Context: an optimization exercise on an open-source flow, tuned for small area. The choices shown serve that exercise and are no tape-out recipe.
Where RTL was checked, it was by simulation tests only, not by an equivalence proof against the original.
Some runs may be left out. An edit can pass the tests and still lose a function that they never use.
The RTL of run 5 was laid out without a check of its function.
Power and IR drop assume default switching activity.

[flow/run.sh]
#!/bin/bash
# synth_recipe.tcl (not shown) runs the flow's synth.tcl, then flattens the netlist and writes it again
# the make line also repeats each setting of config.mk as NAME=value (left out here)
make -C /OpenROAD-flow-scripts/flow DESIGN_CONFIG=/design/flow/config.mk WORK_HOME=/design/flow/orfs CLKGATE_MAP_FILE= SYNTH_SCRIPT=/design/flow/synth_recipe.tcl finish
[flow/config.mk]
export PLATFORM = sky130hd
export DESIGN_NAME = game
export DESIGN_NICKNAME = game
export VERILOG_FILES = /design/flow/design.v
export SDC_FILE = /design/flow/constraint.sdc
export NUM_CORES = 4
export LEC_CHECK = 0
export CAP_MARGIN = 20
export CORE_MARGIN = 2
export CORE_UTILIZATION = 40
export SLEW_MARGIN = 20
[flow/constraint.sdc]
create_clock -name core_clock -period 10.0 [get_ports {CLK}]
set_input_delay 2.0000 -clock core_clock [delete_from_list [all_inputs] [get_ports {CLK}]]
set_output_delay 2.0000 -clock core_clock [all_outputs]
set_load 0.01 [all_outputs]
[flow/design.v]
module game (
    input CLK,
    input RST,
    output LED_R0,
    output LED_R1,
    output LED_R2,
    output LED_R3,
    output LED_R4,
    output LED_R5,
    output LED_R6,
    output LED_R7,
    output LED_C0,
    output LED_C1,
    output LED_C2,
    output LED_C3,
    input BTN_1,
    input BTN_2,
    input BTN_RST
    );
    reg        RUN, VIS;
    reg [12:0] TICK;         
    reg [2:0]  BASKET;       
    reg [7:0]  EGG;          
    reg [3:0]  SH1, SH2, SHR;    
    reg        IN1, IN2, INR;    
    wire running = RUN & VIS;
    wire blank   = RUN & ~VIS;
    wire tick    = (TICK == 0);
    wire [1:0] row = TICK[11:10];
    reg [2:0] EGG_X;
    always @(*) begin
        case (EGG[7:2])
            6'd0: EGG_X = 3'd7;
            6'd1: EGG_X = 3'd4;
            6'd2: EGG_X = 3'd6;
            6'd3: EGG_X = 3'd5;
            6'd4: EGG_X = 3'd7;
            6'd5: EGG_X = 3'd0;
            6'd6: EGG_X = 3'd4;
            6'd7: EGG_X = 3'd2;
            6'd8: EGG_X = 3'd7;
            6'd9: EGG_X = 3'd4;
            6'd10: EGG_X = 3'd2;
            6'd11: EGG_X = 3'd3;
            6'd12: EGG_X = 3'd6;
            6'd13: EGG_X = 3'd5;
            6'd14: EGG_X = 3'd3;
            6'd15: EGG_X = 3'd2;
            6'd16: EGG_X = 3'd3;
            6'd17: EGG_X = 3'd2;
            6'd18: EGG_X = 3'd7;
            6'd19: EGG_X = 3'd4;
            6'd20: EGG_X = 3'd6;
            6'd21: EGG_X = 3'd5;
            6'd22: EGG_X = 3'd3;
            6'd23: EGG_X = 3'd6;
            6'd24: EGG_X = 3'd1;
            6'd25: EGG_X = 3'd1;
            6'd26: EGG_X = 3'd5;
            6'd27: EGG_X = 3'd3;
            6'd28: EGG_X = 3'd6;
            6'd29: EGG_X = 3'd5;
            6'd30: EGG_X = 3'd3;
            6'd31: EGG_X = 3'd6;
            6'd32: EGG_X = 3'd1;
            6'd33: EGG_X = 3'd1;
            6'd34: EGG_X = 3'd1;
            6'd35: EGG_X = 3'd1;
            6'd36: EGG_X = 3'd1;
            6'd37: EGG_X = 3'd5;
            6'd38: EGG_X = 3'd7;
            6'd39: EGG_X = 3'd4;
            6'd40: EGG_X = 3'd6;
            6'd41: EGG_X = 3'd1;
            6'd42: EGG_X = 3'd1;
            6'd43: EGG_X = 3'd5;
            6'd44: EGG_X = 3'd3;
            6'd45: EGG_X = 3'd6;
            6'd46: EGG_X = 3'd1;
            6'd47: EGG_X = 3'd1;
            6'd48: EGG_X = 3'd5;
            6'd49: EGG_X = 3'd7;
            6'd50: EGG_X = 3'd4;
            6'd51: EGG_X = 3'd6;
            6'd52: EGG_X = 3'd5;
            6'd53: EGG_X = 3'd3;
            6'd54: EGG_X = 3'd6;
            6'd55: EGG_X = 3'd5;
            6'd56: EGG_X = 3'd3;
            6'd57: EGG_X = 3'd6;
            6'd58: EGG_X = 3'd1;
            6'd59: EGG_X = 3'd5;
            6'd60: EGG_X = 3'd7;
            6'd61: EGG_X = 3'd0;
            6'd62: EGG_X = 3'd4;
            6'd63: EGG_X = 3'd2;
        endcase
    end
    wire press1 = ~SH1[3] & SH1[2];      
    wire press2 = ~SH2[3] & SH2[2];      
    wire start  = ~SHR[3] & SHR[2] & ~RUN;
    wire caught = (EGG_X == BASKET) | (EGG_X == BASKET + 3'd1);
    wire lost   = running & tick & (EGG[1:0] == 2'd3) & ~caught;
    always @(posedge CLK) begin
        IN1 <= ~BTN_1;
        IN2 <= ~BTN_2;
        INR <= ~BTN_RST;
        if (RST) begin
            RUN <= 1'b1;
            VIS <= 1'b0;
            TICK <= 13'h1FFF;
            SH1[2:0] <= 3'd0;
            SH2[2:0] <= 3'd0;
            SHR[2:0] <= 3'd0;
        end else begin
            TICK <= TICK + 13'd1;
            RUN <= (running & ~lost) | start;
            VIS <= running | start;
            if (running) begin
                SH1 <= {SH1[2:0], IN1};
                SH2 <= {SH2[2:0], IN2};
            end
            if (~RUN)
                SHR <= {SHR[2:0], INR};
        end
        if (start) begin
            BASKET <= 3'd3;
            EGG <= 8'd0;
        end else if (running) begin
            if (press2 & (BASKET != 3'd6))
                BASKET <= BASKET + 3'd1;
            else if (press1 & (BASKET != 3'd0))
                BASKET <= BASKET - 3'd1;
            if (tick)
                EGG <= EGG + 8'd1;
        end
    end
    wire       egg_on  = running & (EGG[1:0] != 2'd0) & (row == EGG[1:0] - 2'd1);
    wire       bask_on = VIS & (row == 2'd3);
    wire [7:0] egg_row  = 8'd1 << EGG_X;
    wire [7:0] bask_row = 8'd3 << BASKET;
    wire [7:0] LED_R = ~(({8{egg_on}} & egg_row) | ({8{bask_on}} & bask_row));
    wire [3:0] LED_C = blank ? 4'hF : ~(4'd1 << row);
    assign {LED_R7, LED_R6, LED_R5, LED_R4, LED_R3, LED_R2, LED_R1, LED_R0} = LED_R;
    assign {LED_C0, LED_C1, LED_C2, LED_C3} = LED_C;
endmodule
Fig. 1: run 1, cell classes on the final placement
Scale: 10 px per um.
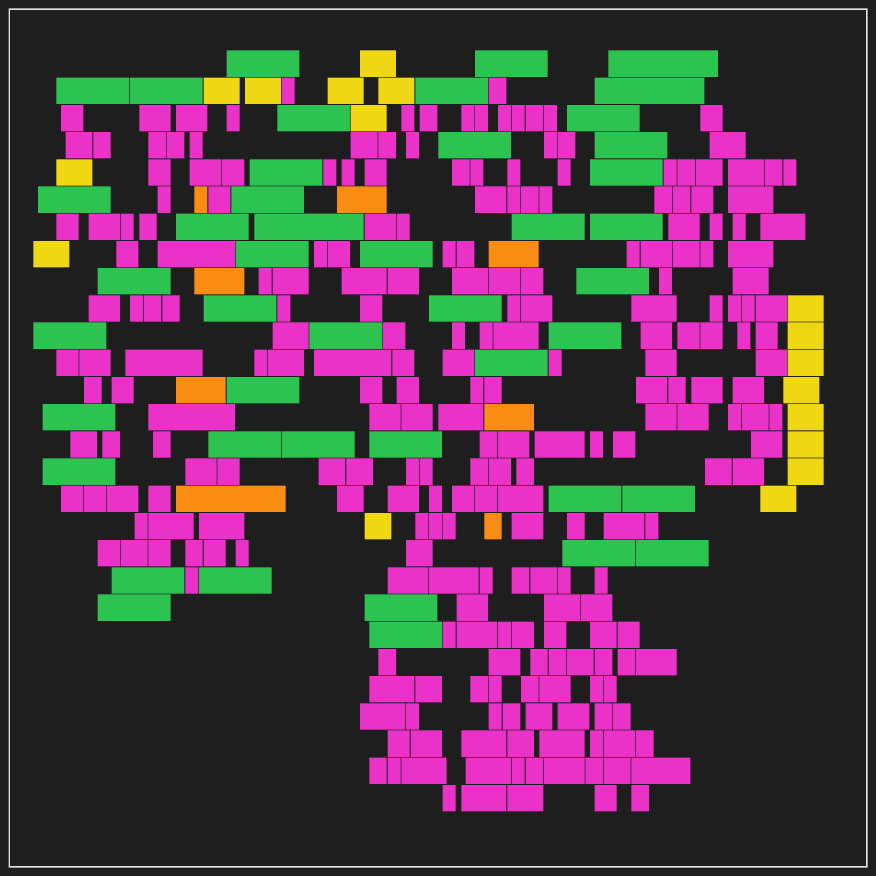
[clock drivers and dummy loads] orange | cells: 8
[remaining buffers and delay cells] yellow | cells: 17
[combinational and other logic] magenta | cells: 247
[sequential cells] green | cells: 44
core area: 6390 um^2
FP Rows: 29
fin area: 2970 um^2

Fig. 2: run 1, clock wires, drivers and flops
Scale: 4 px per um.
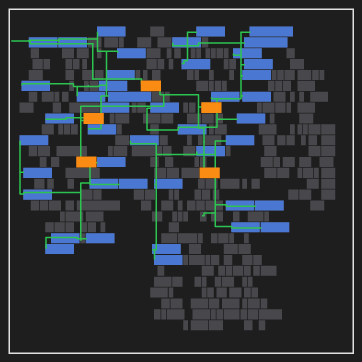
[clock drivers] orange | count: 5
[flip-flops] blue | count: 44
[clock wires] green | length: 485 um
routed clock nets: 6
Worst Skew: 0.00876 ns
power share of the clock group: 0.307
clk pwr: 0.131 mW
worst-skew pair later-pin latency: 0.29 ns

==> results.toml, run 1 <==
[status]
status = "finished clean"

[worst_setup_path]
slowest_stage = "clkdlybuf4s50_1"
cp.depth = 7
r2r-start = "TICK[0]$_SDFF_PP1_"
ff2ff_setup_slack_ns = 6.89
required_ns = 8.00
crit_buf_inv = 2
crit_chain = "inv_1 -> ha_1 -> xnor2_1 -> nor4_1 -> nor2b_1 -> a32oi_1 -> clkdlybuf4s50_1"
reg2reg_depth = 11
path_max_fanout = 5
startpoint_type = "flop"
arrival_ns = 2.50
rr_endpoint = "EGG_X[2]$_DFF_P_"
critPathCaptureType = "output pin"
cp_top_family = "simple AND/OR/NAND/NOR gates"

[cts]
cts_tree = "built"
ctsLongestPathBuffers = 2
cts.sinks = 44
hold_buffers = 0
htreeDepth = 2
cts_root_buf = "clkbuf_8"
cts_made_buffers = 5
cts_resized = 0
cts_setup_buffers = 0

[placed_design]
gp_congestion = 0.802
dp.cells = 385
place_area_um2 = 2860
hpwlAfterDp_um = 3790
io_buffers = 16

[grt]
grt_overflow = 0
use_met3 = 0.0241
grt-busiest-layer = "met2"
met1_usage = 0.202
grt_pass1_vias = 1952
grt_pass1_wl_um = 8960
grt_max_degree = 26
grtUsageMet2 = 0.240

[synth]
yosys-top-cells-area = "dfxtp_1 (31%), ha_1 (7.0%), xnor2_1 (3.9%), nand2_1 (3.7%), edfxtp_1 (3.4%)"
synth_flop_cell = "dfxtp_1"
syn-instance-count = 303
synth-simple-area-share = 0.244
ys_warn_count = 1
synth_fa_ha_area_frac = 0.0705
avgSynthCellArea_um2 = 8.79
synth_top_area_share = 0.308
synth_top_family_by_area = "simple AND/OR/NAND/NOR gates"
synth.area.mux_share = 0.0573
ys_seq_elements = 44
syn_area_um2 = 2660
ys_types = 57
synth_compound_area_frac = 0.161
synth_edf_count = 3
synth-async-reset-ratio = 0

[finish]
drive_gt1_frac = 0.0823
clock_cell_area_share = 0.0362
buffers = 17
num_antenna_cells = 0
syn_to_final_growth_pct = 11.6
nonClkBufAreaFrac = 0.0564
multi_input_gates = 225
multi_input_area_share = 0.536
reg.largest.list = "TICK (13), EGG (8)"
nClkBuffers = 6
top_register = "TICK"
seq_share = 0.307
mostFrequentLayoutCell = "dfxtp_1"
seq_cell_count = 44
multi_input_area_um2 = 1590
layout_common_cells = "dfxtp_1 (41), nand2_1 (26), nor2_1 (23)"
layout.nets = 335
fill_cells = 607
biggestCellCategory = "multi-input gates"

[detailed_routing]
met1_length_um = 2560
routedWlPerCell_um = 13.1
drc_errors = 0
drt_iter0_drc = 147
via_per_inst = 5.33
firstDrtPassIters = 4
highest_layer = "met4"
antenna_left = 0
wl_met2_um = 2390
met3_length_um = 189

[sta]
slew_viol_final = 0
fin_crit_sh = 0.450
holdWs_ns = 0.439
finalHoldViolations = 0
worst_pin_slew_ns = 0.782

[power_and_ir_drop]
power.share.combinational = 0.174
swShare = 0.283
power.net_switching_mw = 0.121
p_int_mw = 0.305
seq-power_mw = 0.221
ir_drop_mv = 0.113
pwr_density_cell_nw_per_um2 = 143
power_leakage_nw = 1.21
powerComb_mw = 0.0743
p_seq_frac = 0.518
top_power_group = "registers"

[worst_hold_path]
hold_depth = 1
hold-path-endpoint = "TICK[0]$_SDFF_PP1_"
hp-class = "reg2reg"

[job]
drv_cap = 0

[floorplan]
tapCellCount = 77
initial_core_util = 0.417
Fig. 3: run 1, worst path highlighted
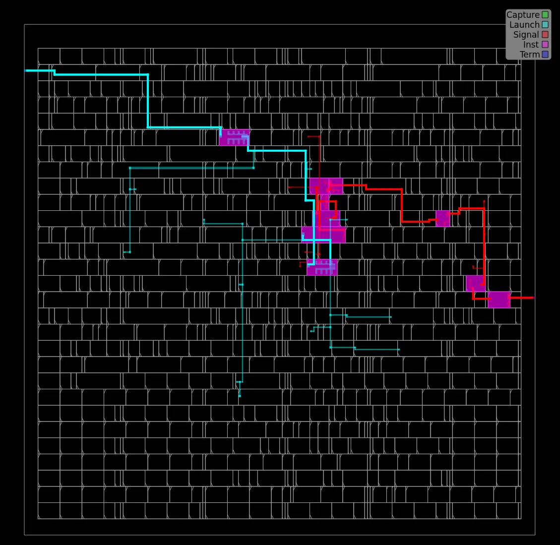
Final Util: 0.465
Post-Route Setup TNS: 0 ns
post-route minimum period: 4.50 ns
PnR worst setup slack: 5.50 ns
fin cells: 393

Fig. 4: run 1, top view of the die
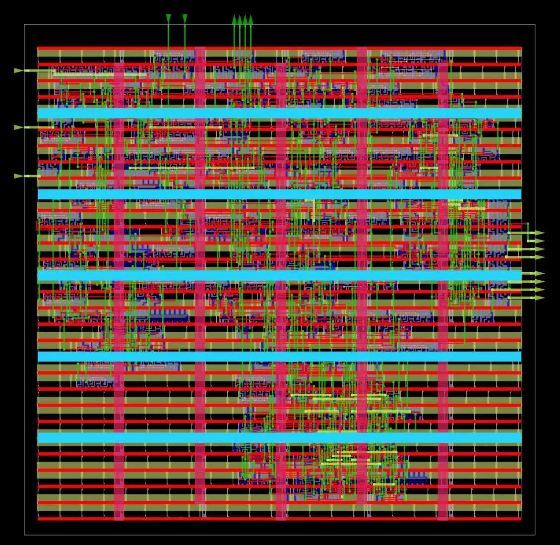
die footprint: 7330 um^2
DIE WIDTH: 85.6 um
Die Height: 85.6 um
final WL: 5160 um
num ports: 17

Fig. 5: run 1, wire density map
Scale: 4 px per um. 17 x 17 tiles, from dark blue (low) to red (high), scaled to the fullest tile. Values are wire area over tile area, all layers added.
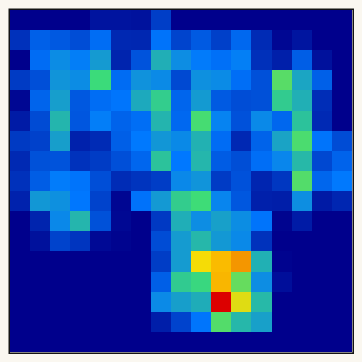

==> run 2, diff against run 1 <==
==> flow/flow/run.sh (new file) <==
#!/bin/bash
# Standard ORFS layout, except that the combinational logic of the standard
# synthesis netlist is re-mapped by ABC for area before floorplanning.
set -euo pipefail
W=$PWD
R=$W/orfs/results/$FLOW_PLATFORM/game/base
LIB=$FLOW_HOME/platforms/$FLOW_PLATFORM/lib/sky130_fd_sc_hd__tt_025C_1v80.lib

# 1. standard synthesis (netlist only)
bash standard.sh $R/1_2_yosys.v > $W/1_standard_synth.log 2>&1
cp $R/1_2_yosys.v $W/standard_1_2_yosys.v

# 2. area re-mapping of the combinational logic; same don't-use cells as ORFS
DONT_USE=$(grep -o -- '-dont_use [A-Za-z0-9_]*' $W/orfs/logs/$FLOW_PLATFORM/game/base/1_2_yosys.log | sort -u | tr '\n' ' ')
REOPT_LIB=$LIB REOPT_IN=$W/standard_1_2_yosys.v REOPT_OUT=$W/reopt.v \
REOPT_SCRIPT=$W/flow/area.abc REOPT_DONT_USE="$DONT_USE" \
  yosys -c $W/flow/reopt.tcl > $W/2_reopt.log 2>&1
cp $W/reopt.v $R/1_2_yosys.v

# 3. the rest of the standard flow
bash standard.sh > $W/3_standard_layout.log 2>&1
==> flow/flow/area.abc (new file) <==
strash
dch -f
amap
topo
==> flow/flow/reopt.tcl (new file) <==
# Re-map the combinational logic of the standard synthesis netlist for area.
# Registers (and their instance names and cell types) are left untouched.
set lib $::env(REOPT_LIB)
yosys read_liberty -ignore_miss_func $lib
yosys read_verilog $::env(REOPT_IN)
yosys hierarchy -top $::env(FLOW_TOP)
yosys setattr -mod -set keep_hierarchy 1 sky130_fd_sc_hd__*df*
yosys setattr -mod -set keep_hierarchy 1 sky130_fd_sc_hd__conb*
yosys flatten
yosys setattr -mod -set blackbox 1 sky130_fd_sc_hd__*
yosys opt_clean
yosys abc -liberty $lib {*}$::env(REOPT_DONT_USE) -script $::env(REOPT_SCRIPT)
yosys opt_clean -purge
yosys rename -hide w:*.*
yosys opt_clean -purge
yosys stat -liberty $lib
yosys write_verilog -noattr -noexpr -nohex -nodec -selected $::env(REOPT_OUT)
==> flow/standard.sh (new file) <==
#!/bin/bash
# synth_recipe.tcl (not shown) runs the flow's synth.tcl, then flattens the netlist and writes it again
# the make line also repeats each setting of config.mk as NAME=value (left out here)
make -C /OpenROAD-flow-scripts/flow DESIGN_CONFIG=/design/flow/config.mk WORK_HOME=/design/flow/orfs CLKGATE_MAP_FILE= SYNTH_SCRIPT=/design/flow/synth_recipe.tcl "${@:-finish}"
removed: flow/run.sh
Fig. 6: run 2, wire density map
Scale: 4 px per um. 15 x 15 tiles, from dark blue (low) to red (high), scaled to the fullest tile. Values are wire area over tile area, all layers added.
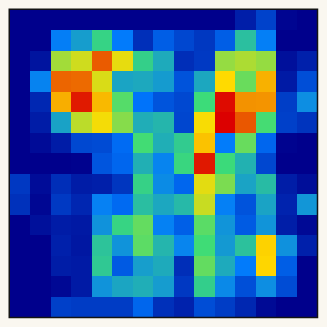
tiles over half the peak: 18%
nearly empty tiles: 20%
densest ninth of the die: centre
final WL: 4720 um
via count: 2038
per-cell routed wire length: 12.5 um
GR Util All Layers: 0.167

==> run 2 against run 1 <==
Combinational power shrank 28%; setup slack lost 0.75 ns; final cell count shrank 3.6%; largest cell class unchanged; largest power group unchanged.
==> results.toml, run 2 <==
[finish]
buffers = 17
top_register = "TICK"
multi_input_area_share = 0.415
nonClkBufAreaFrac = 0.0675
seq_share = 0.367
drive_gt1_frac = 0.0291
reg.largest.list = "TICK (13), EGG (8)"
fill_cells = 526
syn_to_final_growth_pct = 17.5
multi_input_gates = 194
layout_common_cells = "nor2_1 (63), clkinv_1 (46), dfxtp_1 (41)"
clock_cell_area_share = 0.0463
mostFrequentLayoutCell = "nor2_1"
seq_cell_count = 44
multi_input_area_um2 = 1030

[floorplan]
tapCellCount = 70
io_pins = 17
die-area_um2 = 5880
std_cell_rows = 26
fp.dieH_um = 76.7

[grt]
grt-busiest-layer = "met2"
use_met3 = 0.0247
grt_pass1_wl_um = 8050
grt_max_degree = 20
grt_overflow = 0
grt_pass1_vias = 1852
met1_usage = 0.217
grtUsageMet2 = 0.271

[power_and_ir_drop]
ir_drop_mv = 0.0676
clkPwrFrac = 0.349
power.net_switching_mw = 0.109
power_leakage_nw = 0.847
powerComb_mw = 0.0536
p_seq_frac = 0.516
seq-power_mw = 0.205
pwr_density_cell_nw_per_um2 = 160
swShare = 0.273
clk-power_mw = 0.139
p_int_mw = 0.289
power.share.combinational = 0.135

[cts]
cts_made_buffers = 5
cts.sinks = 44
ctsLongestPathBuffers = 2
htreeDepth = 2
hold_buffers = 0
cts_root_buf = "clkbuf_8"
cts_setup_buffers = 0
cts_tree = "built"
clk_latency_ns = 0.30
cts_resized = 0

[placed_design]
hpwlAfterDp_um = 3560
dp.cells = 371
gp_congestion = 0.867
place_area_um2 = 2370

[worst_hold_path]
hold-path-endpoint = "TICK[0]$_SDFF_PP1_"
hp-class = "reg2reg"

[detailed_routing]
met1_length_um = 2310
wl_met2_um = 2150
via_per_inst = 5.38
drc_errors = 0
firstDrtPassIters = 4
highest_layer = "met4"
antenna_left = 0

[sta]
slew_viol_final = 0
fin_crit_ns = 5.25
setup_ws_ns = 4.75
worst_pin_slew_ns = 0.775
holdWs_ns = 0.428
fin_setup_tns_ns = 0
fin_skew_ns = 0.0112
fin_crit_sh = 0.525

[worst_setup_path]
required_ns = 8.00
slowest_stage = "clkdlybuf4s50_1"
crit_chain = "clkinv_1 -> nor2_1 -> o221ai_1 -> a21oi_1 -> o21ai_0 -> nor2_1 -> clkinv_1 -> nor2_1 -> a21oi_1 -> or4_1 -> clkdlybuf4s50_1"
rr_endpoint = "EGG_X[0]$_DFF_P_"
cp_top_family = "simple AND/OR/NAND/NOR gates"
ff2ff_setup_slack_ns = 5.53
r2r-start = "RUN$_SDFF_PP1_"
critPathCaptureType = "output pin"
crit_buf_inv = 3
path_max_fanout = 9

[synth]
ys_warn_count = 1
syn_area_um2 = 2110
avgSynthCellArea_um2 = 7.44

[status]
status = "finished clean"
Fig. 7: run 2, top view of the die
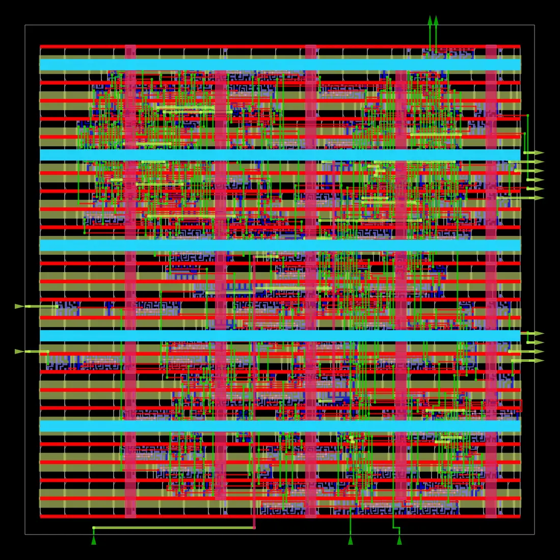
Final Util: 0.486
fin cells: 379

Fig. 8: run 2, clock wires, drivers and flops
Scale: 4 px per um.
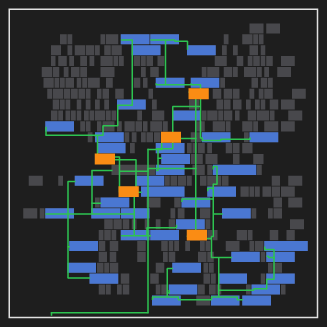

==> run 3, diff against run 2 <==
==> flow/flow/run.sh (replaced) <==
#!/bin/bash
# Standard ORFS layout, except that:
#  - the combinational logic of the standard synthesis netlist is re-mapped by
#    ABC for area (several scripts, the smallest result is kept); registers are
#    left as the standard synthesis made them;
#  - ports are buffered with the smallest buffer;
#  - clock tree synthesis uses no dummy loads.
set -euo pipefail
W=$PWD
R=$W/orfs/results/$FLOW_PLATFORM/game/base
LIB=$FLOW_HOME/platforms/$FLOW_PLATFORM/lib/sky130_fd_sc_hd__tt_025C_1v80.lib

# 1. standard synthesis (netlist only)
bash standard.sh $R/1_2_yosys.v > $W/1_standard_synth.log 2>&1
cp $R/1_2_yosys.v $W/standard_1_2_yosys.v

# 2. area re-mapping of the combinational logic; same don't-use cells as ORFS
DONT_USE=$(grep -o -- '-dont_use [A-Za-z0-9_]*' $W/orfs/logs/$FLOW_PLATFORM/game/base/1_2_yosys.log | sort -u | tr '\n' ' ')
best=""; best_area=""
for s in $W/flow/abc*.abc; do
  n=$(basename $s .abc)
  REOPT_LIB=$LIB REOPT_IN=$W/standard_1_2_yosys.v REOPT_OUT=$W/reopt_$n.v \
  REOPT_SCRIPT=$s REOPT_DONT_USE="$DONT_USE" FLOW_TOP=$FLOW_TOP \
    yosys -c $W/flow/reopt.tcl > $W/2_reopt_$n.log 2>&1 || continue
  a=$(grep "Chip area" $W/2_reopt_$n.log | tail -1 | awk '{print $NF}')
  echo "$n $a" >> $W/2_reopt_areas.txt
  if [[ -z "$best" ]] || awk "BEGIN{exit !($a < $best_area)}"; then best=$n; best_area=$a; fi
done
echo "best $best $best_area" >> $W/2_reopt_areas.txt
cp $W/reopt_$best.v $R/1_2_yosys.v

# 3. the rest of the standard flow
export BUFFER_PORTS_ARGS="-buffer_cell sky130_fd_sc_hd__buf_1"
export CTS_ARGS="-sink_clustering_enable -repair_clock_nets -dont_use_dummy_load -buf_list sky130_fd_sc_hd__clkbuf_16 -root_buf sky130_fd_sc_hd__clkbuf_16 -sink_clustering_size 50 -sink_clustering_max_diameter 200"
bash standard.sh > $W/3_standard_layout.log 2>&1
==> flow/flow/abc1.abc (new file) <==
strash
dch -f
amap
==> flow/flow/abc2.abc (new file) <==
strash
dc2
dch -f
amap
==> flow/flow/abc3.abc (new file) <==
strash
dc2
dch -f
amap
strash
dc2
dch -f
amap
==> flow/flow/abc4.abc (new file) <==
strash
balance
rewrite
refactor
balance
rewrite
rewrite -z
balance
refactor -z
rewrite -z
balance
dch -f
amap
==> flow/flow/abc5.abc (new file) <==
strash
dc2
dch
amap
removed: flow/flow/area.abc
Fig. 9: run 3, clock wires, drivers and flops
Scale: 4 px per um.
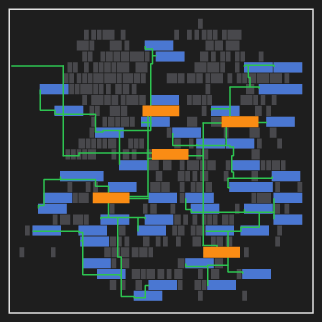
[clock wires] green | length: 532 um
[flip-flops] blue | count: 44
[clock drivers] orange | count: 5
routed clock nets: 6
power share of the clock group: 0.356
Worst Skew: 0.0140 ns
clk pwr: 0.149 mW

Fig. 10: run 3, cell classes on the final placement
Scale: 10 px per um.
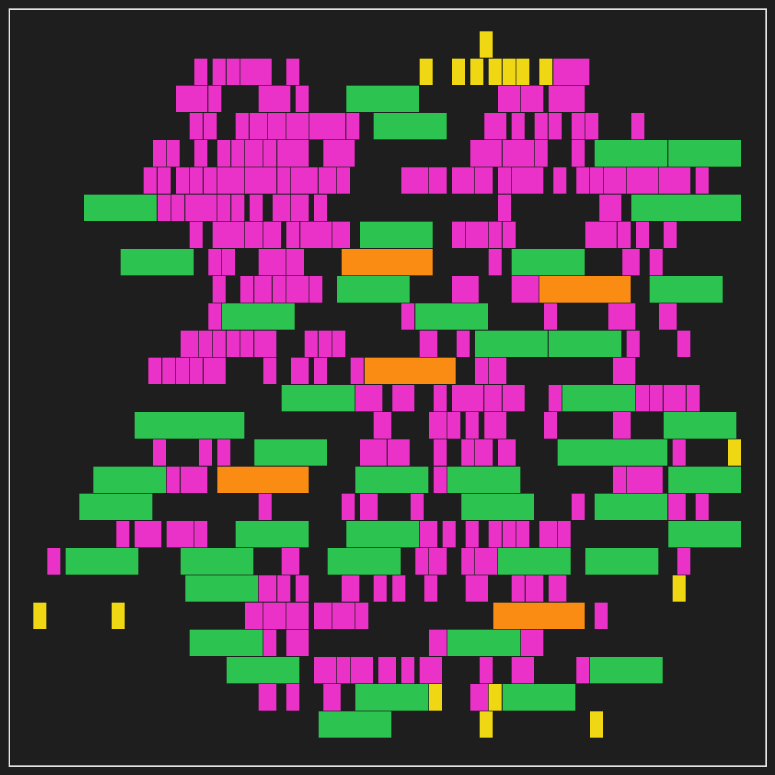
[combinational and other logic] magenta | cells: 230
[clock drivers] orange | cells: 5
[sequential cells] green | cells: 44
[remaining buffers and delay cells] yellow | cells: 16
core area: 5010 um^2
fin area: 2320 um^2
FP Rows: 26

==> run 3 against run 2 <==
Synthesized cell count down 3.5%; final cell count down 3.7%; total power up 5.2%; final area down 6.6%; combinational power up 16%; count of clock-buffer cells in the layout unchanged; area after synthesis down 3.1%; clock power up 7%; maximum frequency up 29%; first-iteration DRC count up 44%; global-route usage up 0.52 points; utilization down 2.3 points.
==> results.toml, run 3 <==
[synth]
avgSynthCellArea_um2 = 7.47
ys_warn_count = 1
syn_area_um2 = 2050
syn-instance-count = 274

[cts]
ctsLongestPathBuffers = 2
cts.sinks = 44
cts_made_buffers = 5
cts_setup_buffers = 0
cts_resized = 0
hold_buffers = 0
htreeDepth = 2

[power_and_ir_drop]
ir_drop_mv = 0.0839
pwr_density_cell_nw_per_um2 = 180
power.net_switching_mw = 0.114
powerComb_mw = 0.0624
power.share.combinational = 0.149

[worst_setup_path]
crit_chain = "nand2_1 -> nor2_1 -> o221ai_1 -> nor2_1 -> clkinv_1 -> o32a_1 -> buf_1"
ff2ff_setup_slack_ns = 6.37
r2r-start = "TICK[11]$_SDFF_PP1_"
arrival_ns = 2.08
crit_buf_inv = 2

[job]
drv_cap = 0

[floorplan]
fp.dieH_um = 75.5

[detailed_routing]
wl_um = 4480
via_per_inst = 5.31
highest_layer = "met4"
vias = 1938

[placed_design]
dp.cells = 360
gp_congestion = 0.868
hpwlAfterDp_um = 3400

[sta]
slew_viol_final = 0
holdWs_ns = 0.424
fin_setup_tns_ns = 0

[finish]
seq_share = 0.393
biggestCellCategory = "multi-input gates"
nonClkBufAreaFrac = 0.0259
multi_input_area_um2 = 978
top_register = "TICK"

[worst_hold_path]
hold_depth = 1

[grt]
grt_util_all_layers = 0.172
grt_max_degree = 18
grt_overflow = 0
grt_pass1_vias = 1725

[status]
status = "finished clean"
Fig. 11: run 3, top view of the die
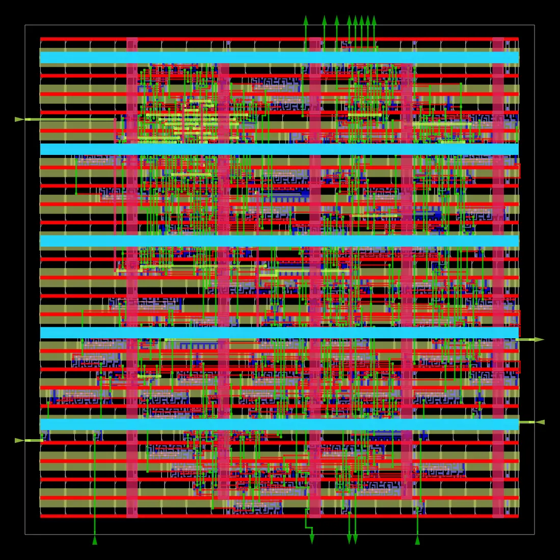

==> run 4, diff against run 3 <==
--- a/flow/flow/run.sh
+++ b/flow/flow/run.sh
@@ -31,5 +31,5 @@
 
 # 3. the rest of the standard flow
 export BUFFER_PORTS_ARGS="-buffer_cell sky130_fd_sc_hd__buf_1"
-export CTS_ARGS="-sink_clustering_enable -repair_clock_nets -dont_use_dummy_load -buf_list sky130_fd_sc_hd__clkbuf_16 -root_buf sky130_fd_sc_hd__clkbuf_16 -sink_clustering_size 50 -sink_clustering_max_diameter 200"
+export CTS_ARGS="-sink_clustering_enable -repair_clock_nets -dont_use_dummy_load"
 bash standard.sh > $W/3_standard_layout.log 2>&1
Fig. 12: run 4, top view of the die
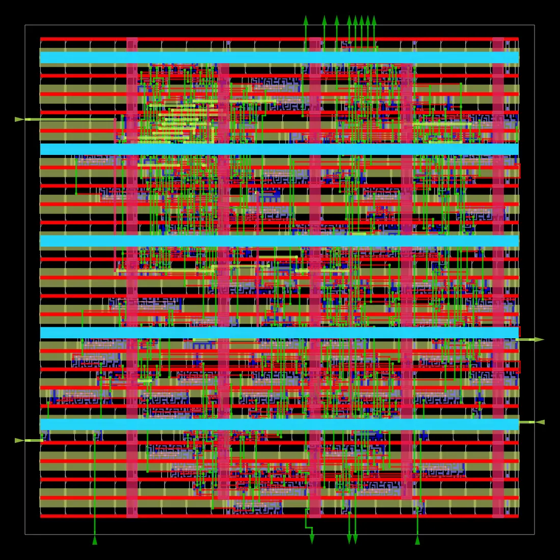
fin cells: 365
Final Util: 0.452

==> run 4 against run 3 <==
Final area shrank 2.4%; area after synthesis is the same; combinational power is essentially flat; clock power shrank 33%; count of clock-buffer cells in the layout is the same; first-iteration DRC count shrank 8.7%; final cell count is the same; hold slack gained 0.0032 ns.
==> results.toml, run 4 <==
[status]
status = "finished clean"

[finish]
num_antenna_cells = 0
top_register = "TICK"
clock_cell_area_share = 0.0304
mostFrequentLayoutCell = "nor2_1"
biggestCellCategory = "multi-input gates"
seq_cell_count = 44
layout.nets = 302
buffers = 16
postLayoutCellArea_um2 = 2260
nonClkBufAreaFrac = 0.0265
multi_input_area_um2 = 978
multi_input_area_share = 0.432
fill_cells = 540
syn_to_final_growth_pct = 10.6
multi_input_gates = 188
reg.largest.list = "TICK (13), EGG (8)"
drive_gt1_frac = 0.0169

[cts]
cts_resized = 0
clk_latency_ns = 0.30
cts_root_buf = "clkbuf_8"
cts.sinks = 44
hold_buffers = 0
htreeDepth = 2
cts_made_buffers = 5

[power_and_ir_drop]
p_int_mw = 0.260
power.net_switching_mw = 0.108
ir_drop_mv = 0.0723
clk-power_mw = 0.0998
p_seq_frac = 0.561
power_leakage_nw = 0.789
powerComb_mw = 0.0621
pwr_density_cell_nw_per_um2 = 163

[placed_design]
dp.cells = 360
hpwlAfterDp_um = 3400
io_buffers = 16
place_area_um2 = 2190
gp_congestion = 0.868

[grt]
grt-busiest-layer = "met2"
use_met3 = 0.0397
grt_max_degree = 18
met1_usage = 0.216
grtUsageMet2 = 0.281
grt_pass1_vias = 1713
grt_pass1_wl_um = 7500

[synth]
syn-instance-count = 274
avgSynthCellArea_um2 = 7.47

[floorplan]
std_cell_rows = 26
tapCellCount = 70
core_area_um2 = 5010
initial_core_util = 0.409
io_pins = 17

[detailed_routing]
via_per_inst = 5.29
highest_layer = "met4"
antenna_left = 0
met3_length_um = 179
drc_errors = 0
vias = 1931
drt_iter0_drc = 126
firstDrtPassIters = 4

[job]
drv_cap = 0

[worst_setup_path]
rr_endpoint = "EGG_X[0]$_DFF_P_"
r2r-start = "TICK[11]$_SDFF_PP1_"
critPathCaptureType = "output pin"
required_ns = 8.00
reg2reg_depth = 16
crit_chain = "nand2_1 -> nor2_1 -> o221ai_1 -> nor2_1 -> clkinv_1 -> o32a_1 -> buf_1"
ff2ff_setup_slack_ns = 6.33
startpoint_type = "flop"
slowest_stage = "dfxtp_1"
cp_top_family = "simple AND/OR/NAND/NOR gates"

[worst_hold_path]
hold_depth = 1
hp-class = "reg2reg"

[sta]
fin_skew_ns = 0.0249
setup_ws_ns = 5.88
holdWs_ns = 0.427
finalHoldViolations = 0
fin_crit_sh = 0.412
fin_setup_tns_ns = 0
Fig. 13: run 4, wire density map
Scale: 4 px per um. 15 x 15 tiles, from dark blue (low) to red (high), scaled to the fullest tile. Values are wire area over tile area, all layers added.
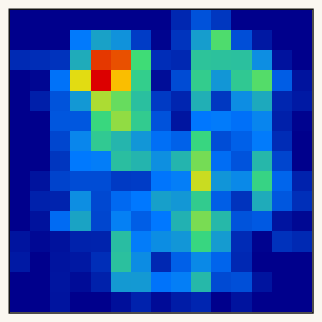
emptiest ninth of the die: lower left
fullest tile: 0.64
densest ninth of the die: centre
GR Util All Layers: 0.171
final WL: 4450 um
per-cell routed wire length: 12.2 um

Fig. 14: run 4, cell classes on the final placement
Scale: 10 px per um.
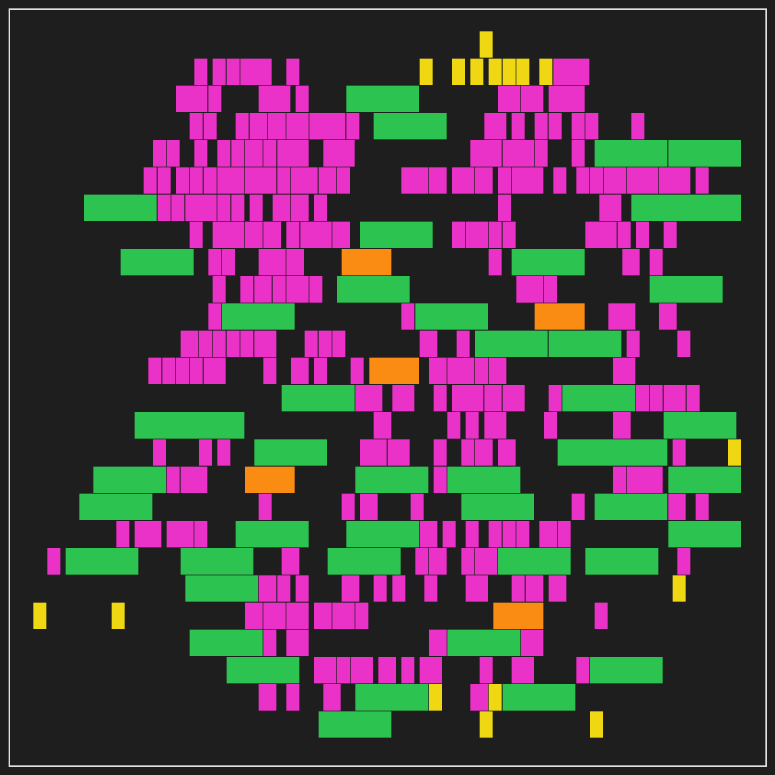

==> run 5, diff against run 4 <==
==> flow/design.v (replaced) <==
module game (
    input CLK,
    input RST,
    output LED_R0,
    output LED_R1,
    output LED_R2,
    output LED_R3,
    output LED_R4,
    output LED_R5,
    output LED_R6,
    output LED_R7,
    output LED_C0,
    output LED_C1,
    output LED_C2,
    output LED_C3,
    input BTN_1,
    input BTN_2,
    input BTN_RST
    );
    reg        RUN, VIS;
    reg [2:0]  BASKET;       
    reg [3:0]  SH1, SH2, SHR;    
    reg        IN1, IN2, INR;    
    wire running = RUN & VIS;
    wire blank   = RUN & ~VIS;
    reg [2:0]  UP;
    reg [9:0]  LOW;
    wire low0    = (LOW[8:0] == 9'd0);
    wire low_end = low0 & LOW[9];
    wire tick    = low0 & ~LOW[9] & (UP == 3'd0);
    wire [1:0] row = UP[1:0];
    reg [5:0]  NUM;          
    reg [1:0]  EROW;         
    localparam [63:0] XTAB0 = 64'h1db3de7f6f656919;
    localparam [63:0] XTAB1 = 64'h936a3140d8d7dd95;
    localparam [63:0] XTAB2 = 64'h5adf29e0b4bc335f;
    wire [2:0] EGG_X = {XTAB2[NUM], XTAB1[NUM], XTAB0[NUM]};
    wire press1 = SH1[3] & ~SH1[2];      
    wire press2 = SH2[3] & ~SH2[2];      
    wire start  = SHR[3] & ~SHR[2] & ~RUN;
    wire caught = (EGG_X == BASKET) | (EGG_X == BASKET + 3'd1);
    wire lost   = running & tick & (EROW == 2'd3) & ~caught;
    always @(posedge CLK) begin
        IN1 <= BTN_1;
        IN2 <= BTN_2;
        INR <= BTN_RST;
        if (RST) begin
            RUN <= 1'b1;
            VIS <= 1'b0;
            UP <= 3'd7;
            LOW <= 10'h200;
            SH1[2:0] <= 3'h7;
            SH2[2:0] <= 3'h7;
            SHR[2:0] <= 3'h7;
        end else begin
            LOW <= {LOW[8:0], LOW[9] ^ LOW[6] ^ low0};
            UP <= UP + {2'd0, low_end};
            RUN <= (running & ~lost) | start;
            VIS <= running | start;
            if (running) begin
                SH1 <= {SH1[2:0], IN1};
                SH2 <= {SH2[2:0], IN2};
            end
            if (~RUN)
                SHR <= {SHR[2:0], INR};
        end
        if (start) begin
            BASKET <= 3'd3;
            NUM <= 6'd0;
            EROW <= 2'd0;
        end else if (running) begin
            if (press2 & (BASKET != 3'd6))
                BASKET <= BASKET + 3'd1;
            else if (press1 & (BASKET != 3'd0))
                BASKET <= BASKET - 3'd1;
            if (tick) begin
                EROW <= EROW + 2'd1;
                if (EROW == 2'd3)
                    NUM <= NUM + 6'd1;
            end
        end
    end
    wire       egg_on  = running & (EROW != 2'd0) & (row == EROW - 2'd1);
    wire       bask_on = VIS & (row == 2'd3);
    wire [7:0] egg_row  = 8'd1 << EGG_X;
    wire [7:0] bask_row = 8'd3 << BASKET;
    wire [7:0] LED_R = ~(({8{egg_on}} & egg_row) | ({8{bask_on}} & bask_row));
    wire [3:0] LED_C = blank ? 4'hF : ~(4'd1 << row);
    assign {LED_R7, LED_R6, LED_R5, LED_R4, LED_R3, LED_R2, LED_R1, LED_R0} = LED_R;
    assign {LED_C0, LED_C1, LED_C2, LED_C3} = LED_C;
endmodule
Fig. 15: run 5, cell classes on the final placement
Scale: 12 px per um.
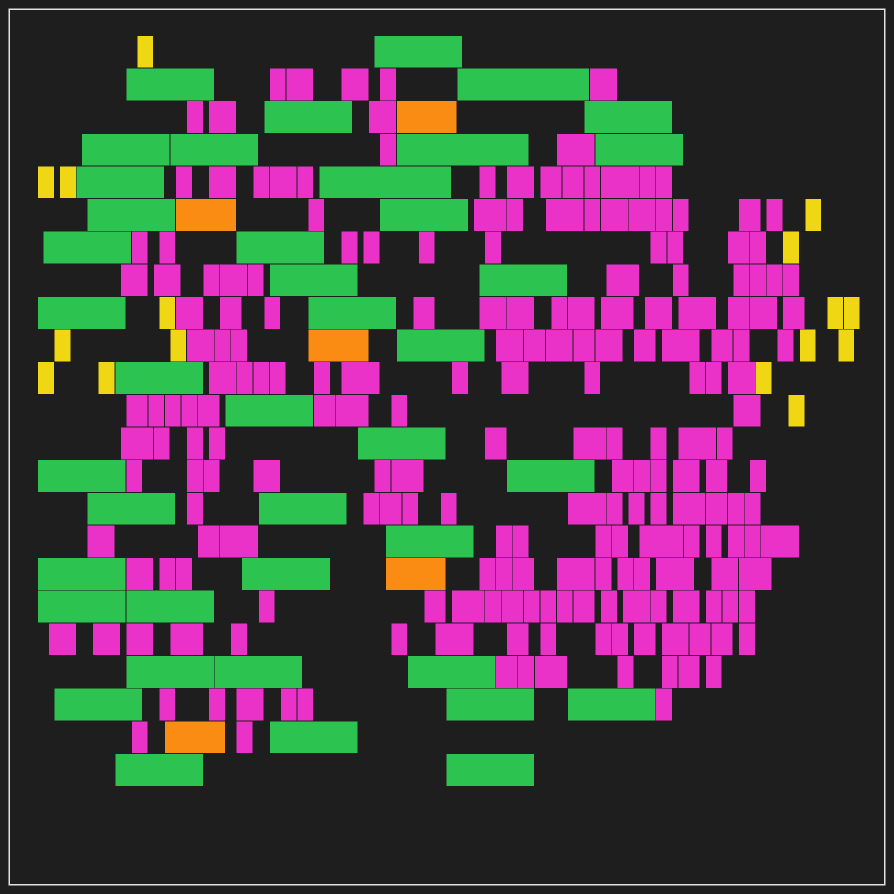
[clock drivers] orange | cells: 5
[combinational and other logic] magenta | cells: 211
[sequential cells] green | cells: 41
[remaining buffers and delay cells] yellow | cells: 16
Final Util: 0.449
FP Rows: 25
fin area: 2090 um^2
sequential share of cell area: 0.407
core area: 4660 um^2

Fig. 16: run 5, top view of the die
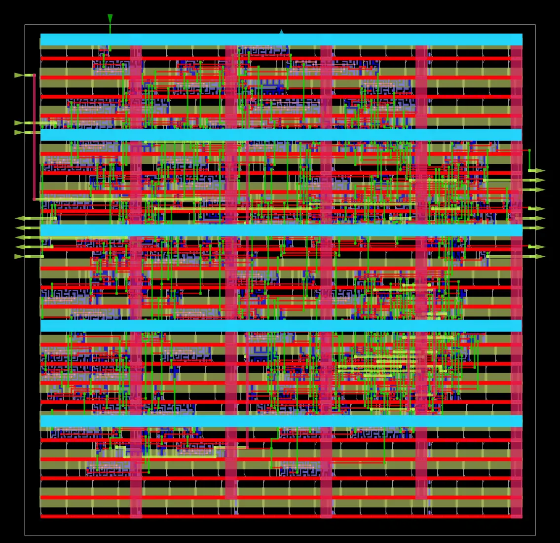
Die Height: 72.8 um
die footprint: 5310 um^2
fin cells: 327

==> run 5 against run 4 <==
Maximum frequency down 20%; critical path depth up 3; utilization down 0.29 points; synthesized cell count down 8.0%; critical path type unchanged; global-route usage down 0.82 points; highest routed layer unchanged.
==> results.toml, run 5 <==
[worst_setup_path]
startpoint_type = "flop"
cp.depth = 10
slowest_stage = "dfxtp_1"
reg2reg_depth = 10
path_max_fanout = 9
crit_buf_inv = 3
critPathCaptureType = "output pin"
cp_top_family = "simple AND/OR/NAND/NOR gates"
r2r-start = "NUM[3]$_SDFFE_PP0P_"
rr_endpoint = "RUN$_SDFF_PP1_"
arrival_ns = 3.17

[power_and_ir_drop]
powerComb_mw = 0.0867
pwr_density_cell_nw_per_um2 = 176
power.share.combinational = 0.236
p_int_mw = 0.250
top_power_group = "registers"
power_leakage_nw = 0.715
swShare = 0.321
ir_drop_mv = 0.100
seq-power_mw = 0.187
p_seq_frac = 0.508
clk-power_mw = 0.0941
clkPwrFrac = 0.256

[sta]
fin_crit_ns = 5.17
slew_viol_final = 0
holdWs_ns = 0.415
fin_crit_sh = 0.517
fin_skew_ns = 0.0117
finalHoldViolations = 0
worst_pin_slew_ns = 0.800
setup_ws_ns = 4.83
fin_setup_tns_ns = 0

[synth]
ys_warn_count = 1

[detailed_routing]
drc_errors = 0
vias = 1806
antenna_left = 0
via_per_inst = 5.52
met3_length_um = 252
wl_um = 4010
routedWlPerCell_um = 12.3
drt_iter0_drc = 178
met1_length_um = 2050

[finish]
layout.nets = 280
multi_input_gates = 172
fill_cells = 470
top_register = "LOW"
clock_cell_area_share = 0.0329
buffers = 16
seq_cell_count = 41
reg.largest.list = "LOW (10), NUM (6)"
nClkBuffers = 5
syn_to_final_growth_pct = 10.4
nonClkBufAreaFrac = 0.0287
biggestCellCategory = "multi-input gates"
drive_gt1_frac = 0.0183
multi_input_area_um2 = 898
multi_input_area_share = 0.429

[status]
status = "finished clean"

[cts]
clk_latency_ns = 0.29
cts.sinks = 41
ctsLongestPathBuffers = 2
htreeDepth = 2
cts_resized = 0
cts_setup_buffers = 0
hold_buffers = 0

[grt]
use_met3 = 0.0387
grt_util_all_layers = 0.163
grt_max_degree = 17
grtUsageMet2 = 0.227
grt-busiest-layer = "met1"
grt_overflow = 0
grt_pass1_wl_um = 6820

[placed_design]
hpwlAfterDp_um = 2910
place_area_um2 = 2020
gp_congestion = 0.942

[floorplan]
io_pins = 17
initial_core_util = 0.407
fp.dieW_um = 72.8
tapCellCount = 54

[worst_hold_path]
hold_depth = 2
Fig. 17: run 5, wire density map
Scale: 4 px per um. 15 x 15 tiles, from dark blue (low) to red (high), scaled to the fullest tile. Values are wire area over tile area, all layers added.
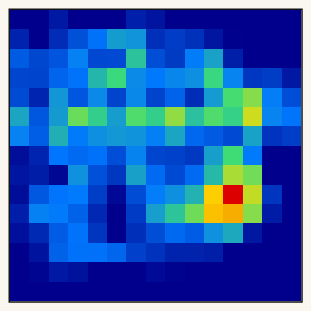

==> run 6, diff against run 5 <==
--- a/flow/design.v
+++ b/flow/design.v
@@ -38,7 +38,7 @@
     wire press1 = SH1[3] & ~SH1[2];      
     wire press2 = SH2[3] & ~SH2[2];      
     wire start  = SHR[3] & ~SHR[2] & ~RUN;
-    wire caught = (EGG_X == BASKET) | (EGG_X == BASKET + 3'd1);
+    wire caught = |((8'd1 << EGG_X) & (8'd3 << BASKET));
     wire lost   = running & tick & (EROW == 2'd3) & ~caught;
     always @(posedge CLK) begin
         IN1 <= BTN_1;
Fig. 18: run 6, wire density map
Scale: 4 px per um. 14 x 14 tiles, from dark blue (low) to red (high), scaled to the fullest tile. Values are wire area over tile area, all layers added.
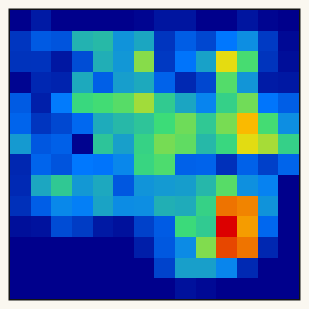
mean over tiles: 0.12
emptiest ninth of the die: lower left
tiles over half the peak: 13%
GR Util All Layers: 0.163
final WL: 3890 um
via count: 1716
per-cell routed wire length: 12.4 um

==> run 6 against run 5 <==
Die area decreased by 1.6%; sequential share of layout area is 0.67 points higher; final area fell by 1.6%; via count shrank 5.0%; critical path type unchanged; highest routed layer unchanged.
==> results.toml, run 6 <==
[status]
status = "finished clean"

[cts]
htreeDepth = 2
cts_made_buffers = 5
cts_tree = "built"
clk_latency_ns = 0.28
cts_root_buf = "clkbuf_8"
cts_resized = 0
cts_setup_buffers = 0

[worst_setup_path]
arrival_ns = 2.78
rr_endpoint = "RUN$_SDFF_PP1_"
crit_chain = "clkinv_1 -> o21ai_0 -> o211ai_1 -> and4_1 -> a31oi_1 -> clkinv_1 -> o32a_1 -> buf_1"
required_ns = 8.00
startpoint_type = "flop"
r2r-start = "NUM[2]$_SDFFE_PP0P_"
path_max_fanout = 8
reg2reg_depth = 11

[detailed_routing]
drt_iter0_drc = 75
met1_length_um = 1970
wl_met2_um = 1680
antenna_left = 0
via_per_inst = 5.46
met3_length_um = 184
drc_errors = 0

[finish]
fill_cells = 459
top_register = "LOW"
seq_cell_count = 41
clock_cell_area_share = 0.0334
layout_common_cells = "nor2_1 (49), dfxtp_1 (38), clkinv_1 (36)"
multi_input_area_um2 = 878
drive_gt1_frac = 0.0191
postLayoutCellArea_um2 = 2060
multi_input_gates = 164
multi_input_area_share = 0.427
biggestCellCategory = "multi-input gates"
num_antenna_cells = 0
nClkBuffers = 5
layout.nets = 269

[power_and_ir_drop]
power.share.combinational = 0.155
clkPwrFrac = 0.284
power_leakage_nw = 0.679
power.net_switching_mw = 0.0891
powerComb_mw = 0.0504
top_power_group = "registers"
pwr_density_cell_nw_per_um2 = 158

[floorplan]
fp.dieW_um = 72.3
std_cell_rows = 24
fp.dieH_um = 72.3
initial_core_util = 0.422
io_pins = 17
die-area_um2 = 5220

[sta]
fin_skew_ns = 0.0153
fin_crit_ns = 4.78
fin_crit_sh = 0.478

[placed_design]
gp_congestion = 0.875
hpwlAfterDp_um = 2970
dp.cells = 309

[job]
drv_cap = 0

[worst_hold_path]
hold-path-endpoint = "LOW[8]$_SDFF_PP0_"

[grt]
grtUsageMet2 = 0.252
grt_pass1_vias = 1523
grt_overflow = 0
grt_max_degree = 17

[synth]
ys_warn_count = 1
Fig. 19: run 6, cell classes on the final placement
Scale: 12 px per um.
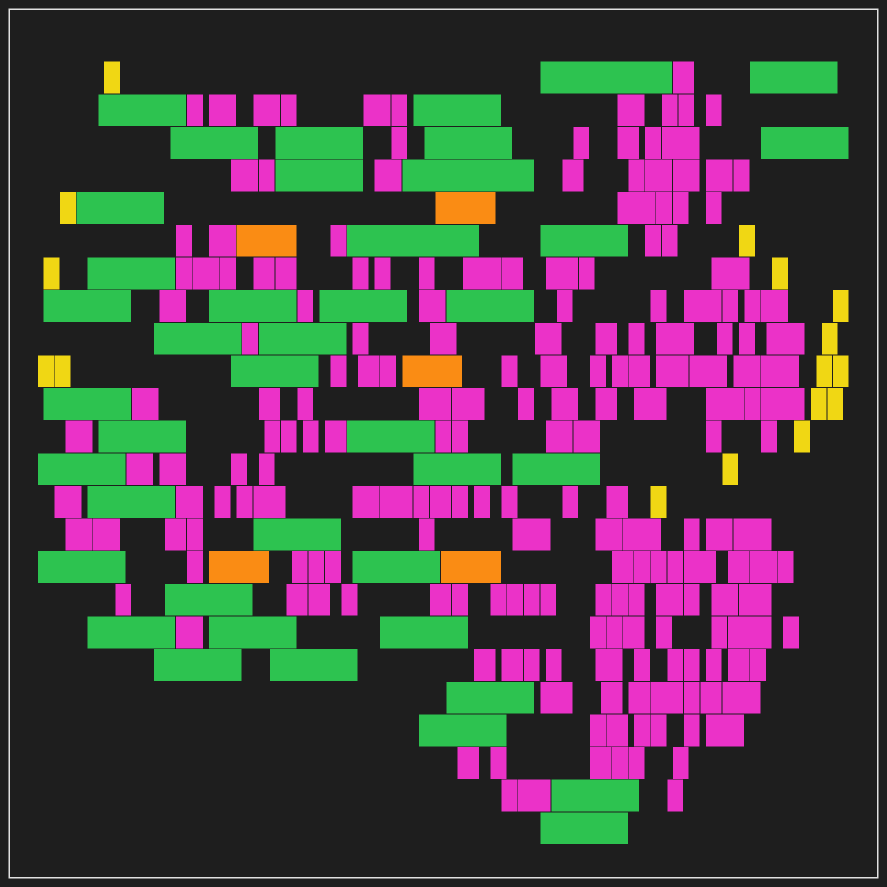
[clock drivers] orange | cells: 5
[combinational and other logic] magenta | cells: 200
[remaining buffers and delay cells] yellow | cells: 16
[sequential cells] green | cells: 41
core area: 4410 um^2
Final Util: 0.466

Fig. 20: run 6, top view of the die
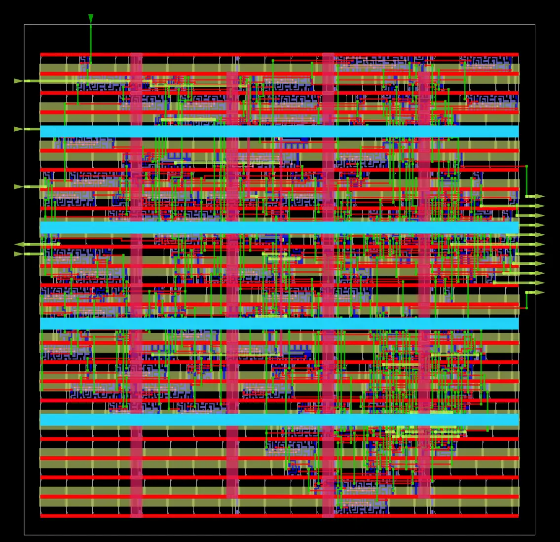

==> run 7, diff against run 6 <==
==> flow/flow/abc01.abc (new file) <==
strash
dch -f
amap
==> flow/flow/abc02.abc (new file) <==
strash
dch
amap
==> flow/flow/abc03.abc (new file) <==
strash
dch -f
map -a
==> flow/flow/abc04.abc (new file) <==
strash
amap
==> flow/flow/abc05.abc (new file) <==
strash
dc2
dch -f
amap
==> flow/flow/abc06.abc (new file) <==
strash
dc2
dch
amap
==> flow/flow/abc07.abc (new file) <==
strash
dc2
dch -f
map -a
==> flow/flow/abc08.abc (new file) <==
strash
dc2
amap
==> flow/flow/abc09.abc (new file) <==
strash
dc2
dc2
dch -f
amap
==> flow/flow/abc10.abc (new file) <==
strash
dc2
dc2
dch
amap
==> flow/flow/abc11.abc (new file) <==
strash
dc2
dc2
dch -f
map -a
==> flow/flow/abc12.abc (new file) <==
strash
dc2
dc2
amap
==> flow/flow/abc13.abc (new file) <==
strash
balance
rewrite
refactor
balance
rewrite
rewrite -z
balance
refactor -z
rewrite -z
balance
dch -f
amap
==> flow/flow/abc14.abc (new file) <==
strash
balance
rewrite
refactor
balance
rewrite
rewrite -z
balance
refactor -z
rewrite -z
balance
dch
amap
==> flow/flow/abc15.abc (new file) <==
strash
balance
rewrite
refactor
balance
rewrite
rewrite -z
balance
refactor -z
rewrite -z
balance
dch -f
map -a
==> flow/flow/abc16.abc (new file) <==
strash
balance
rewrite
refactor
balance
rewrite
rewrite -z
balance
refactor -z
rewrite -z
balance
amap
==> flow/flow/abc17.abc (new file) <==
strash
balance
rewrite
refactor
balance
rewrite
rewrite -z
balance
refactor -z
rewrite -z
balance
dc2
dch -f
amap
==> flow/flow/abc18.abc (new file) <==
strash
balance
rewrite
refactor
balance
rewrite
rewrite -z
balance
refactor -z
rewrite -z
balance
dc2
dch
amap
==> flow/flow/abc19.abc (new file) <==
strash
balance
rewrite
refactor
balance
rewrite
rewrite -z
balance
refactor -z
rewrite -z
balance
dc2
dch -f
map -a
==> flow/flow/abc20.abc (new file) <==
strash
balance
rewrite
refactor
balance
rewrite
rewrite -z
balance
refactor -z
rewrite -z
balance
dc2
amap
==> flow/flow/abc21.abc (new file) <==
strash
&get -n
&syn2
&put
dch -f
amap
==> flow/flow/abc22.abc (new file) <==
strash
&get -n
&syn2
&put
dch
amap
==> flow/flow/abc23.abc (new file) <==
strash
&get -n
&syn2
&put
dch -f
map -a
==> flow/flow/abc24.abc (new file) <==
strash
&get -n
&syn2
&put
amap
removed: flow/flow/abc1.abc
removed: flow/flow/abc2.abc
removed: flow/flow/abc3.abc
removed: flow/flow/abc4.abc
removed: flow/flow/abc5.abc
Fig. 21: run 7, top view of the die
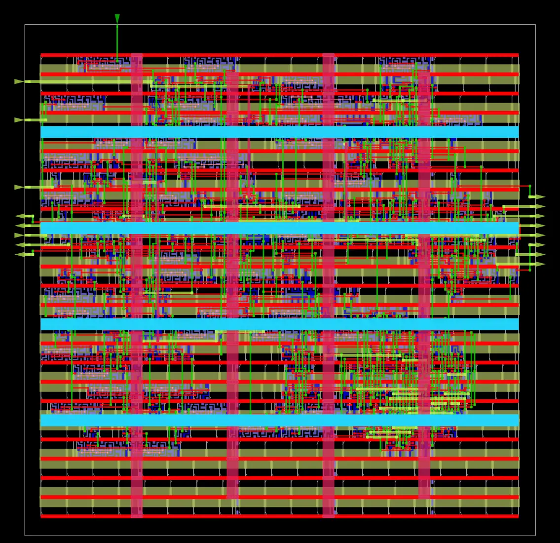
FP Rows: 24
final WL: 3790 um
Die Height: 72.3 um

==> run 7 against run 6 <==
Flip-flop and latch count unchanged; hold slack improved by 0.0025 ns; clock skew increased by 0.0043 ns; sequential power about the same; first-iteration DRC count increased by 72%; non-clock buffer count unchanged; largest power group unchanged.
==> results.toml, run 7 <==
[sta]
finalHoldViolations = 0
fin_skew_ns = 0.0196

[status]
status = "finished clean"

[worst_setup_path]
required_ns = 8.00
cp_top_family = "simple AND/OR/NAND/NOR gates"
r2r-start = "NUM[0]$_SDFFE_PP0P_"
ff2ff_setup_slack_ns = 7.04
path_max_fanout = 9
arrival_ns = 2.90
crit_buf_inv = 3
cp.depth = 12
slowest_stage = "or4_1"

[worst_hold_path]
hold-path-endpoint = "LOW[8]$_SDFF_PP0_"
hp-class = "reg2reg"

[floorplan]
die-area_um2 = 5230

[synth]
syn-instance-count = 242
avgSynthCellArea_um2 = 7.72
ys_warn_count = 1

[finish]
fill_cells = 453
num_antenna_cells = 0
biggestCellCategory = "multi-input gates"
buffers = 16
nonClkBufAreaFrac = 0.0291
postLayoutCoreUtil = 0.467
drive_gt1_frac = 0.0190
top_register = "LOW"
nClkBuffers = 5
multi_input_area_um2 = 897
mostFrequentLayoutCell = "nor2_1"
multi_input_gates = 169

[grt]
grt_pass1_vias = 1526
use_met3 = 0.0500
grtUsageMet2 = 0.234
grt_overflow = 0

[power_and_ir_drop]
p_seq_frac = 0.581
swShare = 0.259
power.share.combinational = 0.117
clkPwrFrac = 0.303
seq-power_mw = 0.180
power.net_switching_mw = 0.0803
pwr_density_cell_nw_per_um2 = 150
p_int_mw = 0.230
ir_drop_mv = 0.0995
powerComb_mw = 0.0362

[cts]
cts_root_buf = "clkbuf_8"
htreeDepth = 2
ctsLongestPathBuffers = 2
cts_made_buffers = 5

[placed_design]
place_area_um2 = 1990
dp.cells = 310

[detailed_routing]
met3_length_um = 267
firstDrtPassIters = 4
drc_errors = 0
met1_length_um = 1990
antenna_left = 0
wl_met2_um = 1480
Fig. 22: run 7, wire density map
Scale: 4 px per um. 14 x 14 tiles, from dark blue (low) to red (high), scaled to the fullest tile. Values are wire area over tile area, all layers added.
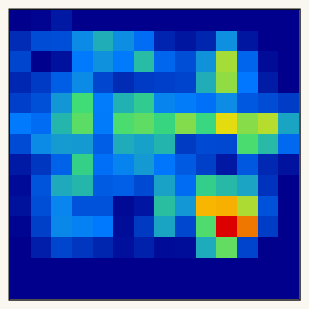
mean over tiles: 0.12
tiles over half the peak: 9.2%
nearly empty tiles: 28%
fullest tile: 0.61
emptiest ninth of the die: lower left
per-cell routed wire length: 12.0 um
via count: 1719
GR Util All Layers: 0.163

==> run 8, diff against run 7 <==
--- a/flow/flow/run.sh
+++ b/flow/flow/run.sh
@@ -31,5 +31,5 @@
 
 # 3. the rest of the standard flow
 export BUFFER_PORTS_ARGS="-buffer_cell sky130_fd_sc_hd__buf_1"
-export CTS_ARGS="-sink_clustering_enable -repair_clock_nets -dont_use_dummy_load"
+export CTS_ARGS="-repair_clock_nets -dont_use_dummy_load -buf_list sky130_fd_sc_hd__clkbuf_8 -root_buf sky130_fd_sc_hd__clkbuf_8"
 bash standard.sh > $W/3_standard_layout.log 2>&1
Fig. 23: run 8, clock wires, drivers and flops
Scale: 4 px per um.
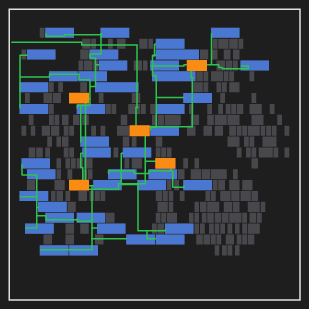
[clock wires] green | length: 464 um
[flip-flops] blue | count: 41
[clock drivers] orange | count: 5
routed clock nets: 6
power share of the clock group: 0.303
clk pwr: 0.0939 mW
Worst Skew: 0.0196 ns

Fig. 24: run 8, cell classes on the final placement
Scale: 12 px per um.
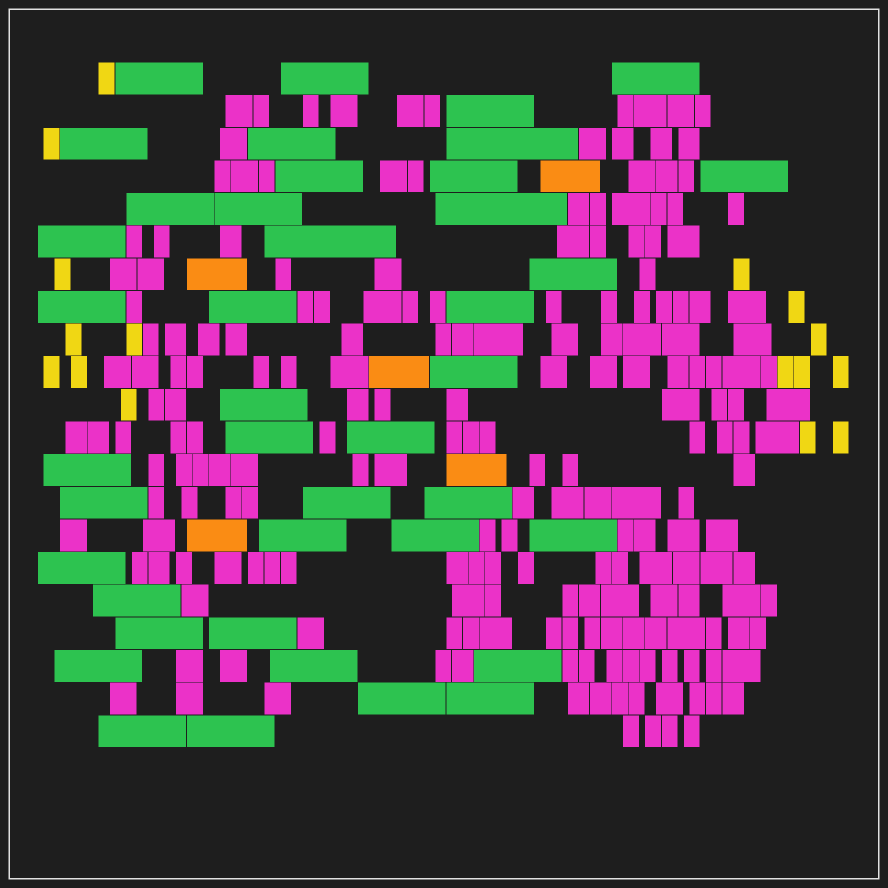
[clock drivers] orange | cells: 5
[remaining buffers and delay cells] yellow | cells: 16
[sequential cells] green | cells: 41
[combinational and other logic] magenta | cells: 201
fin area: 2060 um^2
sequential share of cell area: 0.413

==> run 8 against run 7 <==
Critical path type unchanged; via count unchanged; count of clock-buffer cells in the layout unchanged; critical path depth unchanged; setup slack unchanged; register-to-register slack about the same; total power unchanged; global-route usage unchanged; sequential power about the same; clock skew unchanged.
==> results.toml, run 8 <==
[power_and_ir_drop]
power_leakage_nw = 0.694
power.net_switching_mw = 0.0803
ir_drop_mv = 0.0995
top_power_group = "registers"

[finish]
layout_common_cells = "nor2_1 (53), dfxtp_1 (38), clkinv_1 (32)"
multi_input_gates = 169
layout.nets = 270
fill_cells = 453
nonClkBufAreaFrac = 0.0291
drive_gt1_frac = 0.0190
final_cells = 315
reg.largest.list = "LOW (10), NUM (6)"
top_register = "LOW"

[floorplan]
tapCellCount = 52
die-area_um2 = 5230
initial_core_util = 0.423

[job]
drv_cap = 0

[sta]
slew_viol_final = 0
worst_pin_slew_ns = 1.00
setup_ws_ns = 5.10
fin_crit_ns = 4.90
fin_crit_sh = 0.490

[worst_setup_path]
crit_chain = "clkinv_1 -> nor2_1 -> nor2_1 -> nor2_1 -> nor4_1 -> or4_1 -> o41ai_1 -> nor2_1 -> clkinv_1 -> nor2_1 -> nor3_1 -> buf_1"
cp.depth = 12
startpoint_type = "flop"
rr_endpoint = "RUN$_SDFF_PP1_"
ff2ff_setup_slack_ns = 7.04
critPathCaptureType = "output pin"

[worst_hold_path]
hold-path-endpoint = "LOW[8]$_SDFF_PP0_"
hold_depth = 2

[detailed_routing]
vias = 1719
wl_um = 3790

[placed_design]
dp.cells = 310
hpwlAfterDp_um = 2790

[cts]
ctsLongestPathBuffers = 2
clk_latency_ns = 0.29
cts_root_buf = "clkbuf_8"

[grt]
use_met3 = 0.0500
grt_util_all_layers = 0.163
met1_usage = 0.231
grt_overflow = 0

[synth]
ys_warn_count = 1
syn_area_um2 = 1870

[status]
status = "finished clean"
Fig. 25: run 8, worst path highlighted
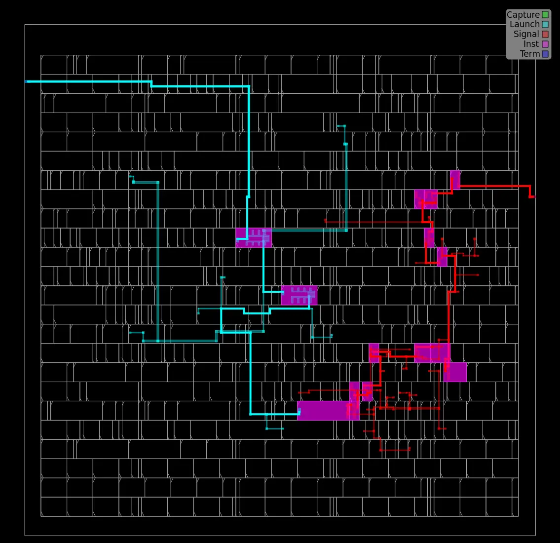

==> run 9, diff against run 8 <==
--- a/flow/design.v
+++ b/flow/design.v
@@ -82,9 +82,10 @@
     end
     wire       egg_on  = running & (EROW != 2'd0) & (row == EROW - 2'd1);
     wire       bask_on = VIS & (row == 2'd3);
-    wire [7:0] egg_row  = 8'd1 << EGG_X;
-    wire [7:0] bask_row = 8'd3 << BASKET;
-    wire [7:0] LED_R = ~(({8{egg_on}} & egg_row) | ({8{bask_on}} & bask_row));
+    wire       show     = egg_on | bask_on;
+    wire [2:0] pos      = bask_on ? BASKET : EGG_X;
+    wire [7:0] pos_row  = 8'd1 << pos;
+    wire [7:0] LED_R = ~({8{show}} & (pos_row | ({8{bask_on}} & {pos_row[6:0], 1'b0})));
     wire [3:0] LED_C = blank ? 4'hF : ~(4'd1 << row);
     assign {LED_R7, LED_R6, LED_R5, LED_R4, LED_R3, LED_R2, LED_R1, LED_R0} = LED_R;
     assign {LED_C0, LED_C1, LED_C2, LED_C3} = LED_C;
--- a/flow/flow/run.sh
+++ b/flow/flow/run.sh
@@ -31,5 +31,5 @@
 
 # 3. the rest of the standard flow
 export BUFFER_PORTS_ARGS="-buffer_cell sky130_fd_sc_hd__buf_1"
-export CTS_ARGS="-repair_clock_nets -dont_use_dummy_load -buf_list sky130_fd_sc_hd__clkbuf_8 -root_buf sky130_fd_sc_hd__clkbuf_8"
+export CTS_ARGS="-sink_clustering_enable -repair_clock_nets -dont_use_dummy_load"
 bash standard.sh > $W/3_standard_layout.log 2>&1
Fig. 26: run 9, worst path highlighted
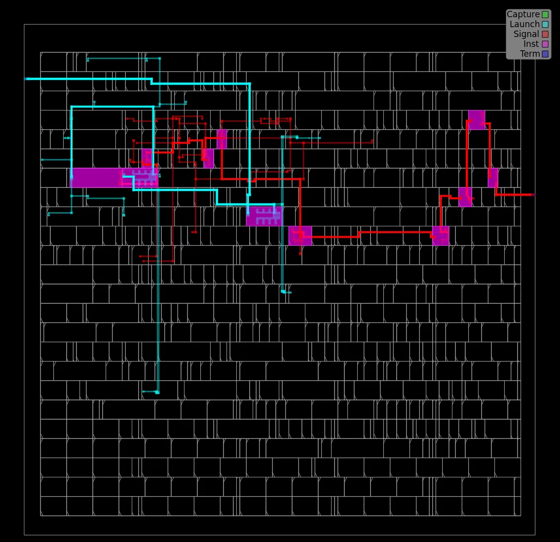
post-route minimum period: 5.14 ns
PnR worst setup slack: 4.86 ns
fin cells: 315
Final Util: 0.462

==> run 9 against run 8 <==
Count of clock-buffer cells in the layout unchanged; still clean; critical path depth is 4 lower; combinational power grew 24%; critical endpoint is now LED_R0; setup slack got worse by 0.24 ns; non-clock buffer count stayed put.
==> results.toml, run 9 <==
[power_and_ir_drop]
powerComb_mw = 0.0449
seq-power_mw = 0.180
power_leakage_nw = 0.668
p_seq_frac = 0.564
top_power_group = "registers"

[cts]
clk_latency_ns = 0.29
cts_root_buf = "clkbuf_8"
cts_resized = 0
cts_setup_buffers = 0
cts_made_buffers = 5
ctsLongestPathBuffers = 2
cts_tree = "built"
htreeDepth = 2

[sta]
holdWs_ns = 0.423
slew_viol_final = 0

[placed_design]
dp.cells = 310
hpwlAfterDp_um = 2820
io_buffers = 16
gp_congestion = 0.859

[detailed_routing]
via_per_inst = 5.26
drc_errors = 0
drt_iter0_drc = 60
vias = 1657
met1_length_um = 1930
wl_met2_um = 1610
highest_layer = "met4"

[finish]
drive_gt1_frac = 0.0190
nClkBuffers = 5
multi_input_area_um2 = 861
layout.nets = 270
top_register = "LOW"
buffers = 16
seq_share = 0.417
seq_cell_count = 41
biggestCellCategory = "multi-input gates"
fill_cells = 443

[grt]
grt_util_all_layers = 0.163
use_met3 = 0.0458
grt_pass1_vias = 1517
grt-busiest-layer = "met2"
grt_max_degree = 17
grt_overflow = 0

[synth]
syn_area_um2 = 1850

[status]
status = "finished clean"

[worst_setup_path]
critPathCaptureType = "output pin"
slowest_stage = "a2111oi_0"
reg2reg_depth = 12
startpoint_type = "flop"
rr_endpoint = "NUM[5]$_SDFFE_PP0P_"
required_ns = 8.00
ff2ff_setup_slack_ns = 6.83

[worst_hold_path]
hold_depth = 2

[floorplan]
fp.dieW_um = 71.9
std_cell_rows = 24
Fig. 27: run 9, a small window of the routed layout
Window x 26 to 46, y 26 to 46 um. Cells in grey, sequential cells in the stronger grey; small squares are vias.
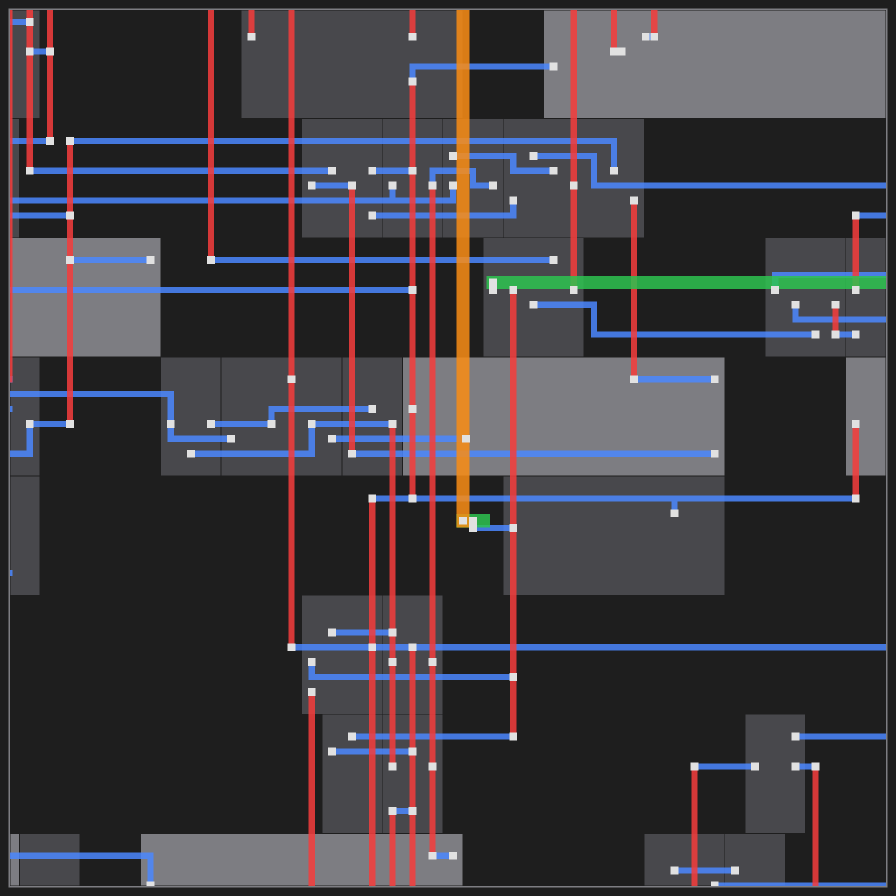
[metal 1] blue
[metal 2] red
[metal 3] green
[metal 4] orange
cells with their middle in the window: 18
netlist names of flops here include: `EROW` (1), `SH1` (1)
sequential cells in the window: 2
most frequent: nor2_1 (3), nand2_1 (3)

Fig. 28: run 9, wire density map
Scale: 4 px per um. 14 x 14 tiles, from dark blue (low) to red (high), scaled to the fullest tile. Values are wire area over tile area, all layers added.
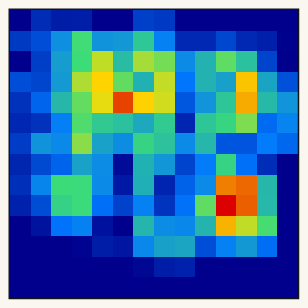

==> run 10: a larger rewrite; changed files in full <==
removed: flow/flow/abc01.abc
removed: flow/flow/abc02.abc
removed: flow/flow/abc03.abc
removed: flow/flow/abc04.abc
removed: flow/flow/abc05.abc
removed: flow/flow/abc06.abc
removed: flow/flow/abc07.abc
removed: flow/flow/abc08.abc
removed: flow/flow/abc09.abc
removed: flow/flow/abc10.abc
removed: flow/flow/abc11.abc
removed: flow/flow/abc12.abc
removed: flow/flow/abc13.abc
removed: flow/flow/abc14.abc
removed: flow/flow/abc15.abc
removed: flow/flow/abc16.abc
removed: flow/flow/abc17.abc
removed: flow/flow/abc18.abc
removed: flow/flow/abc19.abc
removed: flow/flow/abc20.abc
removed: flow/flow/abc21.abc
removed: flow/flow/abc22.abc
removed: flow/flow/abc23.abc
removed: flow/flow/abc24.abc
==> flow/flow/run.sh <==
#!/bin/bash
# Standard ORFS layout, except that:
#  - the combinational logic of the standard synthesis netlist is re-mapped by
#    ABC for area (each script of flow/scripts.txt is tried, the smallest
#    result that is proven equivalent is kept); registers are left as the
#    standard synthesis made them;
#  - ports are buffered with the smallest buffer;
#  - clock tree synthesis uses no dummy loads.
set -euo pipefail
W=$PWD
R=$W/orfs/results/$FLOW_PLATFORM/game/base
LIB=$FLOW_HOME/platforms/$FLOW_PLATFORM/lib/sky130_fd_sc_hd__tt_025C_1v80.lib

# 1. standard synthesis (netlist only)
bash standard.sh $R/1_2_yosys.v > $W/1_standard_synth.log 2>&1
cp $R/1_2_yosys.v $W/standard_1_2_yosys.v

# 2. area re-mapping of the combinational logic; same don't-use cells as ORFS
export REOPT_LIB=$LIB REOPT_IN=$W/standard_1_2_yosys.v FLOW_TOP
export REOPT_DONT_USE=$(grep -o -- '-dont_use [A-Za-z0-9_]*' $W/orfs/logs/$FLOW_PLATFORM/game/base/1_2_yosys.log | sort -u | tr '\n' ' ')
mkdir -p $W/reopt
awk -v d=$W/reopt 'BEGIN{n=0; f=sprintf("%s/s%03d.abc",d,n)} /^#/{close(f); n++; f=sprintf("%s/s%03d.abc",d,n); next} {print > f}' $W/flow/scripts.txt
ls $W/reopt/s*.abc | xargs -P ${NUM_CORES:-4} -I{} bash -c \
  'REOPT_SCRIPT={} REOPT_OUT={}.v yosys -c '$W'/flow/reopt.tcl > {}.log 2>&1 || true'
for s in $W/reopt/s*.abc; do
  a=$( (grep "Chip area" $s.log 2>/dev/null || true) | tail -1 | awk '{print $NF}')
  if [[ -n "$a" && -s $s.v ]]; then echo "$a $(basename $s .abc)"; fi
done | sort -k1,1n -k2,2 > $W/2_reopt_areas.txt
# keep the smallest result that is proven equivalent to the standard netlist
best=""
while read -r a n; do
  if EQ_GOLD=$W/standard_1_2_yosys.v EQ_GATE=$W/reopt/$n.abc.v \
       yosys -c $W/flow/eqchk.tcl > $W/reopt/$n.eq.log 2>&1; then
    best=$n; break
  fi
done < $W/2_reopt_areas.txt
if [[ -n "$best" ]]; then
  echo "chosen $best" >> $W/2_reopt_areas.txt
  cp $W/reopt/$best.abc.v $R/1_2_yosys.v
  cat $W/reopt/$best.abc.log $W/reopt/$best.eq.log > $W/2_reopt_best.log
  touch $R/1_2_yosys.v
fi

# 3. the rest of the standard flow
export BUFFER_PORTS_ARGS="-buffer_cell sky130_fd_sc_hd__buf_1"
export CTS_ARGS="-sink_clustering_enable -repair_clock_nets -dont_use_dummy_load"
bash standard.sh > $W/3_standard_layout.log 2>&1
==> flow/flow/eqchk.tcl <==
# Check that a re-mapped netlist does what the standard synthesis netlist does
# (registers are paired by name).
set lib $::env(REOPT_LIB)
yosys read_liberty -ignore_miss_func $lib
yosys read_verilog $::env(EQ_GOLD)
yosys rename $::env(FLOW_TOP) eq_gold
yosys read_verilog $::env(EQ_GATE)
yosys rename $::env(FLOW_TOP) eq_gate
yosys hierarchy -check
yosys flatten eq_gold eq_gate
yosys opt_clean
yosys equiv_make eq_gold eq_gate eq_miter
yosys hierarchy -top eq_miter
yosys equiv_simple -seq 2
yosys equiv_induct
yosys equiv_status -assert
==> flow/flow/scripts.txt <==
strash
dch -f
amap
#
strash
dch
amap
#
strash
dch -f
map -a
#
strash
amap
#
strash
dc2
dch -f
amap
#
strash
dc2
dch
amap
#
strash
dc2
dch -f
map -a
#
strash
dc2
amap
#
strash
dc2
dc2
dch -f
amap
#
strash
dc2
dc2
dch
amap
#
strash
dc2
dc2
dch -f
map -a
#
strash
dc2
dc2
amap
#
strash
balance
rewrite
refactor
balance
rewrite
rewrite -z
balance
refactor -z
rewrite -z
balance
dch -f
amap
#
strash
balance
rewrite
refactor
balance
rewrite
rewrite -z
balance
refactor -z
rewrite -z
balance
dch
amap
#
strash
balance
rewrite
refactor
balance
rewrite
rewrite -z
balance
refactor -z
rewrite -z
balance
dch -f
map -a
#
strash
balance
rewrite
refactor
balance
rewrite
rewrite -z
balance
refactor -z
rewrite -z
balance
amap
#
strash
balance
rewrite
refactor
balance
rewrite
rewrite -z
balance
refactor -z
rewrite -z
balance
dc2
dch -f
amap
#
strash
balance
rewrite
refactor
balance
rewrite
rewrite -z
balance
refactor -z
rewrite -z
balance
dc2
dch
amap
#
strash
balance
rewrite
refactor
balance
rewrite
rewrite -z
balance
refactor -z
rewrite -z
balance
dc2
dch -f
map -a
#
strash
balance
rewrite
refactor
balance
rewrite
rewrite -z
balance
refactor -z
rewrite -z
balance
dc2
amap
#
strash
&get -n
&syn2
&put
dch -f
amap
#
strash
&get -n
&syn2
&put
dch
amap
#
strash
&get -n
&syn2
&put
dch -f
map -a
#
strash
&get -n
&syn2
&put
amap
#
strash
rewrite -z
resub -z
&get -n
&synch2
&put
balance
rewrite
&get -n
&syn2
&put
dch -f
amap
#
strash
&get -n
&dc2
&put
balance
&get -n
&syn2
&put
refactor
balance
rewrite
dch -f
map -a
#
strash
rewrite
refactor
rewrite
&get -n
&syn2
&put
resub -z
balance
&get -n
&dc2
&put
dch -f
amap
#
strash
&get -n
&synch2
&put
&get -n
&synch2
&put
&get -n
&dc2
&put
balance
dch -f
map -a
#
strash
refactor
dch -f
amap
#
strash
refactor -z
resub -z
rewrite -z
dch -f
amap
#
strash
&get -n
&syn2
&put
&get -n
&synch2
&put
rewrite -z
rewrite
&get -n
&dc2
&put
dch
amap
#
strash
rewrite
&get -n
&syn2
&put
&get -n
&syn3
&put
rewrite
&get -n
&dc2
&put
balance
dch
amap
#
strash
&get -n
&synch2
&put
&get -n
&syn2
&put
resub -z
resub
dc2
&get -n
&dc2
&put
dc2
resub
dch -f
amap -m
#
strash
rewrite -z
&get -n
&syn3
&put
refactor
rewrite
dch -f
amap -m
#
strash
resub
&get -n
&syn3
&put
dc2
refactor -z
&get -n
&dc2
&put
rewrite
rewrite
&get -n
&syn2
&put
dch -f
map -a
#
strash
resub
rewrite -z
dc2
dch -f
map -a
#
strash
&get -n
&synch2
&put
dch -f
amap
#
strash
resub
&get -n
&syn3
&put
resub
&get -n
&dc2
&put
dc2
&get -n
&dc2
&put
dch -f
map -a
#
strash
rewrite
refactor -z
dch -f
map -a
#
strash
balance
&get -n
&syn3
&put
dch -f
amap -m
#
strash
refactor -z
&get -n
&syn3
&put
resub -z
&get -n
&synch2
&put
resub
balance
dc2
resub
dch
amap
#
strash
dc2
balance
dch
amap
#
strash
rewrite -z
&get -n
&syn3
&put
refactor
resub -z
resub -z
dch -f
map -a
#
strash
rewrite -z
dc2
dch -f
map -a
#
strash
rewrite -z
resub -z
&get -n
&syn2
&put
refactor -z
&get -n
&syn3
&put
dch -f
map -a
#
strash
&get -n
&synch2
&put
resub -z
refactor
rewrite -z
rewrite
rewrite -z
dch
amap
#
strash
&get -n
&synch2
&put
refactor
balance
dc2
dch
amap
#
strash
refactor -z
balance
rewrite -z
resub -z
&get -n
&syn2
&put
dch -f
amap -m
#
strash
rewrite -z
&get -n
&syn3
&put
&get -n
&syn2
&put
&get -n
&dc2
&put
&get -n
&synch2
&put
&get -n
&synch2
&put
dch -f
amap
#
strash
&get -n
&synch2
&put
&get -n
&syn2
&put
resub -z
resub -z
resub -z
resub -z
rewrite
dc2
dch -f
map -a
#
strash
refactor
dch -f
amap
#
strash
dc2
rewrite -z
rewrite
resub
dch -f
amap
#
strash
balance
&get -n
&dc2
&put
dch
amap
#
strash
resub
&get -n
&dc2
&put
dch -f
amap
#
strash
refactor
&get -n
&dc2
&put
dch -f
map -a
#
strash
&get -n
&synch2
&put
refactor -z
resub
dch -f
amap -m
#
strash
rewrite
rewrite
dc2
dc2
dc2
dc2
refactor -z
rewrite
dch
amap
#
strash
&get -n
&syn3
&put
resub
dch -f
amap -m
#
strash
&get -n
&syn3
&put
rewrite -z
&get -n
&syn2
&put
balance
refactor
&get -n
&syn2
&put
resub
rewrite -z
dch -f
amap
#
strash
&get -n
&synch2
&put
rewrite
&get -n
&syn3
&put
refactor -z
&get -n
&syn2
&put
dch -f
amap -m
#
strash
resub
refactor
&get -n
&syn2
&put
dch -f
amap -m
#
strash
&get -n
&dc2
&put
refactor
refactor
resub -z
dch
amap
#
strash
&get -n
&syn2
&put
dc2
resub
&get -n
&syn3
&put
dch -f
amap
#
strash
refactor -z
dch -f
map -a
#
strash
refactor
&get -n
&syn3
&put
&get -n
&dc2
&put
resub
dc2
dch -f
amap -m
#
strash
rewrite
refactor
rewrite
refactor
dc2
refactor
dch -f
amap -m
#
strash
dc2
&get -n
&dc2
&put
&get -n
&dc2
&put
balance
dch -f
map -a
#
strash
&get -n
&synch2
&put
rewrite
&get -n
&synch2
&put
rewrite
resub -z
&get -n
&syn3
&put
dch
amap
#
strash
rewrite -z
resub -z
&get -n
&synch2
&put
resub
rewrite
&get -n
&syn3
&put
resub -z
dc2
dch -f
map -a
#
strash
&get -n
&syn3
&put
rewrite -z
dch
amap
#
strash
balance
rewrite -z
&get -n
&dc2
&put
dch -f
map -a
#
strash
&get -n
&dc2
&put
&get -n
&dc2
&put
dc2
dch -f
amap -m
#
strash
&get -n
&syn2
&put
&get -n
&syn2
&put
rewrite -z
dch -f
amap
#
strash
&get -n
&syn3
&put
dch -f
amap
#
strash
resub -z
refactor
refactor
dch -f
amap
#
strash
refactor
refactor -z
&get -n
&syn2
&put
refactor
&get -n
&dc2
&put
dch -f
amap -m
#
strash
&get -n
&syn2
&put
resub -z
rewrite -z
balance
&get -n
&syn3
&put
dch -f
amap -m
#
strash
&get -n
&synch2
&put
&get -n
&dc2
&put
&get -n
&syn2
&put
resub -z
&get -n
&syn2
&put
rewrite -z
&get -n
&syn2
&put
rewrite -z
dch -f
amap
#
strash
rewrite -z
&get -n
&dc2
&put
balance
rewrite -z
rewrite -z
rewrite -z
dc2
&get -n
&dc2
&put
dch -f
amap
#
strash
resub
dch -f
map -a
#
strash
&get -n
&syn2
&put
balance
dch
amap
#
strash
refactor -z
balance
rewrite
&get -n
&syn2
&put
dch -f
map -a
#
strash
rewrite
dch -f
map -a
#
strash
&get -n
&dc2
&put
&get -n
&syn2
&put
&get -n
&dc2
&put
&get -n
&syn2
&put
refactor
&get -n
&syn3
&put
dch -f
amap -m
#
strash
&get -n
&deepsyn -T 40 -S 1
&put
strash
dch -f
amap
#
strash
&get -n
&deepsyn -T 40 -S 2
&put
strash
dch -f
amap
#
strash
&get -n
&deepsyn -T 40 -S 3
&put
strash
dch -f
amap
#
strash
&get -n
&deepsyn -T 40 -S 4
&put
strash
dch -f
amap
#
Fig. 29: run 10, wire density map
Scale: 4 px per um. 14 x 14 tiles, from dark blue (low) to red (high), scaled to the fullest tile. Values are wire area over tile area, all layers added.
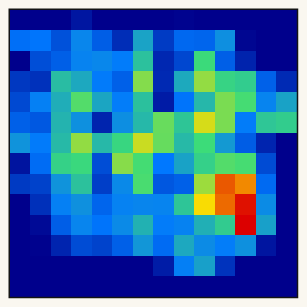
nearly empty tiles: 27%
mean over tiles: 0.11
fullest tile: 0.47
GR Util All Layers: 0.151
final WL: 3640 um

Fig. 30: run 10, a small window of the routed layout
Window x 26 to 46, y 26 to 46 um. Cells in grey, sequential cells in the stronger grey; small squares are vias.
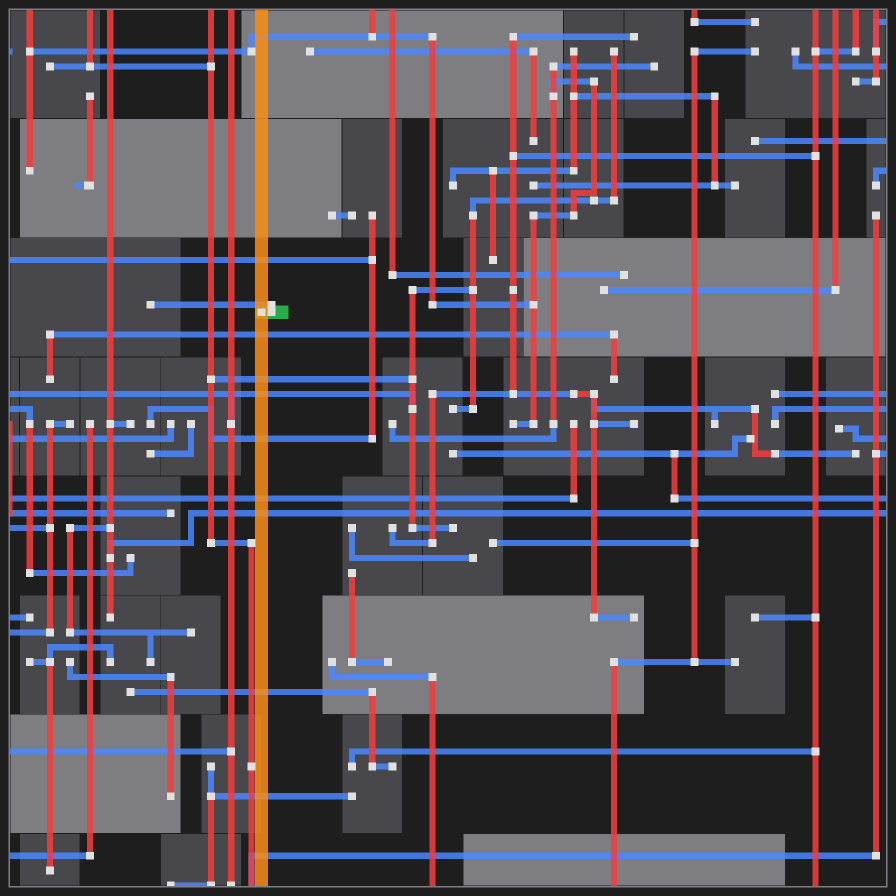
[metal 4] orange
[metal 3] green
[metal 1] blue
[metal 2] red
most frequent: clkinv_1 (6), nor2_1 (5), dfxtp_1 (4)
sequential cells in the window: 5
cells with their middle in the window: 31
netlist names of flops here include: `EROW` (2)

==> run 10 against run 9 <==
Maximum frequency down 5.4%; count of clock-buffer cells in the layout unchanged; total power up 15%; utilization up 0.15 points; area after synthesis down 0.81%; clock skew up 0.0013 ns; die area down 0.76%; combinational power up 100%; flip-flop and latch count unchanged; via count down 2.3%; global-route usage down 1.2 points; critical endpoint is now LED_R7; highest routed layer unchanged.
==> results.toml, run 10 <==
[cts]
htreeDepth = 2
cts_made_buffers = 5
cts_tree = "built"
cts_setup_buffers = 0
cts_resized = 0
cts.sinks = 41
ctsLongestPathBuffers = 2
clk_latency_ns = 0.29
hold_buffers = 0

[finish]
multi_input_area_um2 = 861
layout_common_cells = "nor2_1 (45), dfxtp_1 (38), clkinv_1 (32)"
multi_input_area_share = 0.423
mostFrequentLayoutCell = "nor2_1"
inv_count = 32
seq_share = 0.418
final_cells = 304
buffers = 17
top_register = "LOW"
drive_gt1_frac = 0.0238
num_antenna_cells = 0
postLayoutCoreUtil = 0.464
syn_to_final_growth_pct = 11.0
multi_input_gates = 157
nClkBuffers = 5
seq_cell_count = 41
postLayoutCellArea_um2 = 2030
nonClkBufAreaFrac = 0.0332
clock_cell_area_share = 0.0338

[worst_hold_path]
hp-class = "reg2reg"
hold_depth = 2
hold-path-endpoint = "LOW[2]$_SDFF_PP0_"

[worst_setup_path]
cp_top_family = "compound AO/OA/AOI/OAI gates"
rr_endpoint = "RUN$_SDFF_PP1_"
path_max_fanout = 9
critPathCaptureType = "output pin"
ff2ff_setup_slack_ns = 6.98
cp.depth = 12
r2r-start = "NUM[0]$_SDFFE_PP0P_"
reg2reg_depth = 12
crit_buf_inv = 4

[floorplan]
tapCellCount = 52
io_pins = 17
die-area_um2 = 5140
fp.dieH_um = 71.7
fp.dieW_um = 71.7
core_area_um2 = 4380
initial_core_util = 0.418
std_cell_rows = 24

[sta]
worst_pin_slew_ns = 0.635
fin_skew_ns = 0.0152
holdWs_ns = 0.422
finalHoldViolations = 0
fin_setup_tns_ns = 0
fin_crit_sh = 0.544
setup_ws_ns = 4.56
fin_crit_ns = 5.44

[power_and_ir_drop]
power.share.combinational = 0.245
pwr_density_cell_nw_per_um2 = 181
clkPwrFrac = 0.253
swShare = 0.310
clk-power_mw = 0.0931
powerComb_mw = 0.0905
p_int_mw = 0.254
power.net_switching_mw = 0.114
p_seq_frac = 0.502
ir_drop_mv = 0.0953
power_leakage_nw = 0.677

[placed_design]
io_buffers = 16
hpwlAfterDp_um = 2710
dp.cells = 299
gp_congestion = 0.923
place_area_um2 = 1960

[detailed_routing]
routedWlPerCell_um = 12.0
antenna_left = 0
highest_layer = "met4"
drc_errors = 0
drt_iter0_drc = 113
firstDrtPassIters = 4
vias = 1619
met1_length_um = 1810

[grt]
grt-busiest-layer = "met2"
grt_pass1_vias = 1399
grt_overflow = 0
met1_usage = 0.204
grtUsageMet2 = 0.226
grt_max_degree = 15

[synth]
avgSynthCellArea_um2 = 7.96
syn-instance-count = 230

[status]
status = "finished clean"

[job]
drv_cap = 0
Fig. 31: run 10, cell classes on the final placement
Scale: 12 px per um.
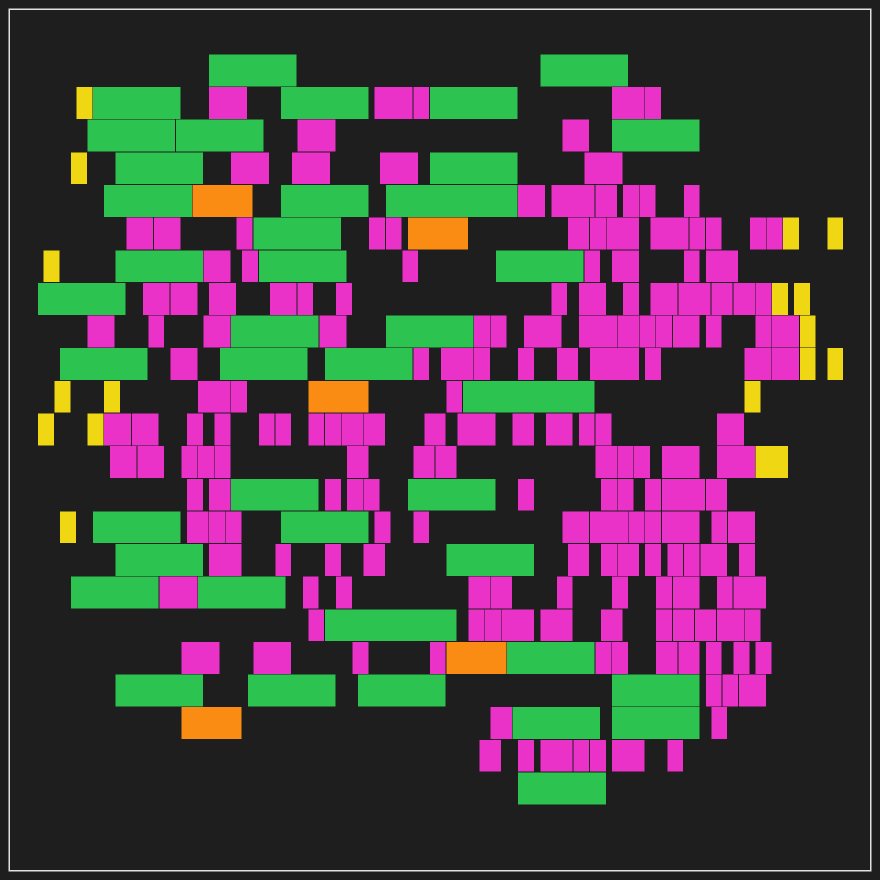

==> run 11, diff against run 10 <==
--- a/flow/design.v
+++ b/flow/design.v
@@ -17,12 +17,13 @@
     input BTN_2,
     input BTN_RST
     );
-    reg        RUN, VIS;
-    reg [2:0]  BASKET;       
+    reg        RUN;
+    reg [2:0]  BASKET;
     reg [3:0]  SH1, SH2, SHR;    
     reg        IN1, IN2, INR;    
-    wire running = RUN & VIS;
-    wire blank   = RUN & ~VIS;
+    wire nobask  = (BASKET == 3'd7);
+    wire running = RUN & ~nobask;
+    wire blank   = RUN & nobask;
     reg [2:0]  UP;
     reg [9:0]  LOW;
     wire low0    = (LOW[8:0] == 9'd0);
@@ -46,7 +47,7 @@
         INR <= BTN_RST;
         if (RST) begin
             RUN <= 1'b1;
-            VIS <= 1'b0;
+            BASKET <= 3'd7;
             UP <= 3'd7;
             LOW <= 10'h200;
             SH1[2:0] <= 3'h7;
@@ -56,7 +57,6 @@
             LOW <= {LOW[8:0], LOW[9] ^ LOW[6] ^ low0};
             UP <= UP + {2'd0, low_end};
             RUN <= (running & ~lost) | start;
-            VIS <= running | start;
             if (running) begin
                 SH1 <= {SH1[2:0], IN1};
                 SH2 <= {SH2[2:0], IN2};
@@ -64,15 +64,21 @@
             if (~RUN)
                 SHR <= {SHR[2:0], INR};
         end
+        if (~RST) begin
+            if (start)
+                BASKET <= 3'd3;
+            else if (running) begin
+                if (press2 & (BASKET != 3'd6))
+                    BASKET <= BASKET + 3'd1;
+                else if (press1 & (BASKET != 3'd0))
+                    BASKET <= BASKET - 3'd1;
+            end else
+                BASKET <= 3'd7;
+        end
         if (start) begin
-            BASKET <= 3'd3;
             NUM <= 6'd0;
             EROW <= 2'd0;
         end else if (running) begin
-            if (press2 & (BASKET != 3'd6))
-                BASKET <= BASKET + 3'd1;
-            else if (press1 & (BASKET != 3'd0))
-                BASKET <= BASKET - 3'd1;
             if (tick) begin
                 EROW <= EROW + 2'd1;
                 if (EROW == 2'd3)
@@ -81,7 +87,7 @@
         end
     end
     wire       egg_on  = running & (EROW != 2'd0) & (row == EROW - 2'd1);
-    wire       bask_on = VIS & (row == 2'd3);
+    wire       bask_on = ~nobask & (row == 2'd3);
     wire       show     = egg_on | bask_on;
     wire [2:0] pos      = bask_on ? BASKET : EGG_X;
     wire [7:0] pos_row  = 8'd1 << pos;
==> flow/flow/eqchk.tcl (replaced) <==
# Check that a re-mapped netlist does what the standard synthesis netlist does.
# Only ports and register instances (same names in both) are paired.
set lib $::env(REOPT_LIB)
yosys read_liberty -ignore_miss_func $lib
yosys read_verilog $::env(EQ_GOLD)
yosys rename $::env(FLOW_TOP) eq_gold
yosys read_verilog $::env(EQ_GATE)
yosys rename $::env(FLOW_TOP) eq_gate
yosys hierarchy -check
foreach m {eq_gold eq_gate} {
  yosys rename -hide $m/w:* $m/x:* %d
  yosys rename -hide $m/c:* $m/t:sky130_fd_sc_hd__*df* %d
}
yosys flatten eq_gold eq_gate
yosys opt_clean
yosys equiv_make eq_gold eq_gate eq_miter
yosys hierarchy -top eq_miter
yosys equiv_simple -seq 2
yosys equiv_induct
yosys equiv_status -assert
Fig. 32: run 11, cell classes on the final placement
Scale: 12 px per um.
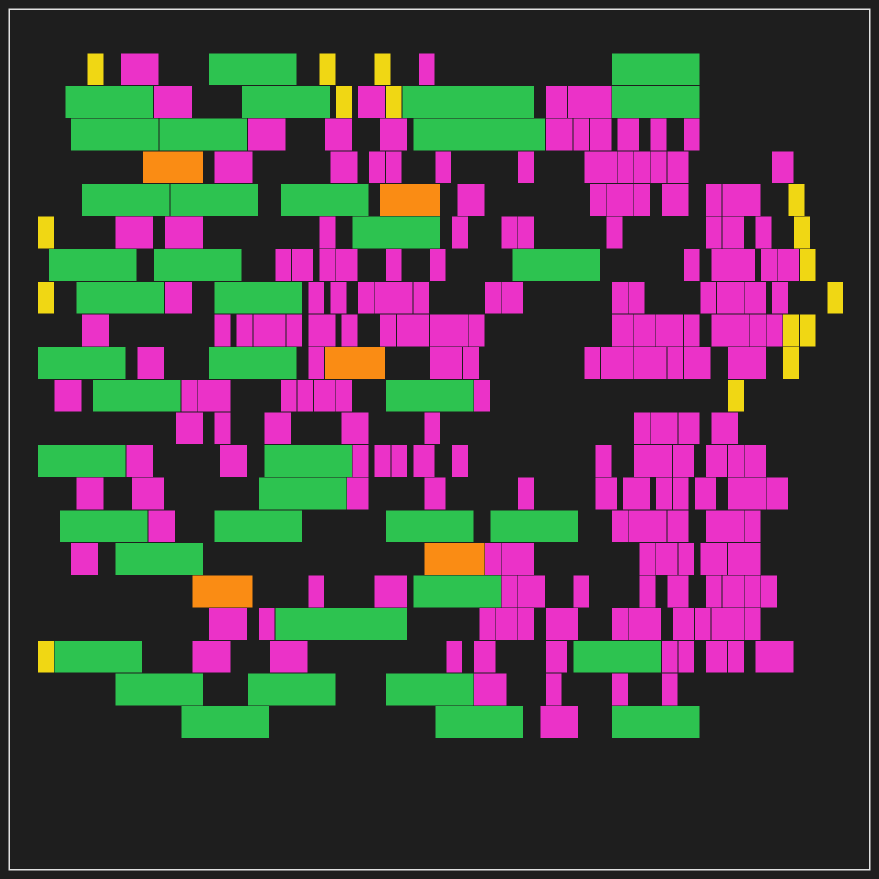
[clock drivers] orange | cells: 5
[combinational and other logic] magenta | cells: 190
[remaining buffers and delay cells] yellow | cells: 16
[sequential cells] green | cells: 40
sequential share of cell area: 0.411
Final Util: 0.461
fin area: 2020 um^2

Fig. 33: run 11, a small window of the routed layout
Window x 26 to 46, y 26 to 46 um. Cells in grey, sequential cells in the stronger grey; small squares are vias.
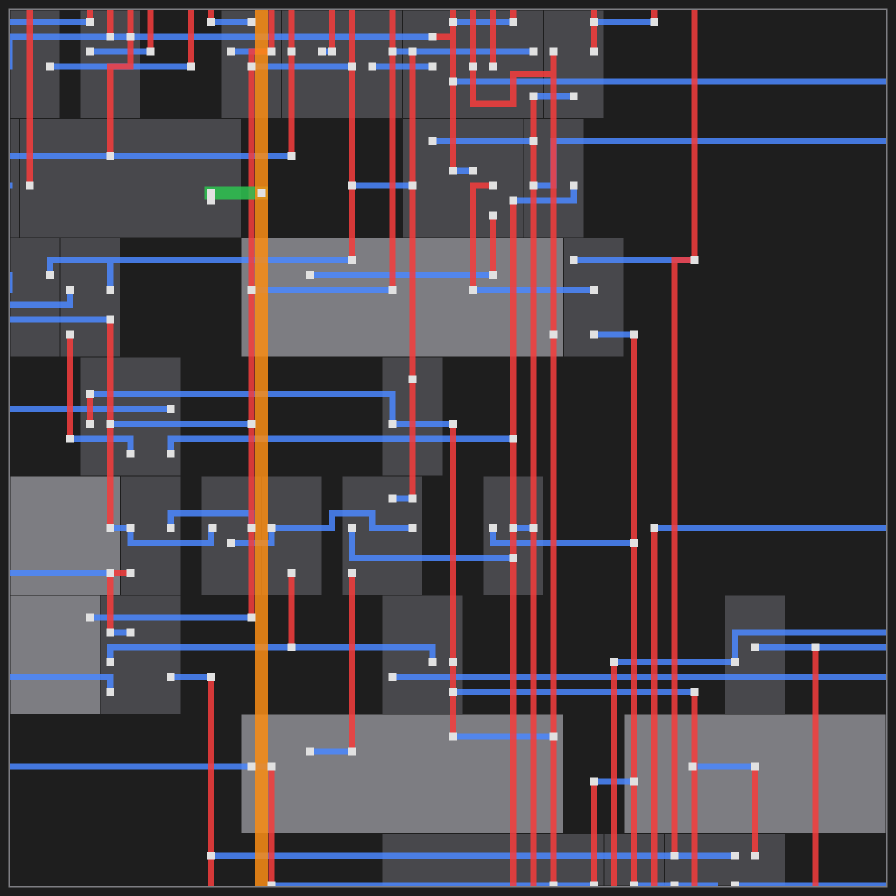
[metal 1] blue
[metal 3] green
[metal 4] orange
[metal 2] red
sequential cells in the window: 3
most frequent: clkinv_1 (6)
cells with their middle in the window: 24

==> run 11 against run 10 <==
Still clean; hold slack improved by 0.024 ns; non-clock buffer count fell by 1; synthesized cell count did not move; sequential share of layout area fell by 0.73 points; die area fell by 0.25%; global-route usage rose by 1.0 points; final cell count fell by 0.33%; sequential power fell by 2%; utilization fell by 0.29 points; first-iteration DRC count fell by 21%; clock skew fell by 0.0034 ns; setup slack improved by 0.44 ns; critical path type unchanged; largest power group unchanged; highest routed layer unchanged.
==> results.toml, run 11 <==
[power_and_ir_drop]
power.net_switching_mw = 0.107
ir_drop_mv = 0.0915
powerComb_mw = 0.0741
clk-power_mw = 0.0921
top_power_group = "registers"
power.share.combinational = 0.214
power_leakage_nw = 0.689

[floorplan]
fp.dieH_um = 71.6
tapCellCount = 52
fp.dieW_um = 71.6
die-area_um2 = 5120
initial_core_util = 0.417

[placed_design]
place_area_um2 = 1950
hpwlAfterDp_um = 2820
io_buffers = 16
dp.cells = 298
gp_congestion = 0.820

[detailed_routing]
routedWlPerCell_um = 12.4
wl_um = 3770
met3_length_um = 205
drc_errors = 0
drt_iter0_drc = 89
antenna_left = 0

[finish]
clock_cell_area_share = 0.0341
nonClkBufAreaFrac = 0.0297
multi_input_gates = 159
drive_gt1_frac = 0.0199
layout_common_cells = "nor2_1 (38), dfxtp_1 (37), clkinv_1 (31)"
final_cells = 303
syn_to_final_growth_pct = 10.6
fill_cells = 450
reg.largest.list = "LOW (10), NUM (6)"

[cts]
clk_latency_ns = 0.29
cts_resized = 0
hold_buffers = 0
cts.sinks = 40
ctsLongestPathBuffers = 2
cts_setup_buffers = 0
cts_tree = "built"

[sta]
holdWs_ns = 0.446
fin_crit_ns = 4.99
slew_viol_final = 0
fin_setup_tns_ns = 0
fin_skew_ns = 0.0118
finalHoldViolations = 0
setup_ws_ns = 5.01
worst_pin_slew_ns = 0.767

[worst_setup_path]
crit_chain = "clkinv_1 -> nor3_1 -> nor2_1 -> o32ai_1 -> nor4_1 -> nor4_1 -> clkinv_1 -> or3_1 -> o22a_1 -> buf_1"
path_max_fanout = 8
reg2reg_depth = 14
rr_endpoint = "RUN$_SDFF_PP1_"
critPathCaptureType = "output pin"
startpoint_type = "flop"
r2r-start = "NUM[0]$_SDFFE_PP0P_"
required_ns = 8.00
cp_top_family = "simple AND/OR/NAND/NOR gates"

[worst_hold_path]
hold_depth = 1
hold-path-endpoint = "LOW[6]$_SDFF_PP0_"

[grt]
grt_pass1_wl_um = 6740
met1_usage = 0.226
grt-busiest-layer = "met2"
grtUsageMet2 = 0.241
grt_overflow = 0

[job]
drv_cap = 0

[status]
status = "finished clean"

[synth]
ys_warn_count = 1
avgSynthCellArea_um2 = 7.94
==> run 12, diff against run 11 <==
--- a/flow/flow/run.sh
+++ b/flow/flow/run.sh
@@ -30,7 +30,7 @@
 best=""
 while read -r a n; do
   if EQ_GOLD=$W/standard_1_2_yosys.v EQ_GATE=$W/reopt/$n.abc.v \
-       yosys -c $W/flow/eqchk.tcl > $W/reopt/$n.eq.log 2>&1; then
+       timeout 300 yosys -c $W/flow/eqchk.tcl > $W/reopt/$n.eq.log 2>&1; then
     best=$n; break
   fi
 done < $W/2_reopt_areas.txt
Fig. 34: run 12, worst path highlighted
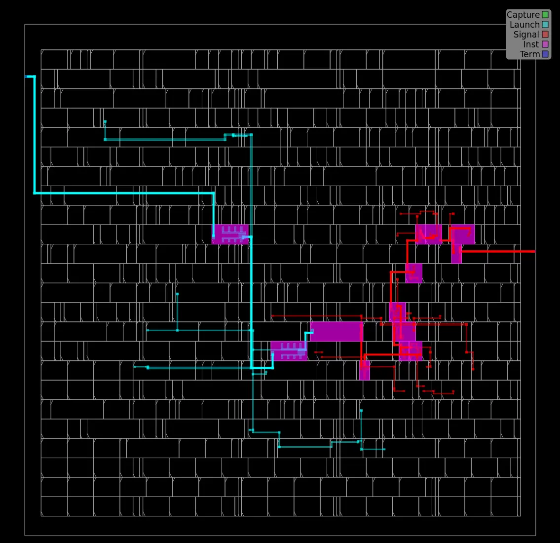
post-route minimum period: 4.99 ns
PnR worst setup slack: 5.01 ns
fin cells: 303

Fig. 35: run 12, clock wires, drivers and flops
Scale: 4 px per um.
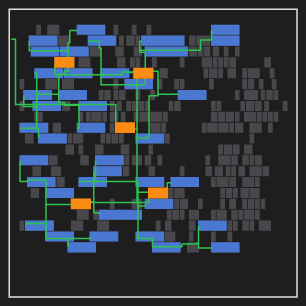
[flip-flops] blue | count: 40
[clock drivers] orange | count: 5
[clock wires] green | length: 444 um
routed clock nets: 6
power share of the clock group: 0.266
clk pwr: 0.0921 mW

==> run 12 against run 11 <==
Clock skew did not move; first-iteration DRC count did not move; total power did not move; wire length did not move; flip-flop and latch count did not move; hold slack did not move; maximum frequency did not move; clock power barely moved; die area did not move; sequential power barely moved; still clean on timing, DRC and antenna.
==> results.toml, run 12 <==
[grt]
grt_pass1_vias = 1531
grtUsageMet2 = 0.241
grt_max_degree = 14
use_met3 = 0.0394
grt_overflow = 0
grt-busiest-layer = "met2"
grt_pass1_wl_um = 6740
met1_usage = 0.226
grt_util_all_layers = 0.161

[finish]
reg.largest.list = "LOW (10), NUM (6)"
seq_share = 0.411
inv_count = 31
biggestCellCategory = "multi-input gates"
postLayoutCoreUtil = 0.461
layout.nets = 258
buffers = 16
clock_cell_area_share = 0.0341
multi_input_area_share = 0.435
multi_input_area_um2 = 880
fill_cells = 450
nonClkBufAreaFrac = 0.0297
layout_common_cells = "nor2_1 (38), dfxtp_1 (37), clkinv_1 (31)"
nClkBuffers = 5
mostFrequentLayoutCell = "nor2_1"
drive_gt1_frac = 0.0199
syn_to_final_growth_pct = 10.6
seq_cell_count = 40

[power_and_ir_drop]
ir_drop_mv = 0.0915
power.net_switching_mw = 0.107
powerComb_mw = 0.0741
p_int_mw = 0.240
pwr_density_cell_nw_per_um2 = 172
power_leakage_nw = 0.689
p_seq_frac = 0.521
top_power_group = "registers"
swShare = 0.309
seq-power_mw = 0.181
power.share.combinational = 0.214

[worst_setup_path]
startpoint_type = "flop"
arrival_ns = 2.99
crit_buf_inv = 3
cp.depth = 10
rr_endpoint = "RUN$_SDFF_PP1_"
cp_top_family = "simple AND/OR/NAND/NOR gates"
required_ns = 8.00
ff2ff_setup_slack_ns = 7.02
slowest_stage = "dfxtp_1"
critPathCaptureType = "output pin"
crit_chain = "clkinv_1 -> nor3_1 -> nor2_1 -> o32ai_1 -> nor4_1 -> nor4_1 -> clkinv_1 -> or3_1 -> o22a_1 -> buf_1"
r2r-start = "NUM[0]$_SDFFE_PP0P_"

[cts]
cts_root_buf = "clkbuf_8"
cts_resized = 0
ctsLongestPathBuffers = 2
htreeDepth = 2
cts_made_buffers = 5
cts_tree = "built"
hold_buffers = 0

[sta]
slew_viol_final = 0
fin_skew_ns = 0.0118
holdWs_ns = 0.446
fin_crit_sh = 0.499
finalHoldViolations = 0
worst_pin_slew_ns = 0.767
fin_setup_tns_ns = 0

[floorplan]
fp.dieH_um = 71.6
std_cell_rows = 24
fp.dieW_um = 71.6
die-area_um2 = 5120
io_pins = 17
initial_core_util = 0.417

[detailed_routing]
routedWlPerCell_um = 12.4
firstDrtPassIters = 4
met1_length_um = 1850
antenna_left = 0
met3_length_um = 205
highest_layer = "met4"
wl_um = 3770
vias = 1695
drc_errors = 0
wl_met2_um = 1650

[placed_design]
dp.cells = 298
io_buffers = 16
hpwlAfterDp_um = 2820
gp_congestion = 0.820

[status]
status = "finished clean"

[worst_hold_path]
hp-class = "reg2reg"
hold_depth = 1
hold-path-endpoint = "LOW[6]$_SDFF_PP0_"
hp-start = "LOW[5]$_SDFF_PP0_"

[synth]
ys_warn_count = 1
syn_area_um2 = 1830
syn-instance-count = 230
avgSynthCellArea_um2 = 7.94
Fig. 36: run 12, wire density map
Scale: 4 px per um. 14 x 14 tiles, from dark blue (low) to red (high), scaled to the fullest tile. Values are wire area over tile area, all layers added.
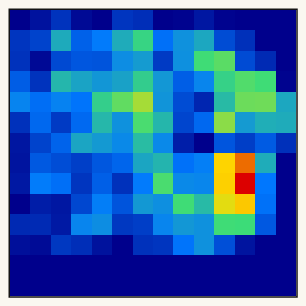

==> run 13, diff against run 12 <==
--- a/flow/design.v
+++ b/flow/design.v
@@ -40,7 +40,7 @@
     wire press2 = SH2[3] & ~SH2[2];      
     wire start  = SHR[3] & ~SHR[2] & ~RUN;
     wire caught = |((8'd1 << EGG_X) & (8'd3 << BASKET));
-    wire lost   = running & tick & (EROW == 2'd3) & ~caught;
+    wire lost   = running & tick & (EROW == 2'd2) & ~caught;
     always @(posedge CLK) begin
         IN1 <= BTN_1;
         IN2 <= BTN_2;
@@ -77,16 +77,16 @@
         end
         if (start) begin
             NUM <= 6'd0;
-            EROW <= 2'd0;
+            EROW <= 2'd3;
         end else if (running) begin
             if (tick) begin
                 EROW <= EROW + 2'd1;
-                if (EROW == 2'd3)
+                if (EROW == 2'd2)
                     NUM <= NUM + 6'd1;
             end
         end
     end
-    wire       egg_on  = running & (EROW != 2'd0) & (row == EROW - 2'd1);
+    wire       egg_on  = running & (row != 2'd3) & (row == EROW);
     wire       bask_on = ~nobask & (row == 2'd3);
     wire       show     = egg_on | bask_on;
     wire [2:0] pos      = bask_on ? BASKET : EGG_X;
Fig. 37: run 13, wire density map
Scale: 4 px per um. 14 x 14 tiles, from dark blue (low) to red (high), scaled to the fullest tile. Values are wire area over tile area, all layers added.
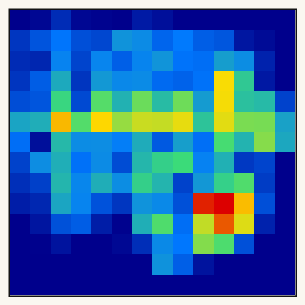
nearly empty tiles: 27%
mean over tiles: 0.12
emptiest ninth of the die: lower left
densest ninth of the die: centre
tiles over half the peak: 14%
fullest tile: 0.49
via count: 1621
GR Util All Layers: 0.164
final WL: 3720 um

Fig. 38: run 13, worst path highlighted
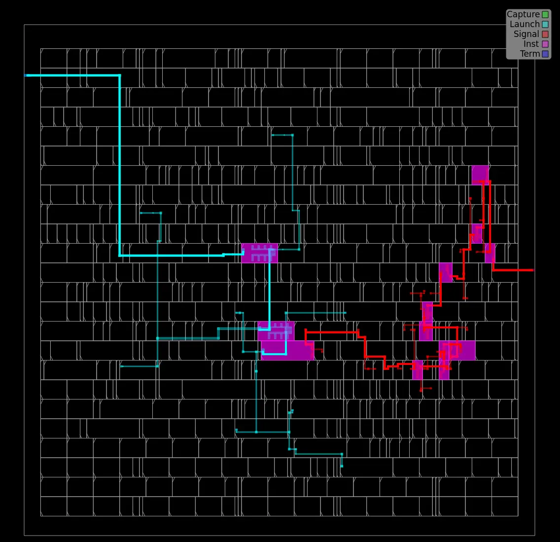
Final Util: 0.461
post-route minimum period: 5.21 ns
fin cells: 304

==> run 13 against run 12 <==
Sequential share of layout area grew 0.26 points; flip-flop and latch count is the same; maximum frequency shrank 4.2%; register-to-register slack gained 0.21 ns; wire length shrank 1.2%; sequential power is essentially flat; utilization is essentially flat; clock power grew 0.5%; first-iteration DRC count grew 65%; combinational power grew 16%; via count shrank 4.4%; area after synthesis shrank 0.68%.
==> results.toml, run 13 <==
[status]
status = "finished clean"

[finish]
inv_count = 34
drive_gt1_frac = 0.0198
reg.largest.list = "LOW (10), NUM (6)"
buffers = 16
biggestCellCategory = "multi-input gates"
nClkBuffers = 5
multi_input_gates = 157
layout_common_cells = "nor2_1 (45), dfxtp_1 (37), clkinv_1 (34)"
multi_input_area_um2 = 856
nonClkBufAreaFrac = 0.0299
postLayoutCellArea_um2 = 2010
syn_to_final_growth_pct = 10.7
clock_cell_area_share = 0.0343
seq_cell_count = 40
multi_input_area_share = 0.426
num_antenna_cells = 0
top_register = "LOW"
mostFrequentLayoutCell = "nor2_1"
regArea_um2 = 831
layout.nets = 259

[power_and_ir_drop]
clkPwrFrac = 0.255
power_leakage_nw = 0.676
power.net_switching_mw = 0.116
top_power_group = "registers"
clk-power_mw = 0.0926
ir_drop_mv = 0.100
swShare = 0.319
pwr_density_cell_nw_per_um2 = 181
seq-power_mw = 0.184

[worst_setup_path]
cp_top_family = "compound AO/OA/AOI/OAI gates"
r2r-start = "NUM[1]$_SDFFE_PP0P_"
reg2reg_depth = 12
ff2ff_setup_slack_ns = 7.23
startpoint_type = "flop"
crit_chain = "clkinv_1 -> nor2_1 -> clkinv_1 -> o32a_1 -> o21ai_0 -> clkinv_1 -> o21ai_0 -> clkinv_1 -> or3_1 -> buf_1"
cp.depth = 10
arrival_ns = 3.21
crit_buf_inv = 5
slowest_stage = "dfxtp_1"
path_max_fanout = 9
critPathCaptureType = "output pin"

[grt]
grtUsageMet2 = 0.258
grt-busiest-layer = "met2"
grt_pass1_wl_um = 6650
grt_max_degree = 15
met1_usage = 0.219
use_met3 = 0.0422
grt_pass1_vias = 1489

[sta]
fin_setup_tns_ns = 0
holdWs_ns = 0.418
fin_skew_ns = 0.0119
worst_pin_slew_ns = 0.656
setup_violations = 0
slew_viol_final = 0

[cts]
cts.sinks = 40
cts_made_buffers = 5
hold_buffers = 0
ctsLongestPathBuffers = 2
cts_setup_buffers = 0
cts_tree = "built"
htreeDepth = 2
cts_root_buf = "clkbuf_8"

[detailed_routing]
wl_met2_um = 1670
drc_errors = 0
met3_length_um = 193
met1_length_um = 1840
firstDrtPassIters = 4
antenna_left = 0
routedWlPerCell_um = 12.2
highest_layer = "met4"
via_per_inst = 5.33
drt_iter0_drc = 147

[placed_design]
gp_congestion = 0.810
dp.cells = 299
io_buffers = 16
hpwlAfterDp_um = 2820
place_area_um2 = 1940

[synth]
syn-instance-count = 231
avgSynthCellArea_um2 = 7.85
syn_area_um2 = 1810
ys_warn_count = 1

[floorplan]
tapCellCount = 52
io_pins = 17
die-area_um2 = 5090
fp.dieW_um = 71.3
initial_core_util = 0.417
core_area_um2 = 4350
std_cell_rows = 24
fp.dieH_um = 71.3

[worst_hold_path]
hold_depth = 2
hold-path-endpoint = "LOW[5]$_SDFF_PP0_"
hp-class = "reg2reg"

[job]
drv_cap = 0

==> notes/layouts.md <==
Pictures saved along the way, in no particular order.

Clock wires, drivers and flops.
Scale: 4 px per um.
picture 1
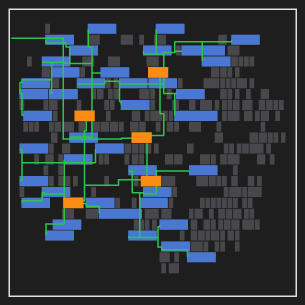
picture 2
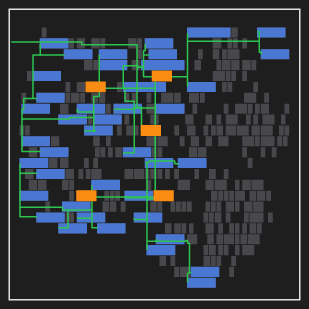
picture 3
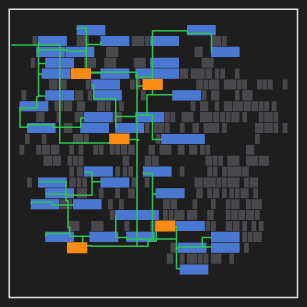
picture 4
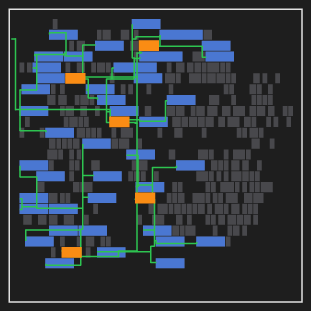
picture 5
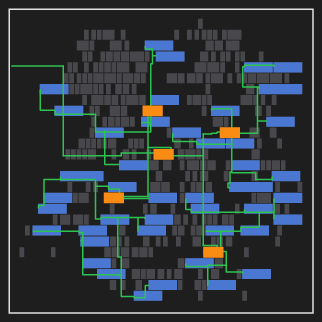
run 10 -> picture 3
run 6 -> picture 2
run 5 -> picture 4
run 13 -> picture 1
run 4 -> picture 5

Key to picture 2:
[clock drivers] orange | count: 5
[flip-flops] blue | count: 41
[clock wires] green | length: 448 um
routed clock nets: 6


==> gallery <==
Worst path highlighted.
shot_01.png
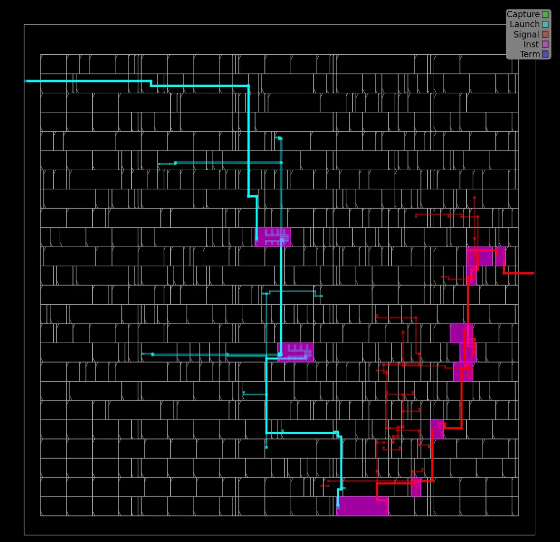
shot_02.png
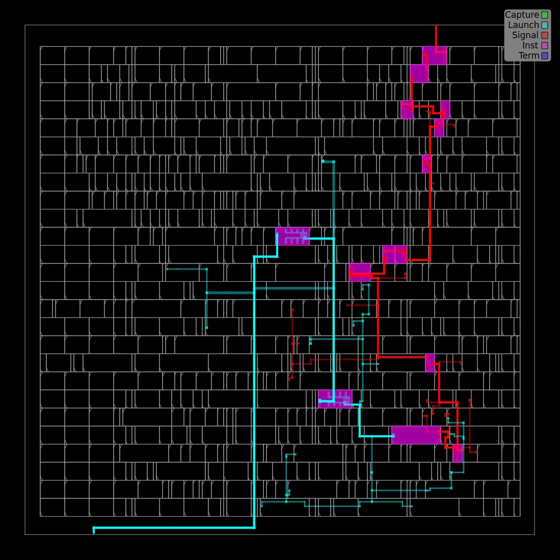
shot_03.png
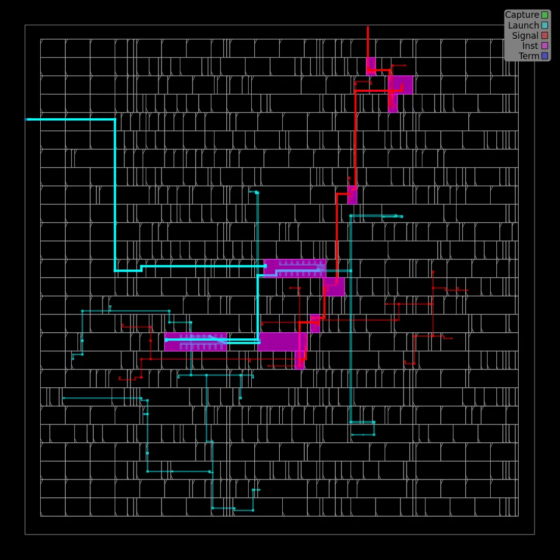
shot_03.png: run 3
shot_01.png: run 6
shot_02.png: run 2
Of these, fewest cells: shot_01.png

## static timing again, ports no longer ideal
In the flow no input, the clock included, has a driving cell. The finished layouts below were timed again as built, in two steps. Step 1, drivers: a clkbuf_16 drives CLK and a buf_2 each remaining input, both assumed. Step 2 moves the port delays by t, midway between the first and last clock arrival at a register: inputs arrive t later, outputs are due t later. That takes back most of the time a late clock gives input paths. a / b / c = no drivers / after step 1 / after step 2; a / b = the first two.
| run | shift t [ns] | slack for setup (ns) | worst register clock-pin slew, ns | pins driven straight from the clock port |
|---|---|---|---|---|
| run 1 | 0.308 | 5.496 / 5.472 / 5.781 | 0.08 / 0.08 | 1 |
| run 2 | 0.323 | 4.747 / 4.720 / 5.043 | 0.09 / 0.09 | 1 |
| run 3 | 0.311 | 5.916 / 5.885 / 6.196 | 0.06 / 0.06 | 1 |
| run 4 | 0.319 | 5.878 / 5.852 / 6.171 | 0.09 / 0.09 | 1 |
| run 5 | 0.308 | 4.833 / 4.810 / 5.118 | 0.07 / 0.07 | 1 |
| run 6 | 0.303 | 5.219 / 5.193 / 5.496 | 0.08 / 0.08 | 1 |
| run 7 | 0.309 | 5.103 / 5.078 / 5.387 | 0.08 / 0.08 | 1 |
| run 8 | 0.309 | 5.103 / 5.078 / 5.387 | 0.08 / 0.08 | 1 |
| run 9 | 0.309 | 4.859 / 4.834 / 5.143 | 0.08 / 0.08 | 1 |
| run 10 | 0.308 | 4.563 / 4.538 / 4.846 | 0.08 / 0.08 | 1 |
| run 11 | 0.303 | 5.005 / 4.982 / 5.285 | 0.07 / 0.07 | 1 |
| run 12 | 0.303 | 5.005 / 4.982 / 5.285 | 0.07 / 0.07 | 1 |
| run 13 | 0.301 | 4.787 / 4.761 / 5.062 | 0.07 / 0.07 | 1 |
After both steps setup and hold are still met in every run listed.
